Context: an optimization exercise on an open-source flow, tuned for small area. The choices shown serve that exercise and are no tape-out recipe.
The RTL was checked by simulation tests, not by an equivalence proof against the original design.
Some runs may be left out. An edit can pass the tests and still lose a function that they never use.
The clock cells of runs 8 to 11 come from the design's own scripts or RTL, not from TritonCTS.
No driver is modelled on the clock port, so clock power and skew are understated where the tree is cut down; a real chip needs a root buffer or a tree.

===== config.mk =====
export PLATFORM = sky130hd
export DESIGN_NAME = CWRU_Transceiver_RX
export DESIGN_NICKNAME = CWRU_Transceiver_RX
export VERILOG_FILES = /design/flow/design.v
export SDC_FILE = /design/flow/constraint.sdc
export NUM_CORES = 4
export LEC_CHECK = 0
export CAP_MARGIN = 20
export CORE_MARGIN = 2
export CORE_UTILIZATION = 40
export SLEW_MARGIN = 20

===== constraint.sdc =====
create_clock -name core_clock -period 20.0 [get_ports {CLOCK_50}]
set_input_delay 4.0000 -clock core_clock [delete_from_list [all_inputs] [get_ports {CLOCK_50}]]
set_output_delay 4.0000 -clock core_clock [all_outputs]
set_load 0.01 [all_outputs]

===== design.v =====
module clk_40_gen(
	input clk_in,
	input rst,
	output reg clk_out,  
	output tick  
);
reg [11:0] counter;  
wire [11:0] counter_inc = counter + 12'h001;
assign tick = (counter_inc == 12'h271) && (clk_out == 1'b0);
always @(posedge clk_in)
begin
	if (rst)
	begin
		clk_out <= 1'b0;
		counter <= 12'h000;
	end
	else if (counter_inc == 12'h271)
	begin
		clk_out <= ~clk_out;
		counter <= 12'h000;
	end
	else
		counter <= counter_inc;
end
endmodule
module shift_sampler(
	input clk,  
	input rst,  
	input en,  
	input signal,  
	output reg [79:0] sample,  
	output reg sample_flag,  
	output [79:0] sample_next,  
	output done  
);
reg [6:0] counter;  
reg [79:0] s;
reg f;
reg [6:0] c;
always @(*)
begin
	s = sample;
	f = sample_flag;
	c = counter;
	if (en)
	begin
		if (f == 1'b0 && signal == 1'b1)
			f = 1'b1;
		if (f == 1'b1 && c > 7'b0000000)
		begin
			s[c] = signal;
			c = c - 7'b0000001;
		end
		if (c == 7'b0000000)
		begin
			s[c] = signal;
			c = 7'b1001111;
			f = 1'b0;
		end
	end
end
assign sample_next = s;
assign done = sample_flag & ~f;  
always @(posedge clk)
begin
	sample <= s;
	if (rst)
	begin
		sample_flag <= 1'b0;
		counter <= 7'b1001111;  
	end
	else
	begin
		sample_flag <= f;
		counter <= c;
	end
end
endmodule
module sample_decoder(
	input clk,  
	input rst,  
	input done,  
	input [79:0] sample,  
	output reg [7:0] code  
);
integer i;  
integer j;  
reg [3:0] window_sum;  
reg [7:0] code_reg;  
always @(*)
begin
	for (i = 0; i <= 7; i = i + 1)
	begin
		window_sum = 4'h0;  
		for (j = i * 10; j <= ((i + 1) * 10) - 1; j = j + 1)
			window_sum = window_sum + sample[j];
		if (window_sum >= 4'h3)  
			code_reg[i] = 1'b1;
		else
			code_reg[i] = 1'b0;
	end
end
always @(posedge clk)
begin
	if (rst)
		code <= 8'h00;
	else if (done)  
		code <= code_reg;
end
endmodule
module HEX_display(
	input clk,  
	input rst,  
	input [7:0] code,
	output reg [6:0] HEX0
);
always @(posedge clk)
begin
	if (rst)
		HEX0 <= 7'b1111111;  
	else if (code == 8'b10000000)
		HEX0 <= 7'b1000000;  
	else if (code == 8'b10100000)
		HEX0 <= 7'b1111001;  
	else if (code == 8'b10101000)
		HEX0 <= 7'b0100100;  
	else if (code == 8'b10101010)
		HEX0 <= 7'b0110000;  
end
endmodule
module CWRU_Transceiver_RX(
	input CLOCK_50,  
	input rst,  
	input [35:0] GPIO_1,  
	output [6:0] HEX0  
);
wire clk_40, tick_40, sample_flag, sample_done;
wire [79:0] sample, sample_next;
wire [7:0] code;
clk_40_gen c(CLOCK_50, rst, clk_40, tick_40);  
shift_sampler s(CLOCK_50, rst, tick_40, GPIO_1[15], sample, sample_flag, sample_next, sample_done);  
sample_decoder d(CLOCK_50, rst, sample_done, sample_next, code);  
HEX_display h(CLOCK_50, rst, code, HEX0);  
endmodule

===== run.sh =====
#!/bin/bash
# synth_recipe.tcl (not shown) runs the flow's synth.tcl, then flattens the netlist and writes it again
# the make line also repeats each setting of config.mk as NAME=value (left out here)
make -C /OpenROAD-flow-scripts/flow DESIGN_CONFIG=/design/flow/config.mk WORK_HOME=/design/flow/orfs CLKGATE_MAP_FILE= SYNTH_SCRIPT=/design/flow/synth_recipe.tcl finish

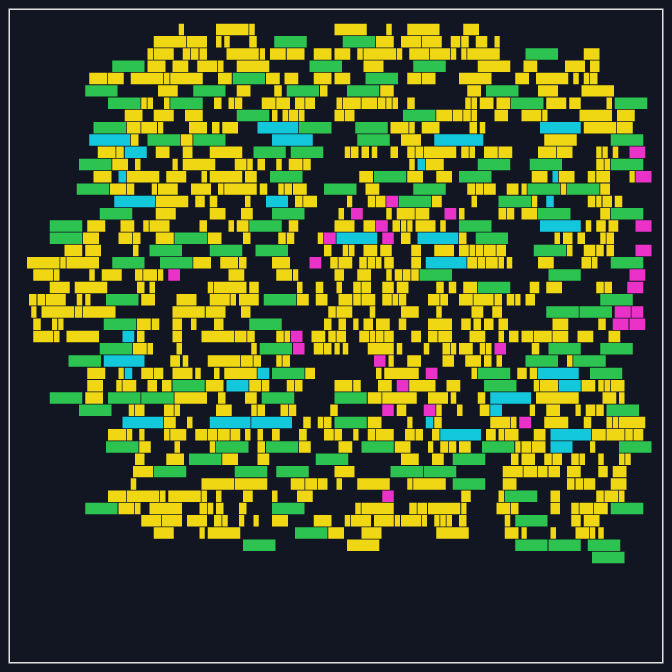
Fig. 1. Placement by cell class (run 1).
magenta -> other buffers and delay cells  # cells 28
green -> flip-flops  # cells 115
cyan -> clock drivers and dummy loads  # cells 32
yellow -> all other logic  # cells 696

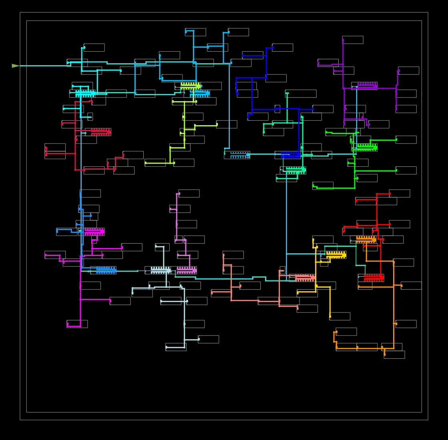
Fig. 2. CTS result over the die (run 1).
CTS HTree Levels: 4
total CTS buffers: 17
Seq Cell Count: 115
clk root buf: clkbuf_16
clock sink total: 115

==> qor.csv, run 1 <==
metric,value,unit
status,no timing/DRC/antenna violations,
worst r2r src,s.counter[0]$_SDFFE_PP1P_,
Slew HR,0.446,
Seq/total area,0.262,
Crit Path Category,in -> reg,
hold_ws,451,ps
Clock Path Buffers,2,
f_max,91.7,MHz
Critical Path AT,11210,ps
Crit. path cell count,23,
clock-pin slew on the worst setup and hold paths,50,ps
Synth Warn #,4,
Post-CTS Setup Bufs,0,
GPL Wtd Cong,0.952,
sequential element share of the synthesized area,0.292,
Tightest Hold Check Type,reg -> reg,
Vias/cell,5.34,
most frequent cell after synthesis,dfxtp_1,
hold_buf cts,0,
Compound-Gate Fraction of Synth Area,0.151,
CP endpoint,d.code[0]$_SDFFE_PP0P_,
IO Pins,45,
initial antenna violation count,0,
HPWL Detailed,13200,um
share of cells above drive strength 1,0.127,
"EDFF count, synth",0,
Initial Utilization,0.406,
asr flop ratio synth,0,
R2R cell count,23,
top cell types by occurrence after synthesis,"dfxtp_1, nand2_1, inv_1",
die area,20800,um^2
CP Cell Sequence,clkdlybuf4s50_1 > buf_4 > nor2_1 > a21oi_1 > o21ai_0 > ha_1 > or4_1 > nor3_1 > mux2_2 > ha_1 > inv_1 > fa_1 > fa_1 > inv_1 > fa_1 > fa_1 > inv_1 > fa_1 > inv_1 > o21ai_0 > nand4_1 > or2_0 > o211a_1,
port bufs,9,
Synth Area in Simple Gates,0.181,
cell repeated most along the worst path,fa_1,
clk tree area frac,0.0655,
Worst setup SP type,input pin,
antenna-violating nets left,0,
vias in the first global route,5651,
DR iter-0 viols,270,
Yosys reg bits,115,
multi-input gates,624,
Synth Area in XOR/XNOR,0.0233,
Buf/Inv on CP,6,
filler cell count,1886,
# clk buffers,23,
Worst path top cell family by delay,adder cells,
worst skew pair latency,420,ps
DR vias,6065,
Final min period,10900,ps
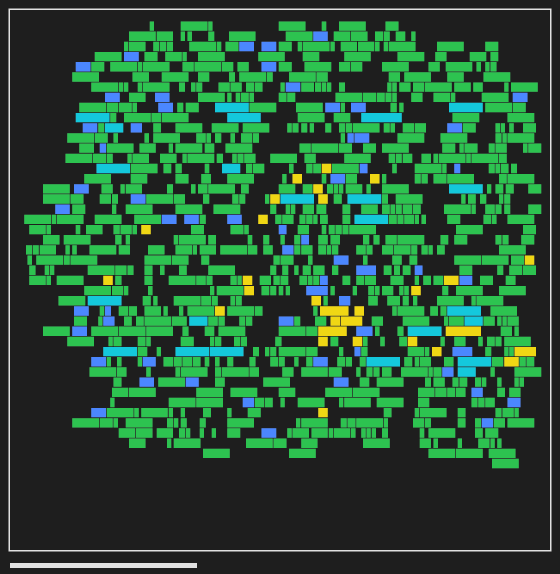
Fig. 3. Cell sizes after repair (run 1).
Scale bar: 50 um.
cyan -> drive 6 and up  # cells 23, most used clkbuf_16
green -> drive 1 or less  # cells 760, most used dfxtp_1
blue -> drive 2  # cells 59, most used mux2_2
yellow -> drive 3 to 4  # cells 29, most used buf_4
Non-clk bufs: 28
Final Cell Area: 8790 um^2

[run 1: placed cells by master, fill, tap and decap left out, types with 4 or more instances in the layout]
master and n:
a21o_1 7, a21oi_1 17, a2bb2oi_1 10, a31o_2 4, a31oi_1 12, and2_1 7, and3_1 5, buf_4 19
clkbuf_16 17, clkbuf_8 5, clkdlybuf4s50_1 9, clkinv_2 5, dfxtp_1 115, fa_1 48, ha_1 46, inv_1 71
mux2_2 32, mux2i_1 35, nand2_1 72, nand2b_1 7, nand3_1 58, nand4_1 17, nor2_1 44, nor2b_1 9
nor3_1 21, o211a_1 5, o21a_1 9, o21ai_0 39, o21bai_1 4, o2bb2ai_1 24, o31ai_1 7, or2_2 4
or3_1 7, xnor2_1 11, xor2_1 10
[run 1: layer usage]
layer | global-route usage | vias to the layer above | wire length, um
li1 | - | 3011 | -
met1 | 0.261 | 2877 | 8980
met2 | 0.291 | 154 | 8260
met3 | 0.0391 | 23 | 1010
met4 | 0.0649 | 0 | 371
met5 | 0 | - | 0
==> inputs of run 2 (changes only) <==
==> design.v (replaced) <==
module clk_40_gen(
	input clk,
	input rst,
	output tick  
);
localparam [10:0] POL = 11'b01010101010;
reg [10:0] q;
wire [10:0] v = q ^ POL;
assign tick = (v == 11'd1753);
wire fb = v[10] ^ v[1] ^ tick;
always @(posedge clk)
begin
	if (rst)
		q <= 11'd1770 ^ POL;
	else
		q <= {v[9:0], fb} ^ POL;
end
endmodule
module sample_decoder(
	input clk,  
	input rst,  
	input en,  
	input signal,  
	output idle,  
	output reg [2:0] st  
);
localparam [3:0] P9 = 4'b0111, P1 = 4'b1001, P0 = 4'b0011;
reg [2:0] win;
reg [3:0] pos;
reg ca, cb;  
wire at_p0 = (pos == P0);
assign idle = (win == 3'd7) && (pos == P9);
wire go = en && (!idle || signal);  
wire last = (win == 3'd0) && (pos == P1);  
wire wend = at_p0 || last;  
wire bit_set = (ca & ~cb) | (signal & (last ? (ca | cb) : (ca & cb)));
wire [3:0] pos_step = {pos[2:0], pos[3] ^ pos[2] ^ at_p0};
wire [2:0] win_dec = {win[2] ^ ~(win[1] | win[0]), ~(win[1] ^ win[0]), ~win[0]};
always @(posedge clk)
begin
	if (rst || (go && last))
		pos <= P9;
	else if (go)
		pos <= pos_step;
	if (rst)
		win <= 3'd7;
	else if (go && wend)
		win <= win_dec;
	if (rst || (go && wend))
	begin
		ca <= 1'b0;
		cb <= 1'b0;
	end
	else if (en && signal)
	begin
		ca <= ca | cb;
		cb <= ~ca;
	end
	if (rst)
		st <= 3'b111;
	else if (go && wend)
	begin
		case (win)
			3'd7: st <= bit_set ? 3'b100 : 3'b111;
			3'd5: st[1] <= st[1] | bit_set;
			3'd3: if (bit_set) st <= {~st[1] | st[0], ~st[1] | st[0], 1'b1};
			3'd1: if (bit_set) st <= {st[2], 1'b1, st[2]};
			default: if (bit_set) st <= 3'b111;
		endcase
	end
end
endmodule
module HEX_display(
	input clk,  
	input rst,  
	input load,  
	input [2:0] st,  
	output [6:0] HEX0
);
reg [2:0] h;
always @(posedge clk)
begin
	if (rst)
		h <= 3'b111;  
	else if (load && !(&st))
		h <= st;
end
assign HEX0[6] = h[2];
assign HEX0[5] = ~h[2] | h[1] | h[0];
assign HEX0[4] = h[1];
assign HEX0[3] = h[2] & h[1];
assign HEX0[2] = h[0];
assign HEX0[1] = &h;
assign HEX0[0] = h[2] & h[1];
endmodule
module CWRU_Transceiver_RX(
	input CLOCK_50,  
	input rst,  
	input [35:0] GPIO_1,  
	output [6:0] HEX0  
);
wire tick_40, idle;
wire [2:0] result;
clk_40_gen c(CLOCK_50, rst, tick_40);  
sample_decoder d(CLOCK_50, rst, tick_40, GPIO_1[15], idle, result);  
HEX_display h(CLOCK_50, rst, idle, result, HEX0);  
endmodule
--- a/config.mk
+++ b/config.mk
@@ -8,4 +8,7 @@
 export CAP_MARGIN = 20
 export CORE_MARGIN = 2
 export CORE_UTILIZATION = 40
+export CTS_BUF_LIST = sky130_fd_sc_hd__clkbuf_8
+export CTS_CLUSTER_DIAMETER = 100
+export CTS_CLUSTER_SIZE = 30
 export SLEW_MARGIN = 20
==> run 2 against run 1 <==
Compared with the run above: cell area is 84% lower; flip-flop and latch count shrank 89; hold slack worse by 56 ps; clock skew decreased by 8.5 ps; via count fell by 85%; clock-buffer cell count shrank 20.
==> qor.csv, run 2 <==
metric,value,unit,change
Synth Warn #,3,,was 4
Yosys reg bits,26,,was 115
status,no timing/DRC/antenna violations,,unchanged
hold_ws,395,ps,was 451 ps
top sig layer,met3,,was met4
hold_buf cts,0,,unchanged
top cell types by occurrence after synthesis,"dfxtp_1, nor2_1, nand2_1",,"was dfxtp_1, nand2_1, inv_1"
Buf/Inv on CP,1,,was 6
filler cell count,280,,was 1886
GPL Wtd Cong,0.831,,was 0.952
vias in the first global route,867,,was 5651
Slew HR,0.586,,was 0.446
port bufs,9,,unchanged
CTS HTree Levels,1,,was 4
HPWL Detailed,1620,um,was 13200 um
initial antenna violation count,0,,unchanged
Worst path top cell family by delay,compound AO/OA/AOI/OAI gates,,was adder cells
"EDFF count, synth",0,,unchanged
DR vias,911,,was 6065
Tightest Hold Check Type,reg -> reg,,unchanged
Crit Path Category,in -> reg,,unchanged
met1 wire length,1050,um,was 8980 um
Worst setup SP type,input pin,,unchanged
Clock Path Buffers,2,,unchanged
clk root buf,clkbuf_8,,was clkbuf_16
worst skew pair latency,260,ps,was 420 ps
met2 Resource Use GR,0.252,,was 0.291
asr flop ratio synth,0,,unchanged
Critical Path AT,5670,ps,was 11210 ps
DR iter-0 viols,43,,was 270
total CTS buffers,3,,was 17
antenna-violating nets left,0,,unchanged
GRT met3 Usage,0.0264,,was 0.0391
die area,3410,um^2,was 20800 um^2
met1 Resource Use GR,0.187,,was 0.261
most frequent cell after synthesis,dfxtp_1,,unchanged
CP Cell Sequence,clkdlybuf4s50_1 > mux2_2 > o21ai_2 > a2111oi_4 > a21boi_1 > a311o_1,,was clkdlybuf4s50_1 > buf_4 > nor2_1 > a21oi_1 > o21ai_0 > ha_1 > or4_1 > nor3_1 > mux2_2 > ha_1 > inv_1 > fa_1 > fa_1 > inv_1 > fa_1 > fa_1 > inv_1 > fa_1 > inv_1 > o21ai_0 > nand4_1 > or2_0 > o211a_1
Initial Utilization,0.425,,was 0.406
gr busiest metal,met2,,unchanged
clock-pin slew on the worst setup and hold paths,90,ps,was 50 ps
run 2: cell types whose count changed after synthesis, moves of 25 or more:
cell	before	now
ha_1	46	7
mux2i_1	35	3
nand2_1	72	10
inv_1	71	8
fa_1	48	0
nor2_1	44	19
dfxtp_1	115	26
clkbuf_1	41	3
mux2_2	32	1
o21ai_0	39	7
nand3_1	58	4
run 2: layout make-up:
cell class	count	area share
Clock buffer	3	0.0303
Multi-Input combinational cell	92	0.450
Inverter	8	0.0220
Sequential cell	26	0.382
Clock inverter	1	0.0220
Tap cell	31	0.0284
Timing Repair Buffer	9	0.0661
run 2: worst paths after layout:
check,from,end,cells after the start
worst max-delay path,GPIO_1[15],d.st[0]$_SDFFE_PP1P_,6
worst min-delay path,c.q[5]$_SDFF_PP0_,c.q[6]$_SDFF_PP1_,1
worst max register to register,d.win[1]$_SDFFE_PP1P_,d.st[0]$_SDFFE_PP1P_,8
worst min register to register,c.q[5]$_SDFF_PP0_,c.q[6]$_SDFF_PP1_,1
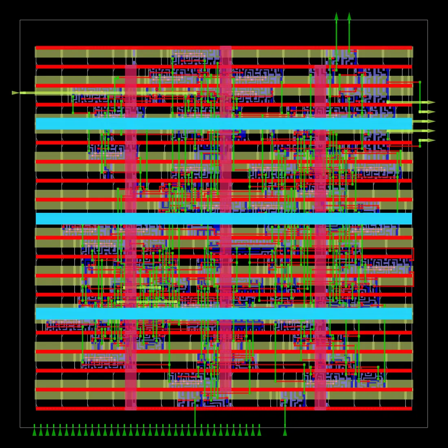
Fig. 4. Top view of the die (run 2).
Die W: 58.4 um
die height: 58.4 um
IO Pins: 45

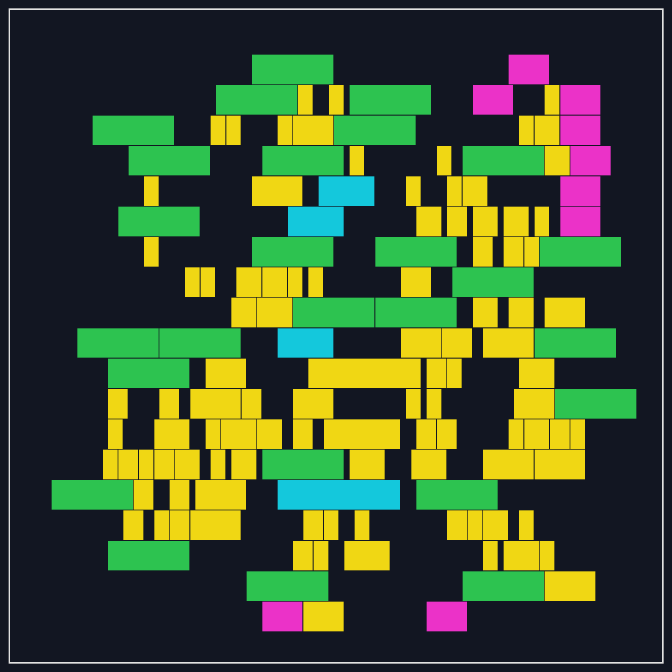
Fig. 5. Placement by cell class (run 2).
Seq/total area: 0.382
Final Cell Area: 1360 um^2
Core Region: 2780 um^2
site row count: 19

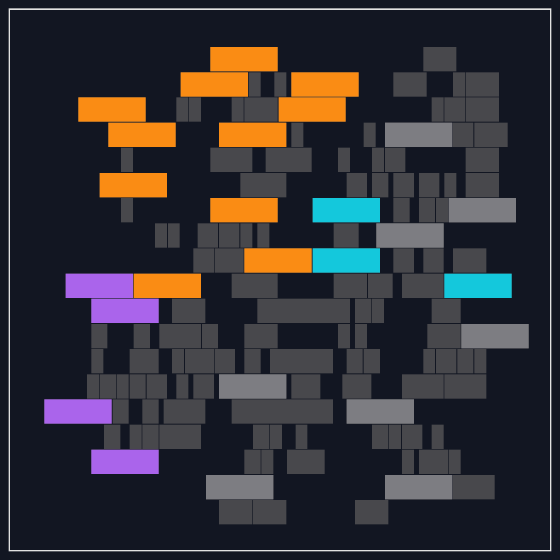
Fig. 6. Register map, names as in the netlist (run 2).
Other sequential cells in the stronger grey, the rest of the logic in the fainter grey.
purple -> d.pos  # flops 4
orange -> c.q  # flops 11, where top centre
cyan -> d.st  # flops 3
not coloured = 8

==> inputs of run 3 (changes only) <==
==> flow/run.sh (new file) <==
#!/bin/bash
# The standard layout (standard.sh), with two knobs of ORFS's own scripts set:
# port buffers of the smallest buffer cell, and clock tree synthesis without
# dummy loads and with one clock buffer type.
set -euo pipefail
export BUFFER_PORTS_ARGS="-buffer_cell sky130_fd_sc_hd__buf_1"
export CTS_ARGS="-sink_clustering_enable -repair_clock_nets -dont_use_dummy_load -buf_list sky130_fd_sc_hd__clkbuf_8"
bash standard.sh finish > standard_flow.log 2>&1
==> standard.sh (new file) <==
#!/bin/bash
# synth_recipe.tcl (not shown) runs the flow's synth.tcl, then flattens the netlist and writes it again
# the make line also repeats each setting of config.mk as NAME=value (left out here)
make -C /OpenROAD-flow-scripts/flow DESIGN_CONFIG=/design/flow/config.mk WORK_HOME=/design/flow/orfs CLKGATE_MAP_FILE= SYNTH_SCRIPT=/design/flow/synth_recipe.tcl "${@:-finish}"
--- a/config.mk
+++ b/config.mk
@@ -8,7 +8,4 @@
 export CAP_MARGIN = 20
 export CORE_MARGIN = 2
 export CORE_UTILIZATION = 40
-export CTS_BUF_LIST = sky130_fd_sc_hd__clkbuf_8
-export CTS_CLUSTER_DIAMETER = 100
-export CTS_CLUSTER_SIZE = 30
 export SLEW_MARGIN = 20
removed: run.sh
==> run 3 against run 2 <==
Compared with the run above: clock-buffer cell count is the same; area after synthesis is the same; register-to-register slack gained 30 ps; synthesized cell count is the same; via count grew 2.0%; cell area shrank 6.3%; final cell count shrank 0.59%; critical path type unchanged; critical endpoint unchanged; largest cell class unchanged.
==> qor.csv, run 3 <==
metric,value,unit,change
Vias/cell,5.50,,was 5.36
Synth Warn #,3,,unchanged
clk root buf,clkbuf_8,,unchanged
Crit Path Category,in -> reg,,unchanged
CP endpoint,d.st[0]$_SDFFE_PP1P_,,unchanged
Initial Utilization,0.425,,unchanged
Post-CTS Setup Bufs,0,,unchanged
wire length on met3,71,um,was 54 um
vias in the first global route,857,,was 867
GRT met3 Usage,0.0418,,was 0.0264
initial antenna violation count,0,,unchanged
Tightest Hold Check Type,reg -> reg,,unchanged
top sig layer,met4,,was met3
clock sink total,26,,unchanged
Final min period,5180,ps,was 5510 ps
DR vias,929,,was 911
top cell types by occurrence after synthesis,"dfxtp_1, nor2_1, nand2_1",,unchanged
share of cells above drive strength 1,0.0725,,was 0.0791
hold_ws,394,ps,was 395 ps
status,no timing/DRC/antenna violations,,unchanged
met2 wire len,1060,um,about the same
gr busiest metal,met2,,unchanged
met1 wire length,1030,um,was 1050 um
HPWL Detailed,1610,um,was 1620 um
Synth Area in XOR/XNOR,0.0222,,unchanged
Die W,58.4,um,unchanged
Yosys reg bits,26,,unchanged
port bufs,9,,unchanged
sequential element share of the synthesized area,0.440,,unchanged
most frequent cells in the layout,"dfxtp_1, nor2_1, nand2_1",,unchanged
run 3: changes by cell type in the layout (fill, tap and decap cells not counted), sizes merged:
cell / before / now
buf: 0 / 9
bufinv: 1 / 0
clkdlybuf4s50: 9 / 0
run 3: final cells by class:
type                    count  area, um^2
clock buffers               3        41.3
fillers                   259        1500
inverters                   8        30.0
multi-input cells          92         613
flip-flops and latches     26         520
well taps                  31        38.8
repair buffers              9        33.8
run 3: worst min-delay path by stage:
stage / cells after the start / slack, ps / end
2_1_floorplan: 1 / 350 / c.q[6]$_SDFF_PP1_
3_3_place_gp: 1 / 360 / c.q[10]$_SDFF_PP1_
3_5_place_dp: 1 / 370 / c.q[10]$_SDFF_PP1_
4_1_cts: 1 / 400 / c.q[6]$_SDFF_PP1_
5_1_grt: 1 / 400 / c.q[10]$_SDFF_PP1_
6_report: 1 / 390 / c.q[6]$_SDFF_PP1_
run 3: critical path: stages:
cell and delay (ps):
buf_1 190, mux2_2 200, o21ai_2 80, a2111oi_4 440
a21boi_1 110, a311o_1 330
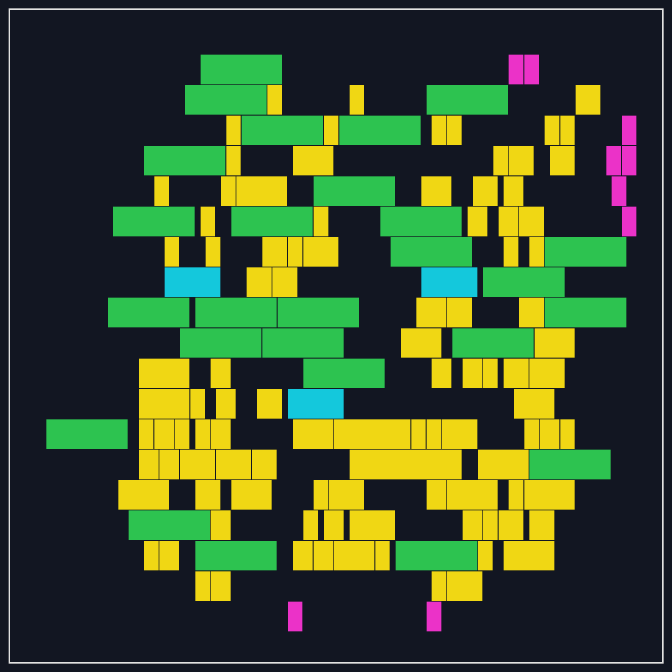
Fig. 7. Placement by cell class (run 3).
magenta -> other buffers and delay cells  # cells 9
cyan -> cells driving clock nets  # cells 3
green -> flip-flops  # cells 26
yellow -> all other logic  # cells 100
post-layout util: 0.459
Seq/total area: 0.407
Final Cell Area: 1280 um^2

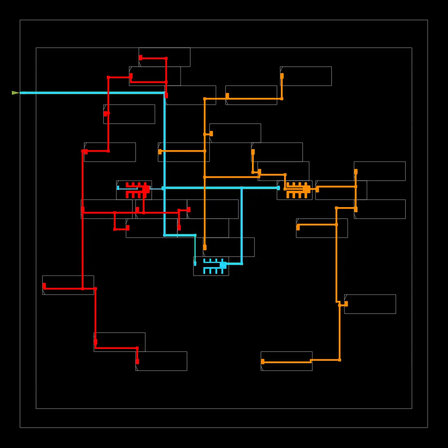
Fig. 8. CTS result over the die (run 3).
Seq Cell Count: 26
CTS HTree Levels: 1
total CTS buffers: 3

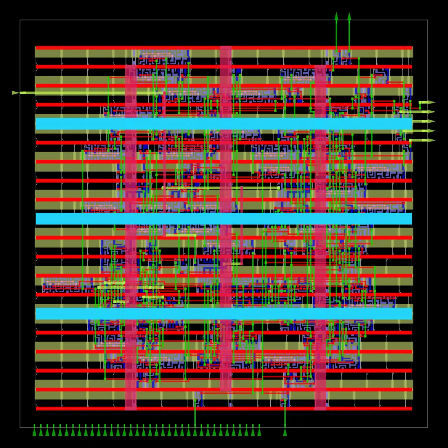
Fig. 9. Top view of the die (run 3).
Finished Layout Cells: 169
die area: 3410 um^2
Post-Route WL: 2200 um

==> inputs of run 4 (changes only) <==
==> flow/run.sh (replaced) <==
#!/bin/bash
# The standard layout (standard.sh), with two knobs of ORFS's own scripts set:
# port buffers of the smallest buffer cell, and clock tree synthesis without
# dummy loads and with one clock buffer type.
set -euo pipefail
export BUFFER_PORTS_ARGS="-buffer_cell sky130_fd_sc_hd__buf_1"
export CTS_ARGS="-sink_clustering_enable -repair_clock_nets -dont_use_dummy_load -buf_list sky130_fd_sc_hd__clkbuf_16 -root_buf sky130_fd_sc_hd__clkbuf_16 -sink_clustering_size 30 -sink_clustering_max_diameter 200"
bash standard.sh finish > standard_flow.log 2>&1
==> run 4 against run 3 <==
Compared with the run above: register-to-register slack hardly changed; wire length hardly changed; critical path type unchanged; global-route usage hardly changed; via count is 1.5% lower; cell area is 2.6% higher; synthesized cell count stayed put; hold slack worse by 2.8 ps; setup slack worse by 1.4 ps; flip-flop and latch count stayed put.
==> qor.csv, run 4 <==
metric,value,unit,change
asr flop ratio synth,0,,unchanged
clk root buf,clkbuf_16,,was clkbuf_8
status,no timing/DRC/antenna violations,,unchanged
vias in the first global route,834,,was 857
Tightest Hold Check Type,reg -> reg,,unchanged
CP Cell Sequence,buf_1 > mux2_2 > o21ai_2 > a2111oi_4 > a21boi_1 > a311o_1,,unchanged
Worst path top cell family by delay,compound AO/OA/AOI/OAI gates,,unchanged
Finished Layout Cells,169,,unchanged
GPL Wtd Cong,0.854,,unchanged
Synth Warn #,3,,unchanged
IO Pins,45,,unchanged
Post-CTS Setup Bufs,0,,unchanged
DR vias,915,,was 929
Crit Path Category,in -> reg,,unchanged
antenna-violating nets left,0,,unchanged
hold_buf cts,0,,unchanged
top cell types by occurrence after synthesis,"dfxtp_1, nor2_1, nand2_1",,unchanged
port bufs,9,,unchanged
wire length on met3,98,um,was 71 um
Vias/cell,5.41,,was 5.50
filler cell count,257,,was 259
most frequent cell after synthesis,dfxtp_1,,unchanged
reg2reg end,d.st[0]$_SDFFE_PP1P_,,unchanged
total CTS buffers,3,,unchanged
Yosys reg bits,26,,unchanged
sequential element share of the synthesized area,0.440,,unchanged
R2R cell count,8,,unchanged
Critical Path AT,5330,ps,was 5340 ps
die height,58.4,um,unchanged
worst hold start,c.q[9]$_SDFF_PP0_,,was c.q[5]$_SDFF_PP0_
initial antenna violation count,0,,unchanged
worst r2r src,d.win[0]$_SDFFE_PP1P_,,unchanged
most frequent cells in the layout,"dfxtp_1, nor2_1, nand2_1",,unchanged
Initial Utilization,0.425,,unchanged
clock-pin slew on the worst setup and hold paths,60,ps,was 80 ps
"EDFF count, synth",0,,unchanged
met2 wire len,1080,um,was 1060 um
site row count,19,,unchanged
Worst path slowest cell,a2111oi_4,,unchanged
Worst setup SP type,input pin,,unchanged
share of cells above drive strength 1,0.0725,,unchanged
die area,3410,um^2,unchanged
CTS HTree Levels,1,,unchanged
Crit. path cell count,6,,unchanged
Final min period,5180,ps,about the same
top sig layer,met4,,unchanged
CP max stage delay,430,ps,was 440 ps
Slew HR,0.523,,was 0.505
f_max,193,MHz,about the same
CP endpoint,d.st[0]$_SDFFE_PP1P_,,unchanged
Crit. Startpoint,GPIO_1[15],,unchanged
worst skew pair latency,260,ps,was 270 ps
Die W,58.4,um,unchanged
run 4: cells by family after synthesis:
family / after synthesis / share of synthesized area
buf+inv: 12 / 0.0413
xor+xnor: 3 / 0.0222
flops: 26 / 0.440
simple gates: 56 / 0.259
fa+ha+maj: 7 / 0.0741
mux: 4 / 0.0349
compound gates: 22 / 0.128
run 4: area by class of cell:
class,instances,area [um^2],share of cell area
clock buffers,3,75.1,0.0573
inverters,8,30.0,0.0229
repair buffers,9,33.8,0.0258
well taps,31,38.8,0.0296
multi-input cells,92,613,0.468
flip-flops and latches,26,520,0.397
run 4: routing by layer:
| metal | track usage | up-vias |
|---|---|---|
| met3 | 0.0462 | 2 |
| met2 | 0.242 | 19 |
| met4 | 0.0365 | 0 |
| li1 | - | 472 |
| met1 | 0.181 | 422 |
| met5 | 0 | - |
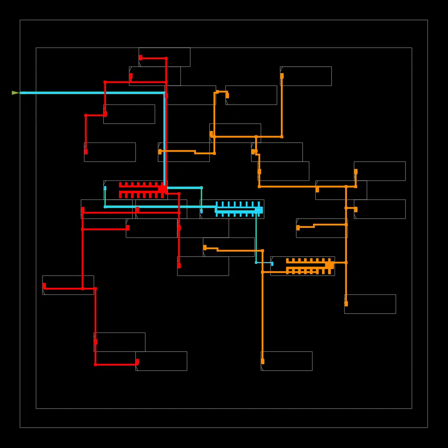
Fig. 10. CTS result over the die (run 4).
clock sink total: 26

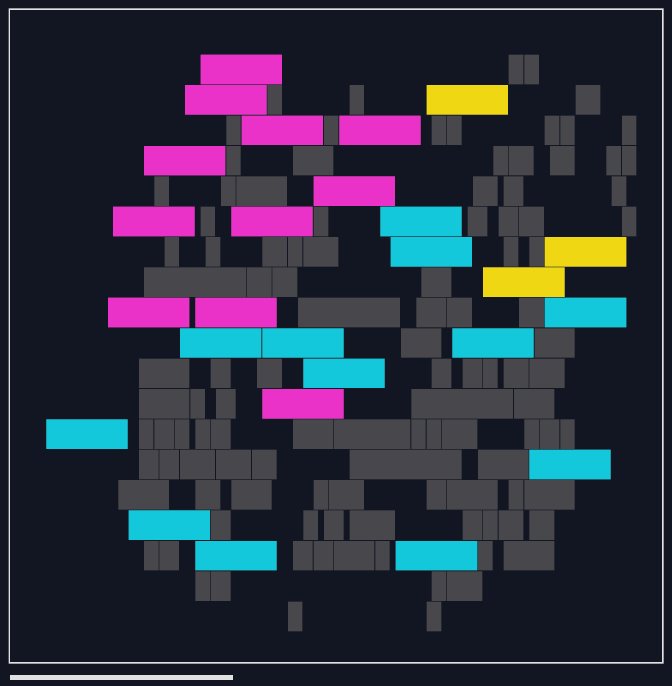
Fig. 11. Flops by top-level scope (run 4).
Scale bar: 20 um. Other cells in grey.
yellow -> h  # flops 3
cyan -> d  # flops 12
magenta -> c  # flops 11
post-layout util: 0.471

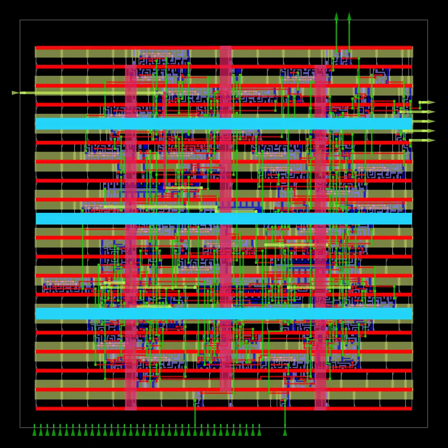
Fig. 12. Top view of the die (run 4).
Post-Route WL: 2200 um
Final Cell Area: 1310 um^2

==> inputs of run 5 (changes only) <==
==> flow/run.sh (replaced) <==
#!/bin/bash
# Own layout flow: the standard flow (standard.sh) with three changes.
#  1. After the standard synthesis, the logic between the registers is
#     re-mapped by ABC for area (flow/resyn.tcl, flow/area.abc); registers
#     keep their instances, names and cells.
#  2. Port buffers use the smallest buffer cell (buffer_ports -buffer_cell).
#  3. Clock tree synthesis without dummy loads, with clkbuf_8 tree buffers.
# Each tool's output goes to its own log file in this folder.
set -euo pipefail
W=$PWD
R=$W/orfs/results/$FLOW_PLATFORM/CWRU_Transceiver_RX/base
export BUFFER_PORTS_ARGS="-buffer_cell sky130_fd_sc_hd__buf_1"
export CTS_ARGS="-sink_clustering_enable -repair_clock_nets -dont_use_dummy_load -buf_list sky130_fd_sc_hd__clkbuf_8"

bash standard.sh synth > $W/log_1_standard_synth.log 2>&1
cp $R/1_2_yosys.v $W/standard_netlist.v

export LIB_FILE=$FLOW_HOME/platforms/$FLOW_PLATFORM/lib/sky130_fd_sc_hd__tt_025C_1v80.lib
export IN_NETLIST=$W/standard_netlist.v
export OUT_NETLIST=$W/resyn_netlist.v
export TOP=$FLOW_TOP
export ABC_SCRIPT=$W/flow/area.abc
DU=""
for c in probe_p_8 probec_p_8 lpflow_bleeder_1 lpflow_clkbufkapwr_1 lpflow_clkbufkapwr_16 \
  lpflow_clkbufkapwr_2 lpflow_clkbufkapwr_4 lpflow_clkbufkapwr_8 lpflow_clkinvkapwr_1 \
  lpflow_clkinvkapwr_16 lpflow_clkinvkapwr_2 lpflow_clkinvkapwr_4 lpflow_clkinvkapwr_8 \
  lpflow_decapkapwr_12 lpflow_decapkapwr_3 lpflow_decapkapwr_4 lpflow_decapkapwr_6 \
  lpflow_decapkapwr_8 lpflow_inputiso0n_1 lpflow_inputiso0p_1 lpflow_inputiso1n_1 \
  lpflow_inputiso1p_1 lpflow_inputisolatch_1 lpflow_isobufsrc_1 lpflow_isobufsrc_16 \
  lpflow_isobufsrc_2 lpflow_isobufsrc_4 lpflow_isobufsrc_8 lpflow_isobufsrckapwr_16 \
  lpflow_lsbuf_lh_hl_isowell_tap_1 lpflow_lsbuf_lh_hl_isowell_tap_2 \
  lpflow_lsbuf_lh_hl_isowell_tap_4 lpflow_lsbuf_lh_isowell_4 lpflow_lsbuf_lh_isowell_tap_1 \
  lpflow_lsbuf_lh_isowell_tap_2 lpflow_lsbuf_lh_isowell_tap_4; do
  DU="$DU -dont_use sky130_fd_sc_hd__$c"
done
export ABC_DONT_USE="$DU"
YOSYS=$(command -v yosys || echo $FLOW_HOME/../tools/install/yosys/bin/yosys)
if $YOSYS -c $W/flow/resyn.tcl > $W/log_2_resyn.log 2>&1 && [[ -s $OUT_NETLIST ]]; then
  cp $OUT_NETLIST $R/1_2_yosys.v
  rm -f $R/1_synth.odb $R/1_synth.sdc
fi

bash standard.sh finish > $W/log_3_standard_finish.log 2>&1
==> flow/area.abc (new file) <==
&get -n
&st
&deepsyn -T 20
&dch -f
&nf -a -R 1000
&put
topo
==> flow/resyn.tcl (new file) <==
# Re-map the combinational logic of the standard synthesis netlist for area.
# Registers are kept as they are (same instances, names and cells); only the
# logic between them is re-mapped by ABC. Reads IN_NETLIST, writes OUT_NETLIST.
yosys read_liberty -ignore_miss_func -ignore_miss_dir $::env(LIB_FILE)
# sequential cells stay as they are
foreach c [list sky130_fd_sc_hd__dfxtp_1 sky130_fd_sc_hd__dfxtp_2 sky130_fd_sc_hd__dfxtp_4 \
             sky130_fd_sc_hd__dfrtp_1 sky130_fd_sc_hd__dfstp_1 sky130_fd_sc_hd__edfxtp_1 \
             sky130_fd_sc_hd__dfxbp_1 sky130_fd_sc_hd__dfrbp_1 sky130_fd_sc_hd__sdfxtp_1] {
  yosys blackbox $c
}
yosys read_verilog $::env(IN_NETLIST)
yosys hierarchy -top $::env(TOP)
yosys flatten
yosys opt_clean -purge
yosys abc -liberty $::env(LIB_FILE) {*}$::env(ABC_DONT_USE) -script $::env(ABC_SCRIPT)
yosys opt_clean -purge
yosys hilomap -singleton -hicell sky130_fd_sc_hd__conb_1 HI -locell sky130_fd_sc_hd__conb_1 LO
yosys opt_clean -purge
yosys rename -hide w:*.*
yosys stat -liberty $::env(LIB_FILE)
yosys write_verilog -noattr -noexpr -nohex -nodec $::env(OUT_NETLIST)
==> run 5 against run 4 <==
Compared with the run above: critical endpoint is now HEX0[3]; highest routed layer unchanged; fmax grew 4.0%; setup slack gained 200 ps; die area is 15% lower; non-clock buffer count grew 1; cell area is 15% lower.
==> qor.csv, run 5 <==
metric,value,unit,change
port bufs,9,,unchanged
Final Hold Viols,0,,unchanged
antenna-violating nets left,0,,unchanged
worst hold start,c.q[7]$_SDFF_PP0_,,was c.q[9]$_SDFF_PP0_
Crit Path Category,reg -> out,,was in -> reg
Post-CTS Setup Bufs,0,,unchanged
die height,53.7,um,was 58.4 um
RSZ-0062 raised after global routing,no,,unchanged
hold_buf cts,0,,unchanged
clk root buf,clkbuf_8,,was clkbuf_16
total CTS buffers,3,,unchanged
"commonest non-fill, non-tap cell in the layout",dfxtp_1,,unchanged
CTS HTree Levels,1,,unchanged
Crit. Startpoint,h.h[1]$_SDFFE_PP1P_,,was GPIO_1[15]
Die W,53.7,um,was 58.4 um
clock-pin slew on the worst setup and hold paths,80,ps,was 60 ps
IO Pins,45,,unchanged
status,no timing/DRC/antenna violations,,unchanged
Core Region,2410,um^2,was 2780 um^2
clock sink total,26,,unchanged
wire length on met3,75,um,was 98 um
met1 wire length,874,um,was 1010 um
worst skew pair latency,260,ps,about the same
Vias/cell,5.10,,was 5.41
top sig layer,met4,,unchanged
hold_ws,399,ps,was 392 ps
share of cells above drive strength 1,0.0310,,was 0.0725
f_max,201,MHz,was 193 MHz
Initial Utilization,0.410,,was 0.425
DR vias,811,,was 915
CTS-repair resized insts,0,,unchanged
Place WS,14860,ps,was 14540 ps
vias in the first global route,707,,was 834
Slew HR,0.651,,was 0.523
Tightest Hold Check Type,reg -> reg,,unchanged
Worst setup SP type,flop,,was input pin
initial antenna violation count,0,,unchanged
Synth Warn #,3,,unchanged
HPWL Detailed,1270,um,was 1610 um
DR iter-0 viols,17,,was 29
GPL Wtd Cong,0.731,,was 0.854
most frequent cells in the layout,"dfxtp_1, nor2_1, nand2_1, a21oi_1",,"was dfxtp_1, nor2_1, nand2_1"
Critical Path AT,980,ps,was 5330 ps
Post-Syn Area,988,um^2,was 1180 um^2
Clock Path Buffers,2,,unchanged
Final min period,4980,ps,was 5180 ps
met2 wire len,736,um,was 1080 um
-- run 5: critical path, cell delays in order (launching register included) --
cell,delay (ps)
dfxtp_1,390
and2_0,170
buf_1,160
-- run 5: layout make-up --
class	count	area, um^2	area share
well taps	30	37.5	0.0339
repair buffers	10	41.3	0.0372
clock buffers	3	41.3	0.0372
multi-input cells	87	457	0.412
inverters	3	11.3	0.0102
flip-flops and latches	26	520	0.470
-- run 5: path summary, 6_finish.rpt --
path / endpoint / cells past startpoint
worst max-delay path: HEX0[3] / 2
worst min-delay path: c.q[8]$_SDFF_PP0_ / 1
worst max register to register: d.st[0]$_SDFFE_PP1P_ / 9
worst min register to register: c.q[8]$_SDFF_PP0_ / 1
-- run 5: metal layers --
metal / GRT usage / up-vias
met5: 0 / -
met4: 0.0641 / 0
met3: 0.0333 / 4
met2: 0.236 / 19
met1: 0.169 / 357
li1: - / 431
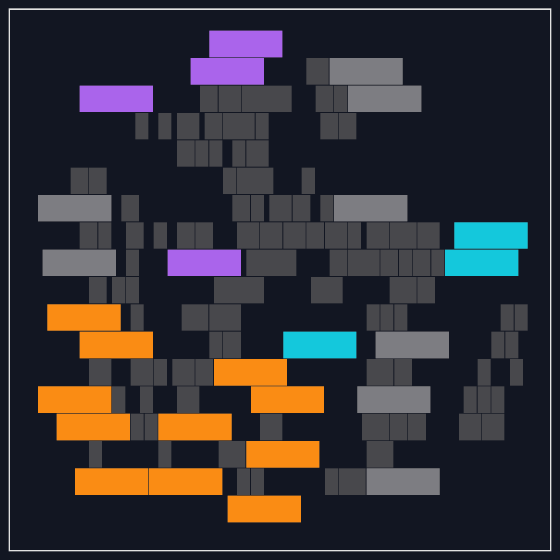
Fig. 13. Register map, names as in the netlist (run 5).
Other sequential cells in the stronger grey, the rest of the logic in the fainter grey.
Seq/total area: 0.470

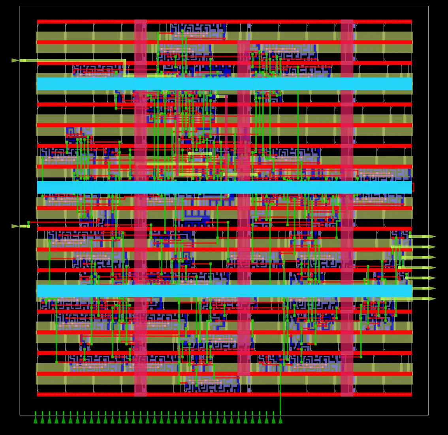
Fig. 14. Top view of the die (run 5).
die area: 2880 um^2
Post-Route WL: 1710 um
Final Cell Area: 1110 um^2

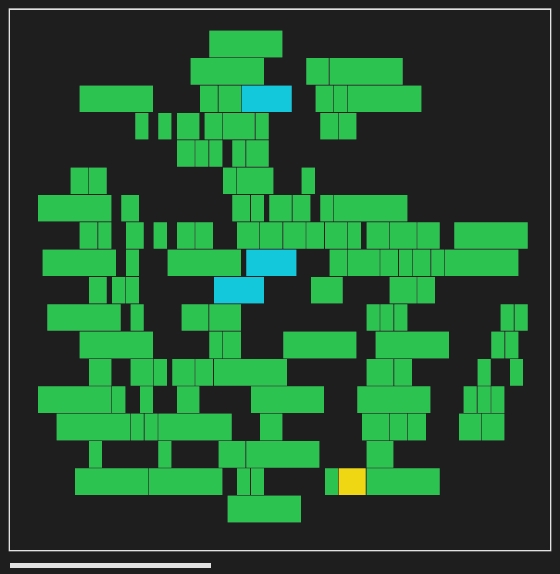
Fig. 15. Cell sizes after repair (run 5).
Scale bar: 20 um.
final setup margin: 15020 ps
Non-clk bufs: 10

==> inputs of run 6 (changes only) <==
--- a/config.mk
+++ b/config.mk
@@ -6,6 +6,6 @@
 export NUM_CORES = 4
 export LEC_CHECK = 0
 export CAP_MARGIN = 20
-export CORE_MARGIN = 2
-export CORE_UTILIZATION = 40
+export CORE_AREA = 2 2 64 64
+export DIE_AREA = 0 0 66 66
 export SLEW_MARGIN = 20
==> run 6 against run 5 <==
Compared with the run above: sequential share of layout area down 0.63 points; fmax down 0.16%; area after synthesis stayed put; critical path type is now in -> reg; critical path depth increased by 2.
==> qor.csv, run 6 <==
metric,value,unit,change
status,no timing/DRC/antenna violations,,unchanged
Final min period,4990,ps,was 4980 ps
wire length on met3,71,um,was 75 um
RSZ-0062 raised after global routing,no,,unchanged
hold_ws,398,ps,was 399 ps
CP Cell Sequence,buf_1 > nand2b_1 > or2_0 > o31a_1,,was and2_0 > buf_1
Crit Path Category,in -> reg,,was reg -> out
Initial Utilization,0.268,,was 0.410
clock-pin slew on the worst setup and hold paths,90,ps,was 80 ps
met1 wire length,948,um,was 874 um
Worst setup SP type,input pin,,was flop
worst skew pair latency,270,ps,was 260 ps
vias in the first global route,797,,was 707
top sig layer,met4,,unchanged
met2 wire len,802,um,was 736 um
gr busiest metal,met2,,unchanged
most frequent cells in the layout,"dfxtp_1, nor2_1, nand2_1, a21oi_1",,unchanged
Place WS,14740,ps,was 14860 ps
Die W,66,um,was 53.7 um
CTS-repair resized insts,0,,unchanged
HPWL Detailed,1330,um,was 1270 um
DR vias,817,,was 811
initial antenna violation count,0,,unchanged
GRT met3 Usage,0.0204,,was 0.0333
CP max stage delay,720,ps,was 390 ps
Critical Path AT,5200,ps,was 980 ps
Post-CTS Setup Bufs,0,,unchanged
die height,66,um,was 53.7 um
run 6: path summary, 6_finish.rpt:
path                              start               endpoint  slack, ps  cells after the start
hold reg to reg       c.q[7]$_SDFF_PP0_      c.q[8]$_SDFF_PP0_        400                      1
setup reg to reg  d.pos[3]$_SDFFE_PP0P_   d.st[0]$_SDFFE_PP1P_      17430                      9
setup / recovery                    rst  d.pos[0]$_SDFFE_PP1P_      15010                      4
hold / removal        c.q[7]$_SDFF_PP0_      c.q[8]$_SDFF_PP0_        400                      1
run 6: area by class of cell:
class | count | area [um^2]
multi-input combinational | 87 | 457
sequential | 26 | 520
tap | 48 | 60.1
inverter | 3 | 11.3
clock buffer | 3 | 41.3
timing repair buffer | 9 | 33.8
fill | 396 | 2560
run 6: critical path, delay by kind of cell:
family          cells  cell delay [ps]
buf+inv             1              720
simple gates        2              350
compound gates      1              120
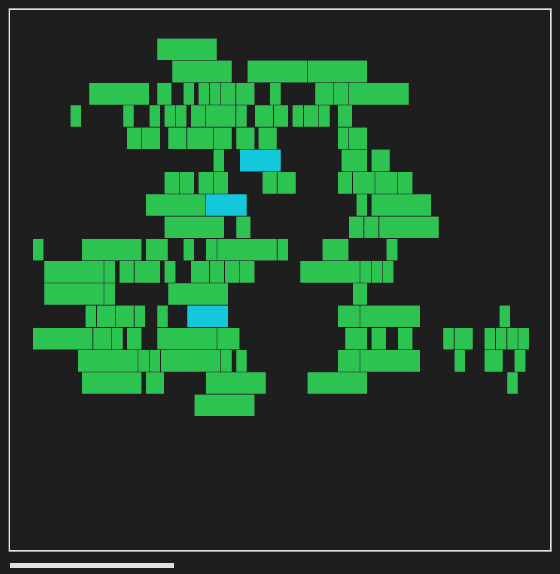
Fig. 16. Cell sizes after repair (run 6).
Scale bar: 20 um.
final setup margin: 15010 ps
Final Cell Area: 1120 um^2
Non-clk bufs: 9

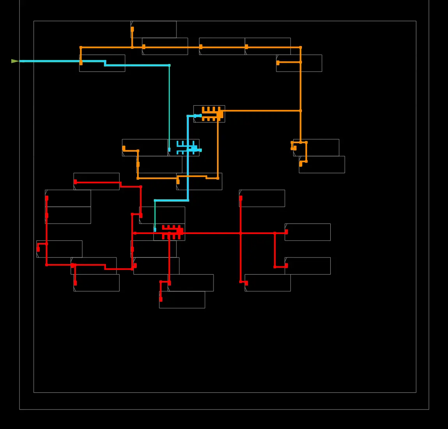
Fig. 17. CTS result over the die (run 6).
clk root buf: clkbuf_8

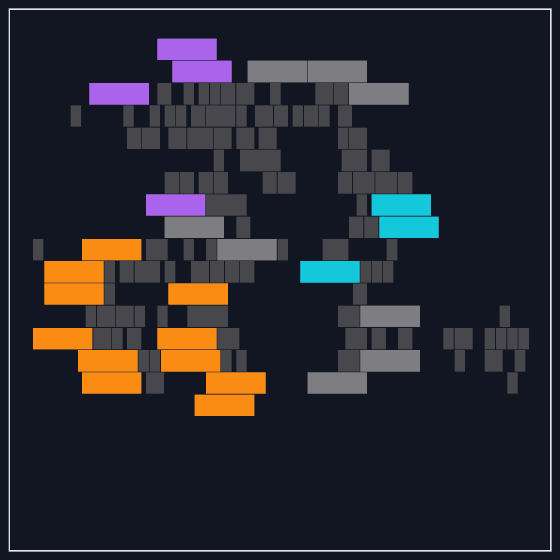
Fig. 18. Register map, names as in the netlist (run 6).
Other sequential cells in the stronger grey, the rest of the logic in the fainter grey.
cyan -> d.st  # flops 3
orange -> c.q  # flops 11, where middle left
purple -> d.pos  # flops 4
not coloured = 8
Seq/total area: 0.463
post-layout util: 0.305
FF/Latch Area: 520 um^2

==> inputs of run 7 (changes only) <==
--- a/flow/run.sh
+++ b/flow/run.sh
@@ -1,25 +1,29 @@
 #!/bin/bash
 # Own layout flow: the standard flow (standard.sh) with three changes.
 #  1. After the standard synthesis, the logic between the registers is
-#     re-mapped by ABC for area (flow/resyn.tcl, flow/area.abc); registers
-#     keep their instances, names and cells.
+#     re-mapped by ABC for area (flow/resyn.tcl), several times with
+#     different seeds; the smallest netlist that a SAT check proves
+#     equivalent to the standard one (flow/cut.py, flow/equiv.tcl) is laid
+#     out. Registers keep their instances, names and cells.
 #  2. Port buffers use the smallest buffer cell (buffer_ports -buffer_cell).
-#  3. Clock tree synthesis without dummy loads, with clkbuf_8 tree buffers.
+#  3. Clock tree synthesis without dummy loads; afterwards (flow/post_cts.tcl)
+#     the root clock buffer drives all clock sinks through one net.
 # Each tool's output goes to its own log file in this folder.
 set -euo pipefail
 W=$PWD
 R=$W/orfs/results/$FLOW_PLATFORM/CWRU_Transceiver_RX/base
 export BUFFER_PORTS_ARGS="-buffer_cell sky130_fd_sc_hd__buf_1"
+export POST_CTS_TCL=$W/flow/post_cts.tcl
+export CLOCK_PORT_NET=CLOCK_50
+export CLOCK_ROOT_CELL=sky130_fd_sc_hd__clkbuf_2
+export CLOCK_COLLAPSE=0
 export CTS_ARGS="-sink_clustering_enable -repair_clock_nets -dont_use_dummy_load -buf_list sky130_fd_sc_hd__clkbuf_8"
 
 bash standard.sh synth > $W/log_1_standard_synth.log 2>&1
 cp $R/1_2_yosys.v $W/standard_netlist.v
 
 export LIB_FILE=$FLOW_HOME/platforms/$FLOW_PLATFORM/lib/sky130_fd_sc_hd__tt_025C_1v80.lib
-export IN_NETLIST=$W/standard_netlist.v
-export OUT_NETLIST=$W/resyn_netlist.v
 export TOP=$FLOW_TOP
-export ABC_SCRIPT=$W/flow/area.abc
 DU=""
 for c in probe_p_8 probec_p_8 lpflow_bleeder_1 lpflow_clkbufkapwr_1 lpflow_clkbufkapwr_16 \
   lpflow_clkbufkapwr_2 lpflow_clkbufkapwr_4 lpflow_clkbufkapwr_8 lpflow_clkinvkapwr_1 \
@@ -35,8 +39,36 @@
 done
 export ABC_DONT_USE="$DU"
 YOSYS=$(command -v yosys || echo $FLOW_HOME/../tools/install/yosys/bin/yosys)
-if $YOSYS -c $W/flow/resyn.tcl > $W/log_2_resyn.log 2>&1 && [[ -s $OUT_NETLIST ]]; then
-  cp $OUT_NETLIST $R/1_2_yosys.v
+PY=$(command -v python3)
+
+mkdir -p $W/resyn
+$PY $W/flow/cut.py $W/standard_netlist.v $W/resyn/gold_cut.v > $W/log_2_cut_gold.log 2>&1
+# candidates: deep AIG synthesis with different seeds and times, then area mapping
+run_cand() {
+  local k=$1 t=$2 s=$3
+  printf '&get -n\n&st\n&deepsyn -T %s -S %s\n&dch -f\n&nf -a -R 1000\n&st\n&dch -f\n&nf -a -R 1000\n&put\ntopo\n' $t $s > $W/resyn/c$k.abc
+  ( export ABC_SCRIPT=$W/resyn/c$k.abc IN_NETLIST=$W/standard_netlist.v OUT_NETLIST=$W/resyn/c$k.v
+    $YOSYS -c $W/flow/resyn.tcl > $W/log_2_resyn_c$k.log 2>&1 &&
+    $PY $W/flow/cut.py $W/resyn/c$k.v $W/resyn/c${k}_cut.v > $W/log_2_cut_c$k.log 2>&1 &&
+    GOLD_CUT=$W/resyn/gold_cut.v GATE_CUT=$W/resyn/c${k}_cut.v $YOSYS -c $W/flow/equiv.tcl > $W/log_2_equiv_c$k.log 2>&1 &&
+    grep -m1 "Chip area" $W/log_2_resyn_c$k.log | awk '{print $NF}' > $W/resyn/c$k.area ) || true
+}
+k=0
+for t in 20 40; do
+  for s in 1 2 3 4; do
+    k=$((k+1)); run_cand $k $t $s &
+  done
+  wait
+done
+best=""; best_area=""
+for a in $W/resyn/c*.area; do
+  [[ -s $a ]] || continue
+  v=$(cat $a)
+  if [[ -z $best_area ]] || awk -v x=$v -v y=$best_area 'BEGIN{exit !(x<y)}'; then best=${a%.area}; best_area=$v; fi
+done
+echo "best: $best $best_area" > $W/log_2_resyn_best.log
+if [[ -n $best ]]; then
+  cp $best.v $R/1_2_yosys.v
   rm -f $R/1_synth.odb $R/1_synth.sdc
 fi
 
==> flow/cut.py (new file) <==
# Cut a flat gate netlist at its registers for a combinational equivalence
# check: each register's outputs become inputs of the module and its
# inputs (but the clock) become outputs. usage: cut.py IN.v OUT.v
import re, sys
SEQ = re.compile(r'sky130_fd_sc_hd__(dfxtp|dfrtp|dfstp|edfxtp|dfxbp|dfrbp|sdfxtp)_\d+$')
OUTPINS = {'Q', 'Q_N'}
src = re.sub(r'\(\*.*?\*\)', '', open(sys.argv[1]).read(), flags=re.S)
inst = re.compile(r'(sky130_fd_sc_hd__\w+)\s+(\\\S+|\w+)\s*\((.*?)\);', re.S)
pins = re.compile(r'\.(\w+)\(\s*([^()]*?)\s*\)')
ports, asg = [], []
def rep(m):
    cell, name, body = m.group(1), m.group(2), m.group(3)
    if not SEQ.match(cell):
        return m.group(0)
    key = re.sub(r'[^A-Za-z0-9_]', '_', name)
    for p, net in pins.findall(body):
        if p == 'CLK' or not net:
            continue
        if p in OUTPINS:
            ports.append(('input', f'QI_{key}_{p}')); asg.append(f'assign {net} = QI_{key}_{p};')
        else:
            ports.append(('output', f'DO_{key}_{p}')); asg.append(f'assign DO_{key}_{p} = {net};')
    return ''
body = inst.sub(rep, src)
m = re.search(r'module\s+(\S+)\s*\(([^)]*)\);', body)
body = body[:m.end(2)] + ''.join(', ' + n for _, n in ports) + body[m.end(2):]
i = body.index(');', m.start()) + 2
body = body[:i] + ''.join(f'\n  {d} {n};' for d, n in ports) + body[i:]
j = body.rindex('endmodule')
body = body[:j] + ''.join('\n  ' + a for a in asg) + '\n' + body[j:]
open(sys.argv[2], 'w').write(body)
print(len(ports), 'register pins cut')
==> flow/equiv.tcl (new file) <==
# Combinational equivalence of two netlists cut at their registers
# (flow/cut.py): GOLD_CUT and GATE_CUT, top module TOP.
yosys read_liberty -ignore_miss_func -ignore_miss_dir $::env(LIB_FILE)
yosys read_verilog $::env(GOLD_CUT)
yosys rename $::env(TOP) gold
yosys read_verilog $::env(GATE_CUT)
yosys rename $::env(TOP) gate
yosys flatten gold gate
yosys opt_clean
yosys miter -equiv -flatten -make_assert gold gate miter
yosys hierarchy -top miter
yosys sat -verify -prove-asserts miter
==> flow/post_cts.tcl (new file) <==
# After clock tree synthesis: with CLOCK_COLLAPSE 1, drive every clock sink
# from the root clock buffer through one net, replacing the leaf buffers of
# the small H-tree; either way size the root buffer as CLOCK_ROOT_CELL.
set block [ord::get_db_block]
set clk_port_net [$block findNet $::env(CLOCK_PORT_NET)]
set root ""
foreach it [$clk_port_net getITerms] {
  if {[$it isInputSignal] || [$it getIoType] eq "INPUT"} {
    set inst [$it getInst]
    if {[string match "sky130_fd_sc_hd__clkbuf_*" [[$inst getMaster] getName]]} { set root $inst }
  }
}
if {$root eq ""} { puts "post_cts: no root clock buffer found, tree left as is"; return }
set rootnet [[$root findITerm X] getNet]
if {!$::env(CLOCK_COLLAPSE)} {
  # keep the tree; only size the root buffer, which drives the leaf buffers
  replace_cell [$root getName] $::env(CLOCK_ROOT_CELL)
  detailed_placement
  check_placement -verbose
  estimate_parasitics -placement
  return
}
set leaves {}
foreach it [$rootnet getITerms] {
  set inst [$it getInst]
  if {$inst eq $root} continue
  if {[string match "sky130_fd_sc_hd__clkbuf_*" [[$inst getMaster] getName]]} { lappend leaves $inst }
}
set moved 0
foreach leaf $leaves {
  set lnet [[$leaf findITerm X] getNet]
  foreach it [$lnet getITerms] {
    if {[$it getInst] eq $leaf} continue
    $it disconnect
    $it connect $rootnet
    incr moved
  }
  [$leaf findITerm A] disconnect
  [$leaf findITerm X] disconnect
  odb::dbInst_destroy $leaf
  odb::dbNet_destroy $lnet
}
puts "post_cts: removed [llength $leaves] leaf clock buffers, moved $moved sinks to [$rootnet getName]"
replace_cell [$root getName] $::env(CLOCK_ROOT_CELL)
detailed_placement
check_placement -verbose
estimate_parasitics -placement
report_clock_min_period
removed: flow/area.abc
==> run 7 against run 6 <==
Compared with the run above: still clean; clock skew increased by 1.7 ps; setup slack got worse by 690 ps; critical path type unchanged; critical endpoint is now d.st[1]$_SDFFE_PP1P_; largest cell class unchanged; highest routed layer unchanged.
==> qor.csv, run 7 <==
metric,value,unit,change
FF/Latch Area,520,um^2,unchanged
Crit Path Category,in -> reg,,unchanged
initial antenna violation count,0,,unchanged
f_max,176,MHz,was 200 MHz
Post-Route WL,1710,um,was 1850 um
site row count,22,,unchanged
invs w/o clock,2,,was 3
most frequent cells in the layout,"dfxtp_1, nor2_1, nor3_1",,"was dfxtp_1, nor2_1, nand2_1, a21oi_1"
multi-input gate share of total cell area,0.411,,was 0.406
share of cells above drive strength 1,0.0244,,was 0.0234
Core Region,3690,um^2,unchanged
Synth Warn #,3,,unchanged
post-layout util,0.301,,was 0.305
RSZ-0062 raised after global routing,no,,unchanged
cell repeated most along the worst path,a21oi_1,,
tap cell count,48,,unchanged
CP Cell Sequence,buf_1 > a21oi_1 > a21oi_1 > a21boi_0 > nand3_1 > o21ai_0 > a21oi_1,,was buf_1 > nand2b_1 > or2_0 > o31a_1
IO Pins,45,,unchanged
worst r2r src,c.q[8]$_SDFF_PP0_,,was d.pos[3]$_SDFFE_PP0P_
vias in the first global route,695,,was 797
worst hold start,c.q[9]$_SDFF_PP0_,,was c.q[7]$_SDFF_PP0_
"commonest non-fill, non-tap cell in the layout",dfxtp_1,,unchanged
Final Hold Viols,0,,unchanged
Crit. Startpoint,rst,,unchanged
DR vias,776,,was 817
DR iter-0 viols,28,,was 31
buffering overhead,0.0304,,was 0.0301
Seq/total area,0.468,,was 0.463
# clk buffers,3,,unchanged
Worst path slowest cell,buf_1,,unchanged
Vias/cell,4.54,,was 4.64
Seq Cell Count,26,,unchanged
antenna-violating nets left,0,,unchanged
Tightest Hold Check Type,reg -> reg,,unchanged
Slew HR,0.380,,was 0.334
clk tree area frac,0.0293,,was 0.0367
port bufs,9,,unchanged
status,no timing/DRC/antenna violations,,unchanged
Final min period,5680,ps,was 4990 ps
filler cell count,413,,was 396
CP max stage delay,670,ps,was 720 ps
GPL Wtd Cong,0.741,,was 0.742
Non-clk bufs,9,,unchanged
Biggest Area Class,registers,,unchanged
multi-input gates,83,,was 87
## run 7: per-layer routing
layer,vias to the layer above,part of all wire,GRT usage
met5,-,0,0
met4,0,0.0059,0.0306
met3,2,0.044,0.0358
met2,12,0.43,0.146
met1,352,0.52,0.103
li1,410,-,-
## run 7: path summary, 6_finish.rpt
check | to | cells after the start | slack (ps)
max | d.st[1]$_SDFFE_PP1P_ | 7 | 14320
min | c.q[10]$_SDFF_PP1_ | 1 | 400
max reg2reg | d.st[1]$_SDFFE_PP1P_ | 10 | 17300
min reg2reg | c.q[10]$_SDFF_PP1_ | 1 | 400
## run 7: per-stage QoR
| stage | instances | setup WS (ps) | cell area, um^2 |
|---|---|---|---|
| floorplan | 111 | 14810 | 985 |
| global placement | 168 | 14150 | 1080 |
| detailed placement | 168 | 14030 | 1080 |
| global route | 171 | 14060 | 1110 |
| finish | 171 | 14320 | 1110 |
## run 7: worst max-delay path, delay by kind of cell
kind	cells	cell delay, ps
AOI/OAI and AO/OA	5	1000
buffers and inverters	1	670
and+or+nand+nor	1	140
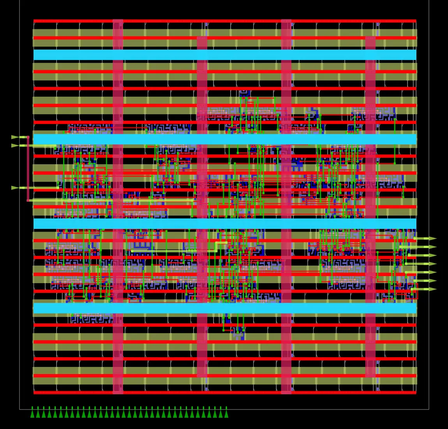
Fig. 19. Top view of the die (run 7).
Final Cell Area: 1110 um^2
Die W: 66 um

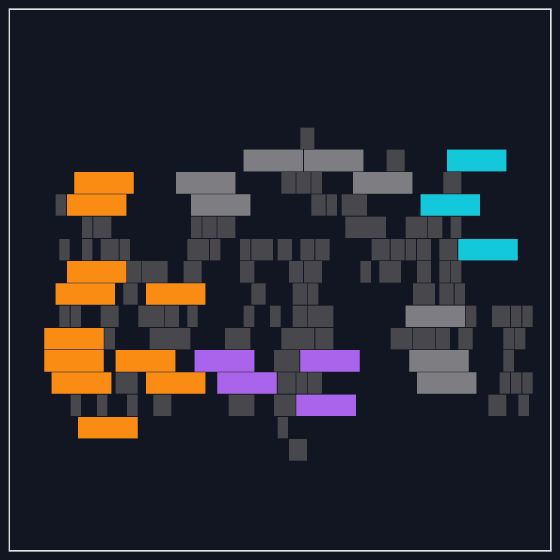
Fig. 20. Register map, names as in the netlist (run 7).
Other sequential cells in the stronger grey, the rest of the logic in the fainter grey.
cyan -> d.st  # flops 3
orange -> c.q  # flops 11
purple -> d.pos  # flops 4
not coloured = 8

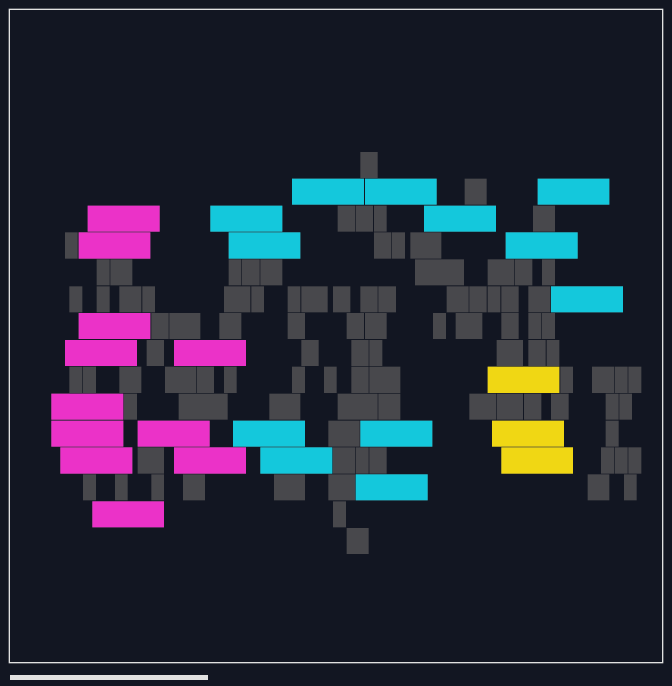
Fig. 21. Flops by top-level scope (run 7).
Scale bar: 20 um. Other cells in grey.
yellow -> h  # flops 3
magenta -> c  # flops 11
cyan -> d  # flops 12

==> inputs of run 8 (changes only) <==
--- a/flow/run.sh
+++ b/flow/run.sh
@@ -15,8 +15,8 @@
 export BUFFER_PORTS_ARGS="-buffer_cell sky130_fd_sc_hd__buf_1"
 export POST_CTS_TCL=$W/flow/post_cts.tcl
 export CLOCK_PORT_NET=CLOCK_50
-export CLOCK_ROOT_CELL=sky130_fd_sc_hd__clkbuf_2
-export CLOCK_COLLAPSE=0
+export CLOCK_ROOT_CELL=sky130_fd_sc_hd__clkbuf_16
+export CLOCK_COLLAPSE=1
 export CTS_ARGS="-sink_clustering_enable -repair_clock_nets -dont_use_dummy_load -buf_list sky130_fd_sc_hd__clkbuf_8"
 
 bash standard.sh synth > $W/log_1_standard_synth.log 2>&1
==> run 8 against run 7 <==
Compared with the run above: still clean on timing, DRC and antenna; cell area decreased by 0.68%; first-iteration DRC count is 140% higher; non-clock buffer count stayed put; core utilization decreased by 0.20 points; wire length increased by 0.82%; largest cell class unchanged.
==> qor.csv, run 8 <==
metric,value,unit,change
status,no timing/DRC/antenna violations,,unchanged
RSZ-0062 raised after global routing,no,,unchanged
Worst path slowest cell,buf_1,,unchanged
HPWL Detailed,1290,um,unchanged
IO Pins,45,,unchanged
met2 Resource Use GR,0.163,,was 0.146
met1 Resource Use GR,0.145,,was 0.103
Slew HR,0.390,,was 0.380
final worst path period share,0.290,,was 0.284
clock-pin slew on the worst setup and hold paths,100,ps,was 90 ps
die area,4360,um^2,unchanged
Tightest Hold Check Type,reg -> reg,,unchanged
Nets,161,,was 163
syn_nets,149,,unchanged
Vias/cell,4.73,,was 4.54
setup TNS,0,ps,unchanged
Die W,66,um,unchanged
Critical Path AT,5840,ps,about the same
antenna-violating nets left,0,,unchanged
Final min period,5800,ps,was 5680 ps
gr busiest metal,met2,,unchanged
placed cells,168,,unchanged
CP Cell Sequence,buf_1 > a21oi_1 > a21oi_1 > a21boi_0 > nand3_1 > o21ai_0 > a21oi_1,,unchanged
cell repeated most along the worst path,a21oi_1,,unchanged
Core Region,3690,um^2,unchanged
f_max,172,MHz,was 176 MHz
wire length on met3,143,um,was 75 um
Final Hold Viols,0,,unchanged
Worst path top cell family by delay,compound AO/OA/AOI/OAI gates,,unchanged
CP max stage delay,660,ps,was 670 ps
Buf/Inv on CP,1,,unchanged
Synth Warn #,3,,unchanged
vias in the first global route,677,,was 695
Initial Utilization,0.267,,unchanged
worst skew pair latency,160,ps,was 290 ps
DR vias,800,,was 776
worst r2r src,c.q[8]$_SDFF_PP0_,,unchanged
"commonest non-fill, non-tap cell in the layout",dfxtp_1,,unchanged
DRC viols,0,,unchanged
clock sink total,26,,unchanged
initial antenna violation count,0,,unchanged
Finished Layout Cells,169,,was 171
GPL Wtd Cong,0.741,,unchanged
critical path required time,20040,ps,was 20160 ps
GRT met3 Usage,0.0204,,was 0.0358
hold_ws,402,ps,was 400 ps
worst hold start,c.q[7]$_SDFF_PP0_,,was c.q[9]$_SDFF_PP0_
port bufs,9,,unchanged
DP Area,1080,um^2,unchanged
Post-Syn Area,985,um^2,unchanged
Crit. Startpoint,rst,,unchanged
most frequent cells in the layout,"dfxtp_1, nor2_1, nor3_1",,unchanged
met1 wire length,813,um,was 885 um
share of cells above drive strength 1,0.00826,,was 0.0244
top sig layer,met3,,was met4
DR iter-0 viols,66,,was 28
run 8: path summary, 6_finish.rpt:
check,to,slack [ps],cells after the start
setup / recovery,d.st[1]$_SDFFE_PP1P_,14200,7
hold / removal,c.q[8]$_SDFF_PP0_,400,1
setup reg to reg,d.st[1]$_SDFFE_PP1P_,17300,10
hold reg to reg,c.q[8]$_SDFF_PP0_,400,1
run 8: worst reg2reg max path, stage by stage, from the launching register on:
cell and delay [ps]:
dfxtp_1 320, or4_1 550, nor3_1 270, nand2_1 110, nor2_1 180, a21oi_1 130
a21oi_1 270, a21boi_0 440, nand3_1 140, o21ai_0 100, a21oi_1 50
run 8: area by class of cell:
class	count	area [um^2]
repair buffers	9	33.8
clock buffers	1	25.0
multi-input cells	83	457
inverters	2	7.51
well taps	48	60.1
fillers	411	2580
flip-flops and latches	26	520
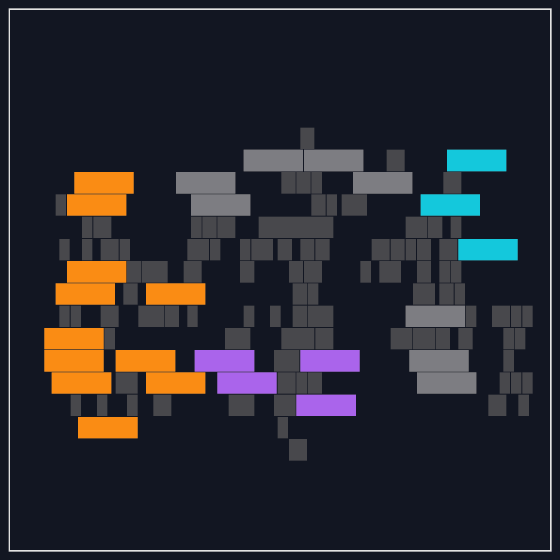
Fig. 22. Register map, names as in the netlist (run 8).
Other sequential cells in the stronger grey, the rest of the logic in the fainter grey.
Seq/total area: 0.472
post-layout util: 0.299

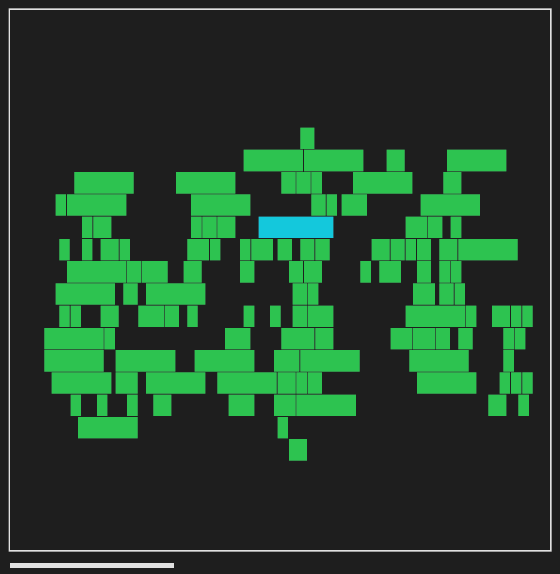
Fig. 23. Cell sizes after repair (run 8).
Scale bar: 20 um.
green -> drive 1 or less  # cells 120, most used dfxtp_1
cyan -> drive 6 and up  # cells 1, most used clkbuf_16
Layout area overhead: 12.1%
Final Cell Area: 1100 um^2
final setup margin: 14200 ps

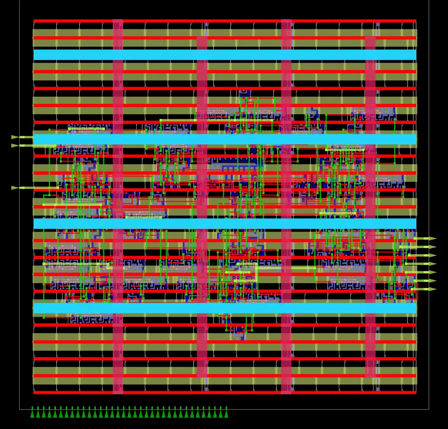
Fig. 24. Top view of the die (run 8).
site row count: 22
die height: 66 um
Post-Route WL: 1720 um

==> inputs of run 9 (changes only) <==
--- a/flow/run.sh
+++ b/flow/run.sh
@@ -1,8 +1,8 @@
 #!/bin/bash
 # Own layout flow: the standard flow (standard.sh) with three changes.
 #  1. After the standard synthesis, the logic between the registers is
-#     re-mapped by ABC for area (flow/resyn.tcl), several times with
-#     different seeds; the smallest netlist that a SAT check proves
+#     re-mapped by ABC for area (flow/resyn.tcl), many times with
+#     different seeds and scripts; the smallest netlist that a SAT check proves
 #     equivalent to the standard one (flow/cut.py, flow/equiv.tcl) is laid
 #     out. Registers keep their instances, names and cells.
 #  2. Port buffers use the smallest buffer cell (buffer_ports -buffer_cell).
@@ -15,7 +15,7 @@
 export BUFFER_PORTS_ARGS="-buffer_cell sky130_fd_sc_hd__buf_1"
 export POST_CTS_TCL=$W/flow/post_cts.tcl
 export CLOCK_PORT_NET=CLOCK_50
-export CLOCK_ROOT_CELL=sky130_fd_sc_hd__clkbuf_16
+export CLOCK_ROOT_CELL=sky130_fd_sc_hd__buf_12
 export CLOCK_COLLAPSE=1
 export CTS_ARGS="-sink_clustering_enable -repair_clock_nets -dont_use_dummy_load -buf_list sky130_fd_sc_hd__clkbuf_8"
 
@@ -43,29 +43,41 @@
 
 mkdir -p $W/resyn
 $PY $W/flow/cut.py $W/standard_netlist.v $W/resyn/gold_cut.v > $W/log_2_cut_gold.log 2>&1
-# candidates: deep AIG synthesis with different seeds and times, then area mapping
+# candidates: deep AIG synthesis with different seeds, then area mapping by
+# &nf or by amap; two rounds, the second starting from the first's best
 run_cand() {
-  local k=$1 t=$2 s=$3
-  printf '&get -n\n&st\n&deepsyn -T %s -S %s\n&dch -f\n&nf -a -R 1000\n&st\n&dch -f\n&nf -a -R 1000\n&put\ntopo\n' $t $s > $W/resyn/c$k.abc
-  ( export ABC_SCRIPT=$W/resyn/c$k.abc IN_NETLIST=$W/standard_netlist.v OUT_NETLIST=$W/resyn/c$k.v
+  local k=$1 s=$2 m=$3 in=$4
+  if [[ $m == nf ]]; then
+    printf '&get -n\n&st\n&deepsyn -T 40 -S %s\n&dch -f\n&nf -a -R 1000\n&put\ntopo\n' $s > $W/resyn/c$k.abc
+  else
+    printf '&get -n\n&st\n&deepsyn -T 40 -S %s\n&put\ndch -f\namap\ntopo\n' $s > $W/resyn/c$k.abc
+  fi
+  ( export ABC_SCRIPT=$W/resyn/c$k.abc IN_NETLIST=$in OUT_NETLIST=$W/resyn/c$k.v
     $YOSYS -c $W/flow/resyn.tcl > $W/log_2_resyn_c$k.log 2>&1 &&
     $PY $W/flow/cut.py $W/resyn/c$k.v $W/resyn/c${k}_cut.v > $W/log_2_cut_c$k.log 2>&1 &&
     GOLD_CUT=$W/resyn/gold_cut.v GATE_CUT=$W/resyn/c${k}_cut.v $YOSYS -c $W/flow/equiv.tcl > $W/log_2_equiv_c$k.log 2>&1 &&
     grep -m1 "Chip area" $W/log_2_resyn_c$k.log | awk '{print $NF}' > $W/resyn/c$k.area ) || true
 }
+pick_best() {
+  best=""; best_area=""
+  for a in $W/resyn/c*.area; do
+    [[ -s $a ]] || continue
+    v=$(cat $a)
+    if [[ -z $best_area ]] || awk -v x=$v -v y=$best_area 'BEGIN{exit !(x<y)}'; then best=${a%.area}; best_area=$v; fi
+  done
+}
 k=0
-for t in 20 40; do
-  for s in 1 2 3 4; do
-    k=$((k+1)); run_cand $k $t $s &
+for round in 1 2; do
+  in=$W/standard_netlist.v
+  if [[ $round == 2 ]]; then pick_best; [[ -n $best ]] && in=$best.v; fi
+  for m in nf amap; do
+    for s in 1 2 3 4; do
+      k=$((k+1)); run_cand $k $((round*10+s)) $m $in &
+    done
+    wait
   done
-  wait
 done
-best=""; best_area=""
-for a in $W/resyn/c*.area; do
-  [[ -s $a ]] || continue
-  v=$(cat $a)
-  if [[ -z $best_area ]] || awk -v x=$v -v y=$best_area 'BEGIN{exit !(x<y)}'; then best=${a%.area}; best_area=$v; fi
-done
+pick_best
 echo "best: $best $best_area" > $W/log_2_resyn_best.log
 if [[ -n $best ]]; then
   cp $best.v $R/1_2_yosys.v
==> run 9 against run 8 <==
Compared with the run above: still clean; cell area decreased by 4.6%; flip-flop and latch count unchanged; sequential share of layout area increased by 2.3 points; final cell count increased by 0.59%; setup slack improved by 190 ps; fmax increased by 3.3%; highest routed layer is now met4.
==> qor.csv, run 9 <==
metric,value,unit,change
RSZ-0062 raised after global routing,no,,unchanged
met1 wire length,808,um,was 813 um
status,no timing/DRC/antenna violations,,unchanged
Nets,162,,was 161
Worst setup SP type,input pin,,unchanged
HPWL Detailed,1300,um,was 1290 um
f_max,178,MHz,was 172 MHz
hold_ws,400,ps,was 402 ps
initial antenna violation count,0,,unchanged
share of cells above drive strength 1,0.00820,,was 0.00826
"commonest non-fill, non-tap cell in the layout",dfxtp_1,,unchanged
Final Hold Viols,0,,unchanged
setup TNS,0,ps,unchanged
Initial Utilization,0.254,,was 0.267
met2 Resource Use GR,0.170,,was 0.163
Layout area overhead,12.1,%,about the same
vias in the first global route,704,,was 677
Slew HR,0.643,,was 0.390
port bufs,9,,unchanged
top sig layer,met4,,was met3
Die W,66,um,unchanged
Crit Path Category,in -> reg,,unchanged
==> run 9: cell types whose count changed in the layout (fill, tap and decap cells not counted), moves of 4 or more <==
cell / before / now
nand2b_1: 6 / 0
clkinv_1: 2 / 13
nor3_1: 10 / 6
o21ai_0: 5 / 12
==> run 9: layout make-up <==
type                            instances  area, um^2  area share
Sequential cell                        26         520       0.495
Multi-Input combinational cell         73         369       0.351
Tap cell                               48        60.1      0.0571
Inverter                               13        48.8      0.0464
Timing Repair Buffer                    9        33.8      0.0321
Clock buffer                            1        20.0      0.0190
==> run 9: final timing paths <==
path                            slack, ps                   end  depth (start not counted)         startpoint
worst max register to register      17220  d.st[0]$_SDFFE_PP1P_                         13  c.q[7]$_SDFF_PP0_
worst min-delay path                  400     c.q[6]$_SDFF_PP1_                          1  c.q[5]$_SDFF_PP0_
worst max-delay path                14390  d.st[0]$_SDFFE_PP1P_                          6                rst
worst min register to register        400     c.q[6]$_SDFF_PP1_                          1  c.q[5]$_SDFF_PP0_
==> run 9: worst max-delay path: stages <==
cell      delay (ps)
buf_1            410
clkinv_1         430
a31oi_1          420
o31ai_1          180
nand3_1          110
o21ai_0           70
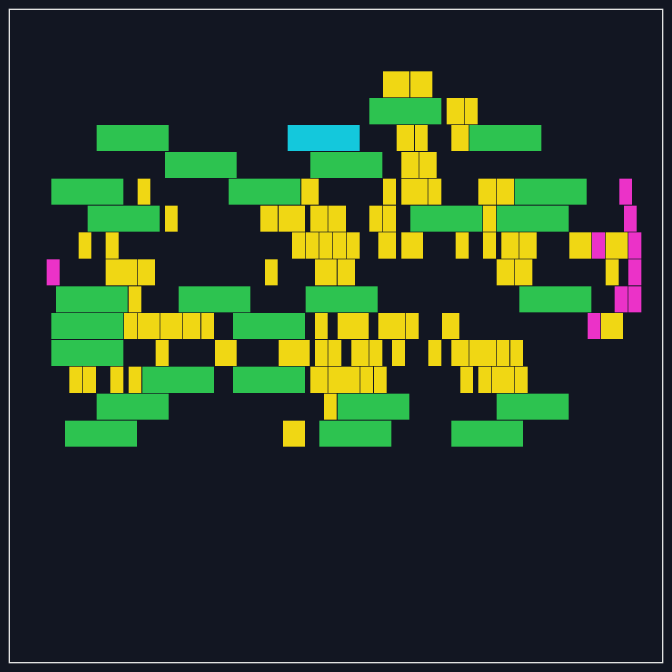
Fig. 25. Placement by cell class (run 9).
magenta -> other buffers and delay cells  # cells 9
cyan -> cells driving clock nets  # cells 1
green -> flip-flops  # cells 26
yellow -> all other logic  # cells 86
Core Region: 3690 um^2
Final Cell Area: 1050 um^2
Seq/total area: 0.495

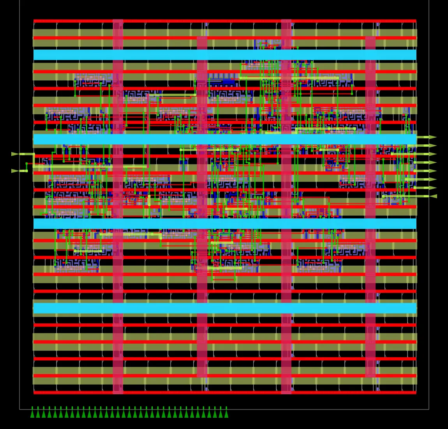
Fig. 26. Top view of the die (run 9).
Finished Layout Cells: 170
post-layout util: 0.285
die area: 4360 um^2
Post-Route WL: 1720 um

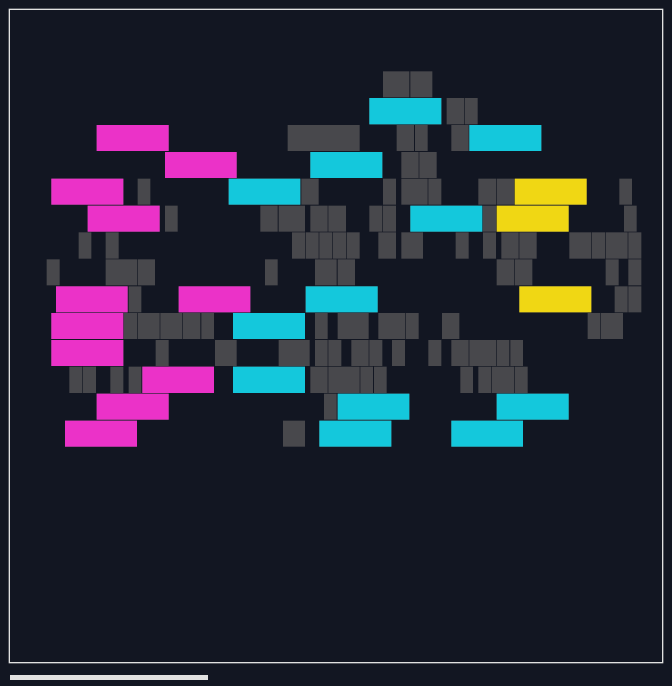
Fig. 27. Flops by top-level scope (run 9).
Scale bar: 20 um. Other cells in grey.

==> inputs of run 10 (changes only) <==
--- a/flow/run.sh
+++ b/flow/run.sh
@@ -15,7 +15,7 @@
 export BUFFER_PORTS_ARGS="-buffer_cell sky130_fd_sc_hd__buf_1"
 export POST_CTS_TCL=$W/flow/post_cts.tcl
 export CLOCK_PORT_NET=CLOCK_50
-export CLOCK_ROOT_CELL=sky130_fd_sc_hd__buf_12
+export CLOCK_ROOT_CELL=sky130_fd_sc_hd__clkbuf_16
 export CLOCK_COLLAPSE=1
 export CTS_ARGS="-sink_clustering_enable -repair_clock_nets -dont_use_dummy_load -buf_list sky130_fd_sc_hd__clkbuf_8"
 
==> run 10 against run 9 <==
Compared with the run above: cell area rose by 0.48%; via count fell by 2.9%; clock-buffer cell count did not move; final cell count did not move; synthesized cell count did not move; wire length fell by 0.17%; critical path type unchanged; core utilization rose by 0.14 points; fmax rose by 0.36%; register-to-register slack barely moved; die area did not move.
==> qor.csv, run 10 <==
metric,value,unit,change
HPWL Detailed,1300,um,unchanged
Buf/Inv on CP,2,,unchanged
status,no timing/DRC/antenna violations,,unchanged
site row count,22,,unchanged
critical path required time,20040,ps,was 20010 ps
vias in the first global route,697,,was 704
Slew HR,0.638,,was 0.643
die area,4360,um^2,unchanged
Critical Path AT,5630,ps,was 5620 ps
"commonest non-fill, non-tap cell in the layout",dfxtp_1,,unchanged
CP Cell Sequence,buf_1 > clkinv_1 > a31oi_1 > o31ai_1 > nand3_1 > o21ai_0,,unchanged
worst skew pair latency,160,ps,was 130 ps
f_max,179,MHz,was 178 MHz
Post-Syn Area,938,um^2,unchanged
CP endpoint,d.st[0]$_SDFFE_PP1P_,,unchanged
IO Pins,45,,unchanged
syn_nets,150,,unchanged
clock-pin slew on the worst setup and hold paths,100,ps,about the same
Hold Path Stages,1,,unchanged
R2R Setup Slk,17230,ps,was 17220 ps
Crit. path cell count,6,,unchanged
Crit Path Category,in -> reg,,unchanged
CP max stage delay,430,ps,about the same
die height,66,um,unchanged
Crit. Startpoint,rst,,unchanged
worst hold start,c.q[5]$_SDFF_PP0_,,unchanged
Nets,162,,unchanged
final worst path period share,0.280,,was 0.281
setup TNS,0,ps,unchanged
worst r2r src,c.q[7]$_SDFF_PP0_,,unchanged
Worst setup SP type,input pin,,unchanged
## run 10: cell types whose count changed in the layout (fill, tap and decap cells not counted)
| cell | change |
|---|---|
| clkbuf_16 | +1 |
| buf_12 | -1 |
## run 10: stage by stage
| step | setup WS, ps | instance area [um^2] | hold WS (ps) |
|---|---|---|---|
| 2_1_floorplan | 15110 | 938 | 367 |
| 3_3_place_gp | 14330 | 1030 | 377 |
| 3_5_place_dp | 14250 | 1030 | 374 |
| 5_1_grt | 14110 | 1060 | 424 |
| 6_report | 14410 | 1060 | 401 |
## run 10: per-layer routing
metal | up-vias | GRT usage | wire, um
met5 | - | 0 | 0
met3 | 2 | 0.0204 | 136
met4 | 0 | 0.0153 | 11
met2 | 34 | 0.170 | 776
met1 | 369 | 0.149 | 796
li1 | 406 | - | -
## run 10: area by class of cell
cell class	instances	area, um^2
clock buffer	1	25.0
fill	406	2630
inverter	13	48.8
multi-input combinational	73	369
sequential	26	520
tap	48	60.1
timing repair buffer	9	33.8
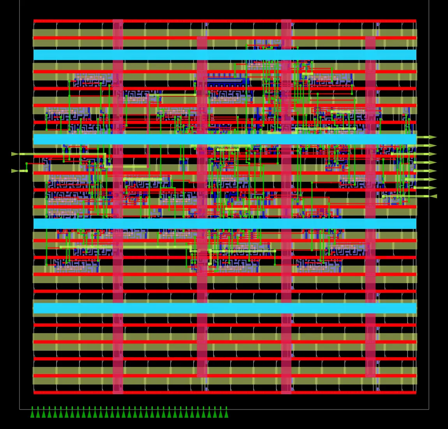
Fig. 28. Top view of the die (run 10).
Post-Route WL: 1720 um
Final Cell Area: 1060 um^2
post-layout util: 0.287

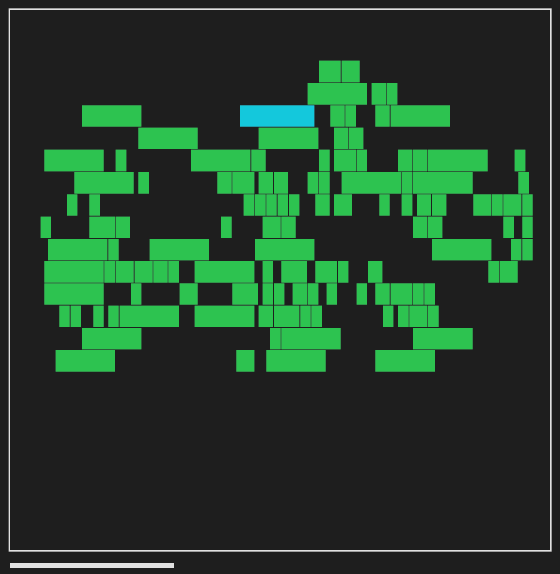
Fig. 29. Cell sizes after repair (run 10).
Scale bar: 20 um.
green -> drive 1 or less  # cells 121, most used dfxtp_1
cyan -> drive 6 and up  # cells 1, most used clkbuf_16

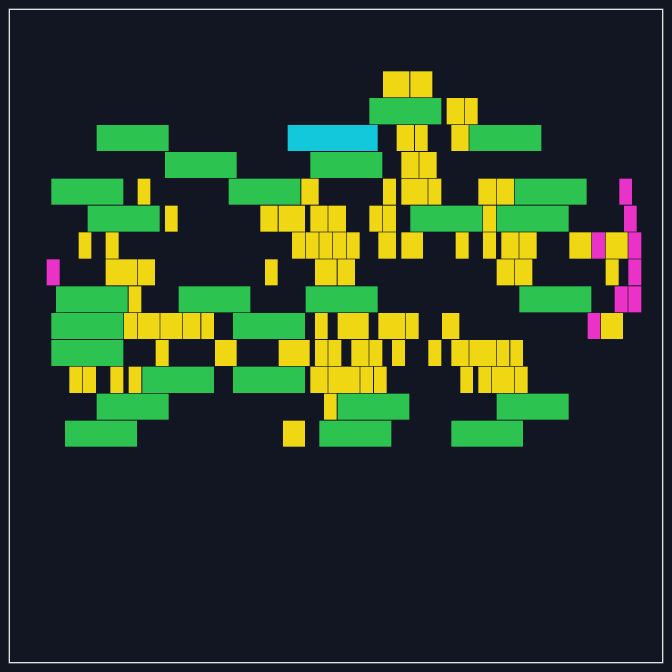
Fig. 30. Placement by cell class (run 10).
yellow -> all other logic  # cells 86
green -> flip-flops  # cells 26
cyan -> cells driving clock nets  # cells 1
magenta -> other buffers and delay cells  # cells 9

==> inputs of run 11 (changes only) <==
--- a/design.v
+++ b/design.v
@@ -25,17 +25,19 @@
 	output reg [2:0] st  
 );
 localparam [3:0] P9 = 4'b0111, P1 = 4'b1001, P0 = 4'b0011;
-reg [2:0] win;
+reg ph;
+reg [1:0] pair;
+wire w7 = !ph && pair == 2'b00;
+wire w0 = ph && pair == 2'b10;
 reg [3:0] pos;
 reg ca, cb;  
 wire at_p0 = (pos == P0);
-assign idle = (win == 3'd7) && (pos == P9);
+assign idle = w7 && (pos == P9);
 wire go = en && (!idle || signal);  
-wire last = (win == 3'd0) && (pos == P1);  
+wire last = w0 && (pos == P1);  
 wire wend = at_p0 || last;  
 wire bit_set = (ca & ~cb) | (signal & (last ? (ca | cb) : (ca & cb)));
 wire [3:0] pos_step = {pos[2:0], pos[3] ^ pos[2] ^ at_p0};
-wire [2:0] win_dec = {win[2] ^ ~(win[1] | win[0]), ~(win[1] ^ win[0]), ~win[0]};
 always @(posedge clk)
 begin
 	if (rst || (go && last))
@@ -43,9 +45,16 @@
 	else if (go)
 		pos <= pos_step;
 	if (rst)
-		win <= 3'd7;
+	begin
+		ph <= 1'b0;
+		pair <= 2'b00;
+	end
 	else if (go && wend)
-		win <= win_dec;
+	begin
+		ph <= !ph;
+		if (ph)
+			pair <= {pair[0], !pair[1]};
+	end
 	if (rst || (go && wend))
 	begin
 		ca <= 1'b0;
@@ -60,13 +69,17 @@
 		st <= 3'b111;
 	else if (go && wend)
 	begin
-		case (win)
-			3'd7: st <= bit_set ? 3'b100 : 3'b111;
-			3'd5: st[1] <= st[1] | bit_set;
-			3'd3: if (bit_set) st <= {~st[1] | st[0], ~st[1] | st[0], 1'b1};
-			3'd1: if (bit_set) st <= {st[2], 1'b1, st[2]};
-			default: if (bit_set) st <= 3'b111;
-		endcase
+		if (ph)
+		begin
+			if (bit_set) st <= 3'b111;
+		end
+		else
+			case (pair)
+				2'b00: st <= bit_set ? 3'b100 : 3'b111;
+				2'b01: st[1] <= st[1] | bit_set;
+				2'b11: if (bit_set) st <= {~st[1] | st[0], ~st[1] | st[0], 1'b1};
+				default: if (bit_set) st <= {st[2], 1'b1, st[2]};
+			endcase
 	end
 end
 endmodule
--- a/flow/run.sh
+++ b/flow/run.sh
@@ -7,7 +7,7 @@
 #     out. Registers keep their instances, names and cells.
 #  2. Port buffers use the smallest buffer cell (buffer_ports -buffer_cell).
 #  3. Clock tree synthesis without dummy loads; afterwards (flow/post_cts.tcl)
-#     the root clock buffer drives all clock sinks through one net.
+#     one buffer (buf_12) at the root drives all clock sinks through one net.
 # Each tool's output goes to its own log file in this folder.
 set -euo pipefail
 W=$PWD
@@ -15,7 +15,7 @@
 export BUFFER_PORTS_ARGS="-buffer_cell sky130_fd_sc_hd__buf_1"
 export POST_CTS_TCL=$W/flow/post_cts.tcl
 export CLOCK_PORT_NET=CLOCK_50
-export CLOCK_ROOT_CELL=sky130_fd_sc_hd__clkbuf_16
+export CLOCK_ROOT_CELL=sky130_fd_sc_hd__buf_12
 export CLOCK_COLLAPSE=1
 export CTS_ARGS="-sink_clustering_enable -repair_clock_nets -dont_use_dummy_load -buf_list sky130_fd_sc_hd__clkbuf_8"
 
@@ -70,9 +70,9 @@
 for round in 1 2; do
   in=$W/standard_netlist.v
   if [[ $round == 2 ]]; then pick_best; [[ -n $best ]] && in=$best.v; fi
-  for m in nf amap; do
+  for m in nf amap nf amap; do
     for s in 1 2 3 4; do
-      k=$((k+1)); run_cand $k $((round*10+s)) $m $in &
+      k=$((k+1)); run_cand $k $((round*100+k)) $m $in &
     done
     wait
   done
==> run 11 against run 10 <==
Compared with the run above: global-route usage is 0.16 points lower; fmax is 1.2% lower; setup slack worse by 69 ps.
==> qor.csv, run 11 <==
metric,value,unit,change
Post-Syn Area,947,um^2,was 938 um^2
status,no timing/DRC/antenna violations,,unchanged
Worst path slowest cell,clkinv_1,,unchanged
die area,4360,um^2,unchanged
initial antenna violation count,0,,unchanged
Initial Utilization,0.257,,was 0.254
CP max stage delay,410,ps,was 430 ps
final worst path period share,0.283,,was 0.280
hold_ws,401,ps,about the same
CP Cell Sequence,buf_1 > clkinv_1 > nand2_1 > clkinv_1 > a31oi_1 > o31a_1 > nor2_1 > nor2_1,,was buf_1 > clkinv_1 > a31oi_1 > o31ai_1 > nand3_1 > o21ai_0
Die W,66,um,unchanged
Buf/Inv on CP,3,,was 2
GPL Wtd Cong,0.716,,was 0.825
die height,66,um,unchanged
Synth Warn #,3,,unchanged
Worst setup SP type,input pin,,unchanged
port bufs,9,,unchanged
most frequent cells in the layout,"dfxtp_1, nor2_1, clkinv_1",,unchanged
critical path required time,20080,ps,was 20040 ps
Core Region,3690,um^2,unchanged
Critical Path AT,5740,ps,was 5630 ps
clock sink total,26,,unchanged
f_max,177,MHz,was 179 MHz
DRC viols,0,,unchanged
Worst path top cell family by delay,buffers and inverters,,unchanged
antenna-violating nets left,0,,unchanged
vias in the first global route,748,,was 697
site row count,22,,unchanged
final setup margin,14340,ps,was 14410 ps
Crit Path Category,in -> reg,,unchanged
DR iter-0 viols,58,,was 81
HPWL Detailed,1380,um,was 1300 um
Slew HR,0.703,,was 0.638
DP Area,1040,um^2,was 1030 um^2
Layout area overhead,12.0,%,was 12.7%
worst skew pair latency,130,ps,was 160 ps
==> run 11: per-layer routing <==
layer  track usage  vias up  routed length, um
li1              -      407                  -
met1         0.127      372                785
met2         0.196       21                923
met3        0.0153        4                 97
met4        0.0153        0                 22
met5             0        -                  0
==> run 11: layout make-up <==
class	count	area, um^2	share of cell area
sequential	26	520	0.491
multi-input combinational	69	367	0.346
inverter	16	60.1	0.0566
tap	48	60.1	0.0566
timing repair buffer	9	33.8	0.0318
clock buffer	1	20.0	0.0189
==> run 11: path summary, 6_finish.rpt <==
kind,end,slack (ps),cells after the start,startpoint
setup / recovery,d.st[2]$_SDFFE_PP1P_,14340,8,rst
hold / removal,c.q[10]$_SDFF_PP1_,400,1,c.q[9]$_SDFF_PP0_
setup reg to reg,d.st[2]$_SDFFE_PP1P_,16590,14,c.q[1]$_SDFF_PP0_
hold reg to reg,c.q[10]$_SDFF_PP1_,400,1,c.q[9]$_SDFF_PP0_
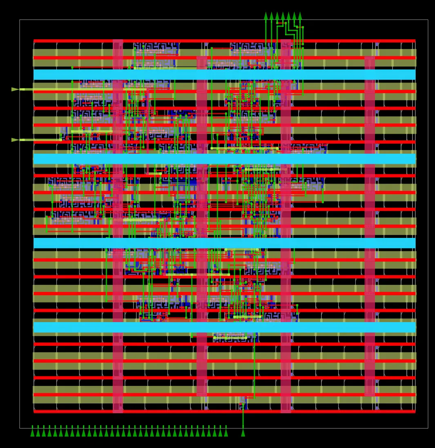
Fig. 31. Top view of the die (run 11).
Final Cell Area: 1060 um^2
Finished Layout Cells: 169

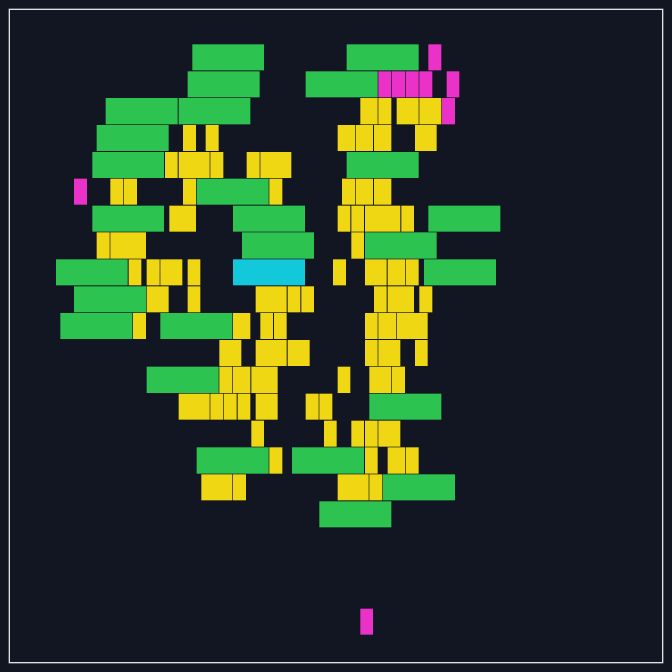
Fig. 32. Placement by cell class (run 11).
post-layout util: 0.288
Seq/total area: 0.491

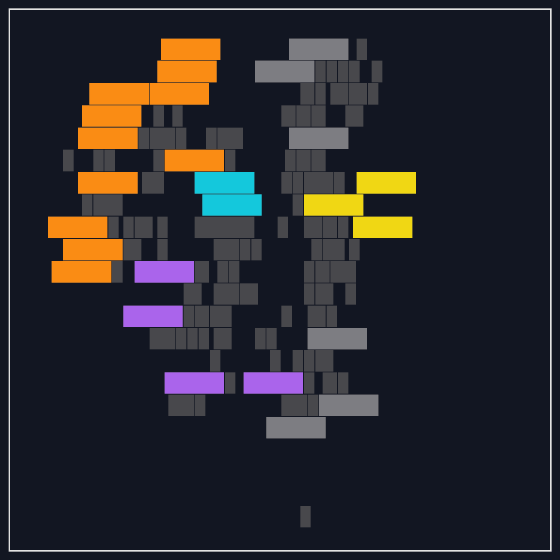
Fig. 33. Register map, names as in the netlist (run 11).
Other sequential cells in the stronger grey, the rest of the logic in the fainter grey.


==> layout pictures side by side <==
Placement by cell class.
(a)
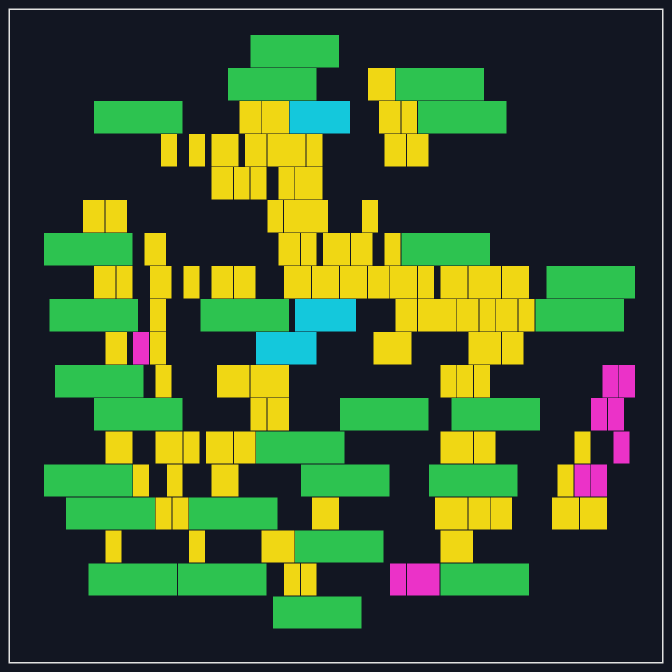
(b)
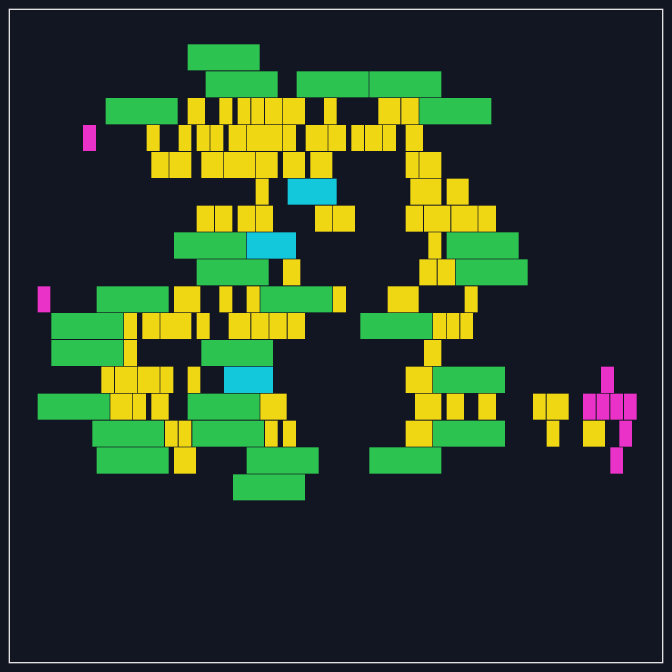
(c)
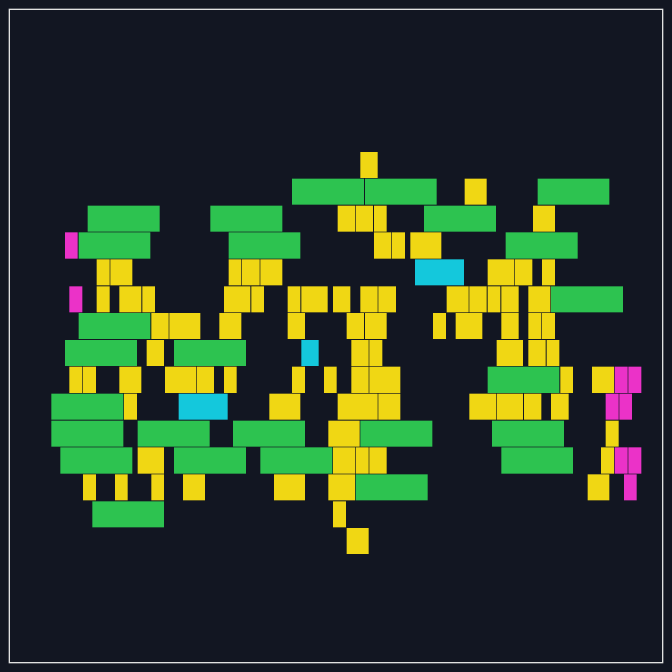
(d)
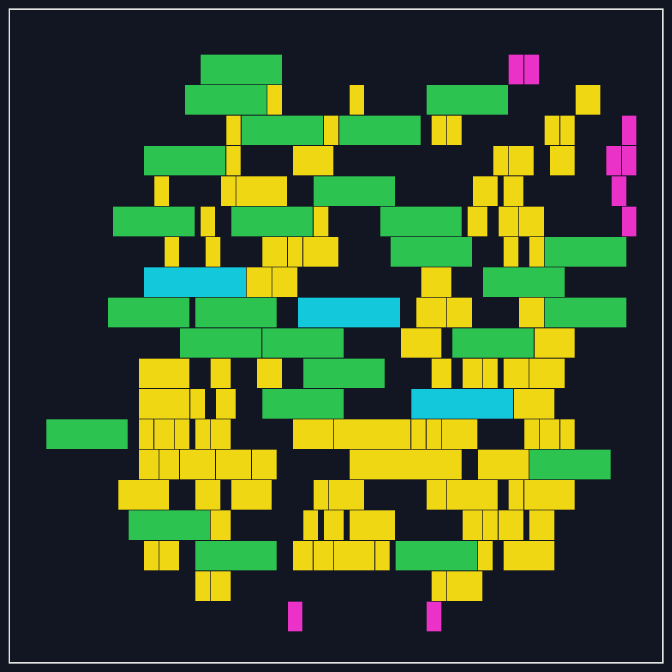
For run 5, see (a).
For run 7, see (c).
For run 4, see (d).
For run 6, see (b).

Key to (a):
green -> flip-flops  # cells 26
cyan -> cells driving clock nets  # cells 3
magenta -> other buffers and delay cells  # cells 10
yellow -> all other logic  # cells 90


==> screenshots <==
Register map, names as in the netlist.
Other sequential cells in the stronger grey, the rest of the logic in the fainter grey.
shot_01.png
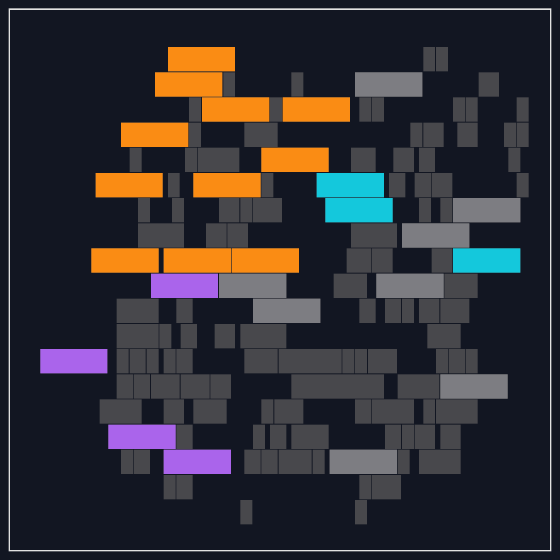
shot_02.png
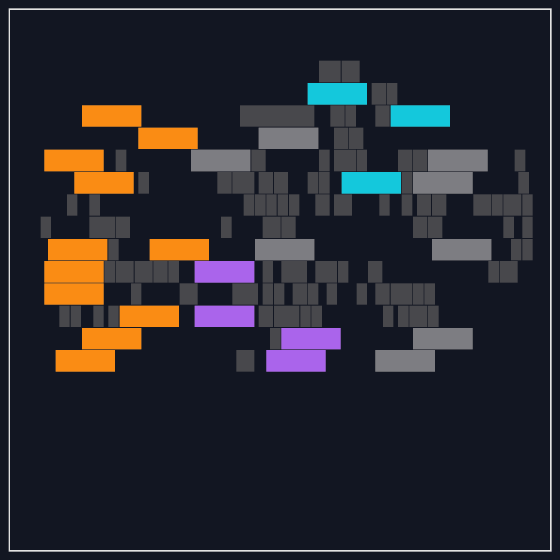
shot_03.png
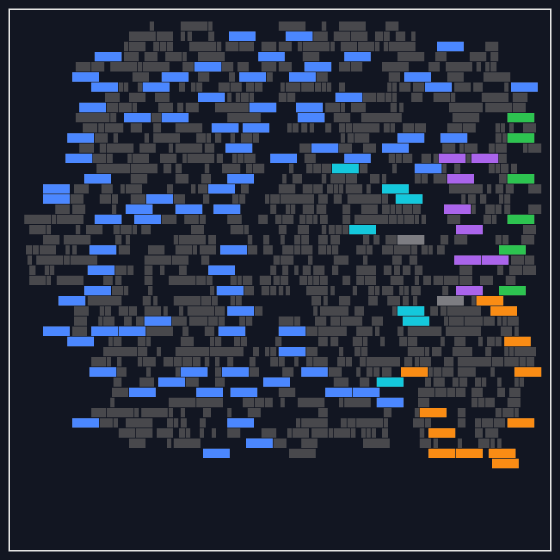
- most sequential cells: shot_03.png
shot_01.png: run 3
shot_02.png: run 10
shot_03.png: run 1

Key to shot_02.png:
purple -> d.pos  # flops 4, where centre
orange -> c.q  # flops 11
cyan -> d.st  # flops 3
not coloured = 8

==> re-timing with driven ports <==
In the flow no input, the clock included, has a driving cell. The finished layouts below were timed again as built, in two steps. Step 1, drivers: a clkbuf_16 drives CLOCK_50 and a buf_2 each remaining input, both assumed. Step 2 times the ports against the registers' clock, not the clock port: input delays grow and output delays shrink by t, the midpoint of the rising clock arrivals with the driver on. a / b / c = ideal ports / drivers / drivers and shift; a / b = the first two.
run | t (ns) | slack for setup (ns) | latest minus earliest clock arrival (ns) | cell pins on the clock port's net
run 1 | 0.460 | 9.095 / 9.110 / 8.650 | 0.012 / 0.012 | 1
run 2 | 0.284 | 14.486 / 14.484 / 14.200 | 0.004 / 0.004 | 1
run 3 | 0.288 | 14.820 / 14.824 / 14.536 | 0.005 / 0.005 | 1
run 4 | 0.281 | 14.819 / 14.826 / 14.545 | 0.004 / 0.003 | 1
run 5 | 0.284 | 15.020 / 14.996 / 14.827 | 0.008 / 0.007 | 1
run 6 | 0.284 | 15.012 / 14.992 / 14.720 | 0.009 / 0.008 | 1
run 7 | 0.305 | 14.321 / 14.315 / 14.010 | 0.011 / 0.010 | 1
run 8 | 0.183 | 14.201 / 14.200 / 14.017 | 0.004 / 0.004 | 1
run 9 | 0.160 | 14.388 / 14.394 / 14.234 | 0.006 / 0.006 | 1
run 10 | 0.183 | 14.408 / 14.413 / 14.229 | 0.005 / 0.005 | 1
run 11 | 0.161 | 14.339 / 14.344 / 14.184 | 0.005 / 0.005 | 1
After both steps setup and hold are still met in every run listed. The setup slack of run 1, which loses most, moves by +0.015 ns with the drivers and by -0.445 ns with both steps.
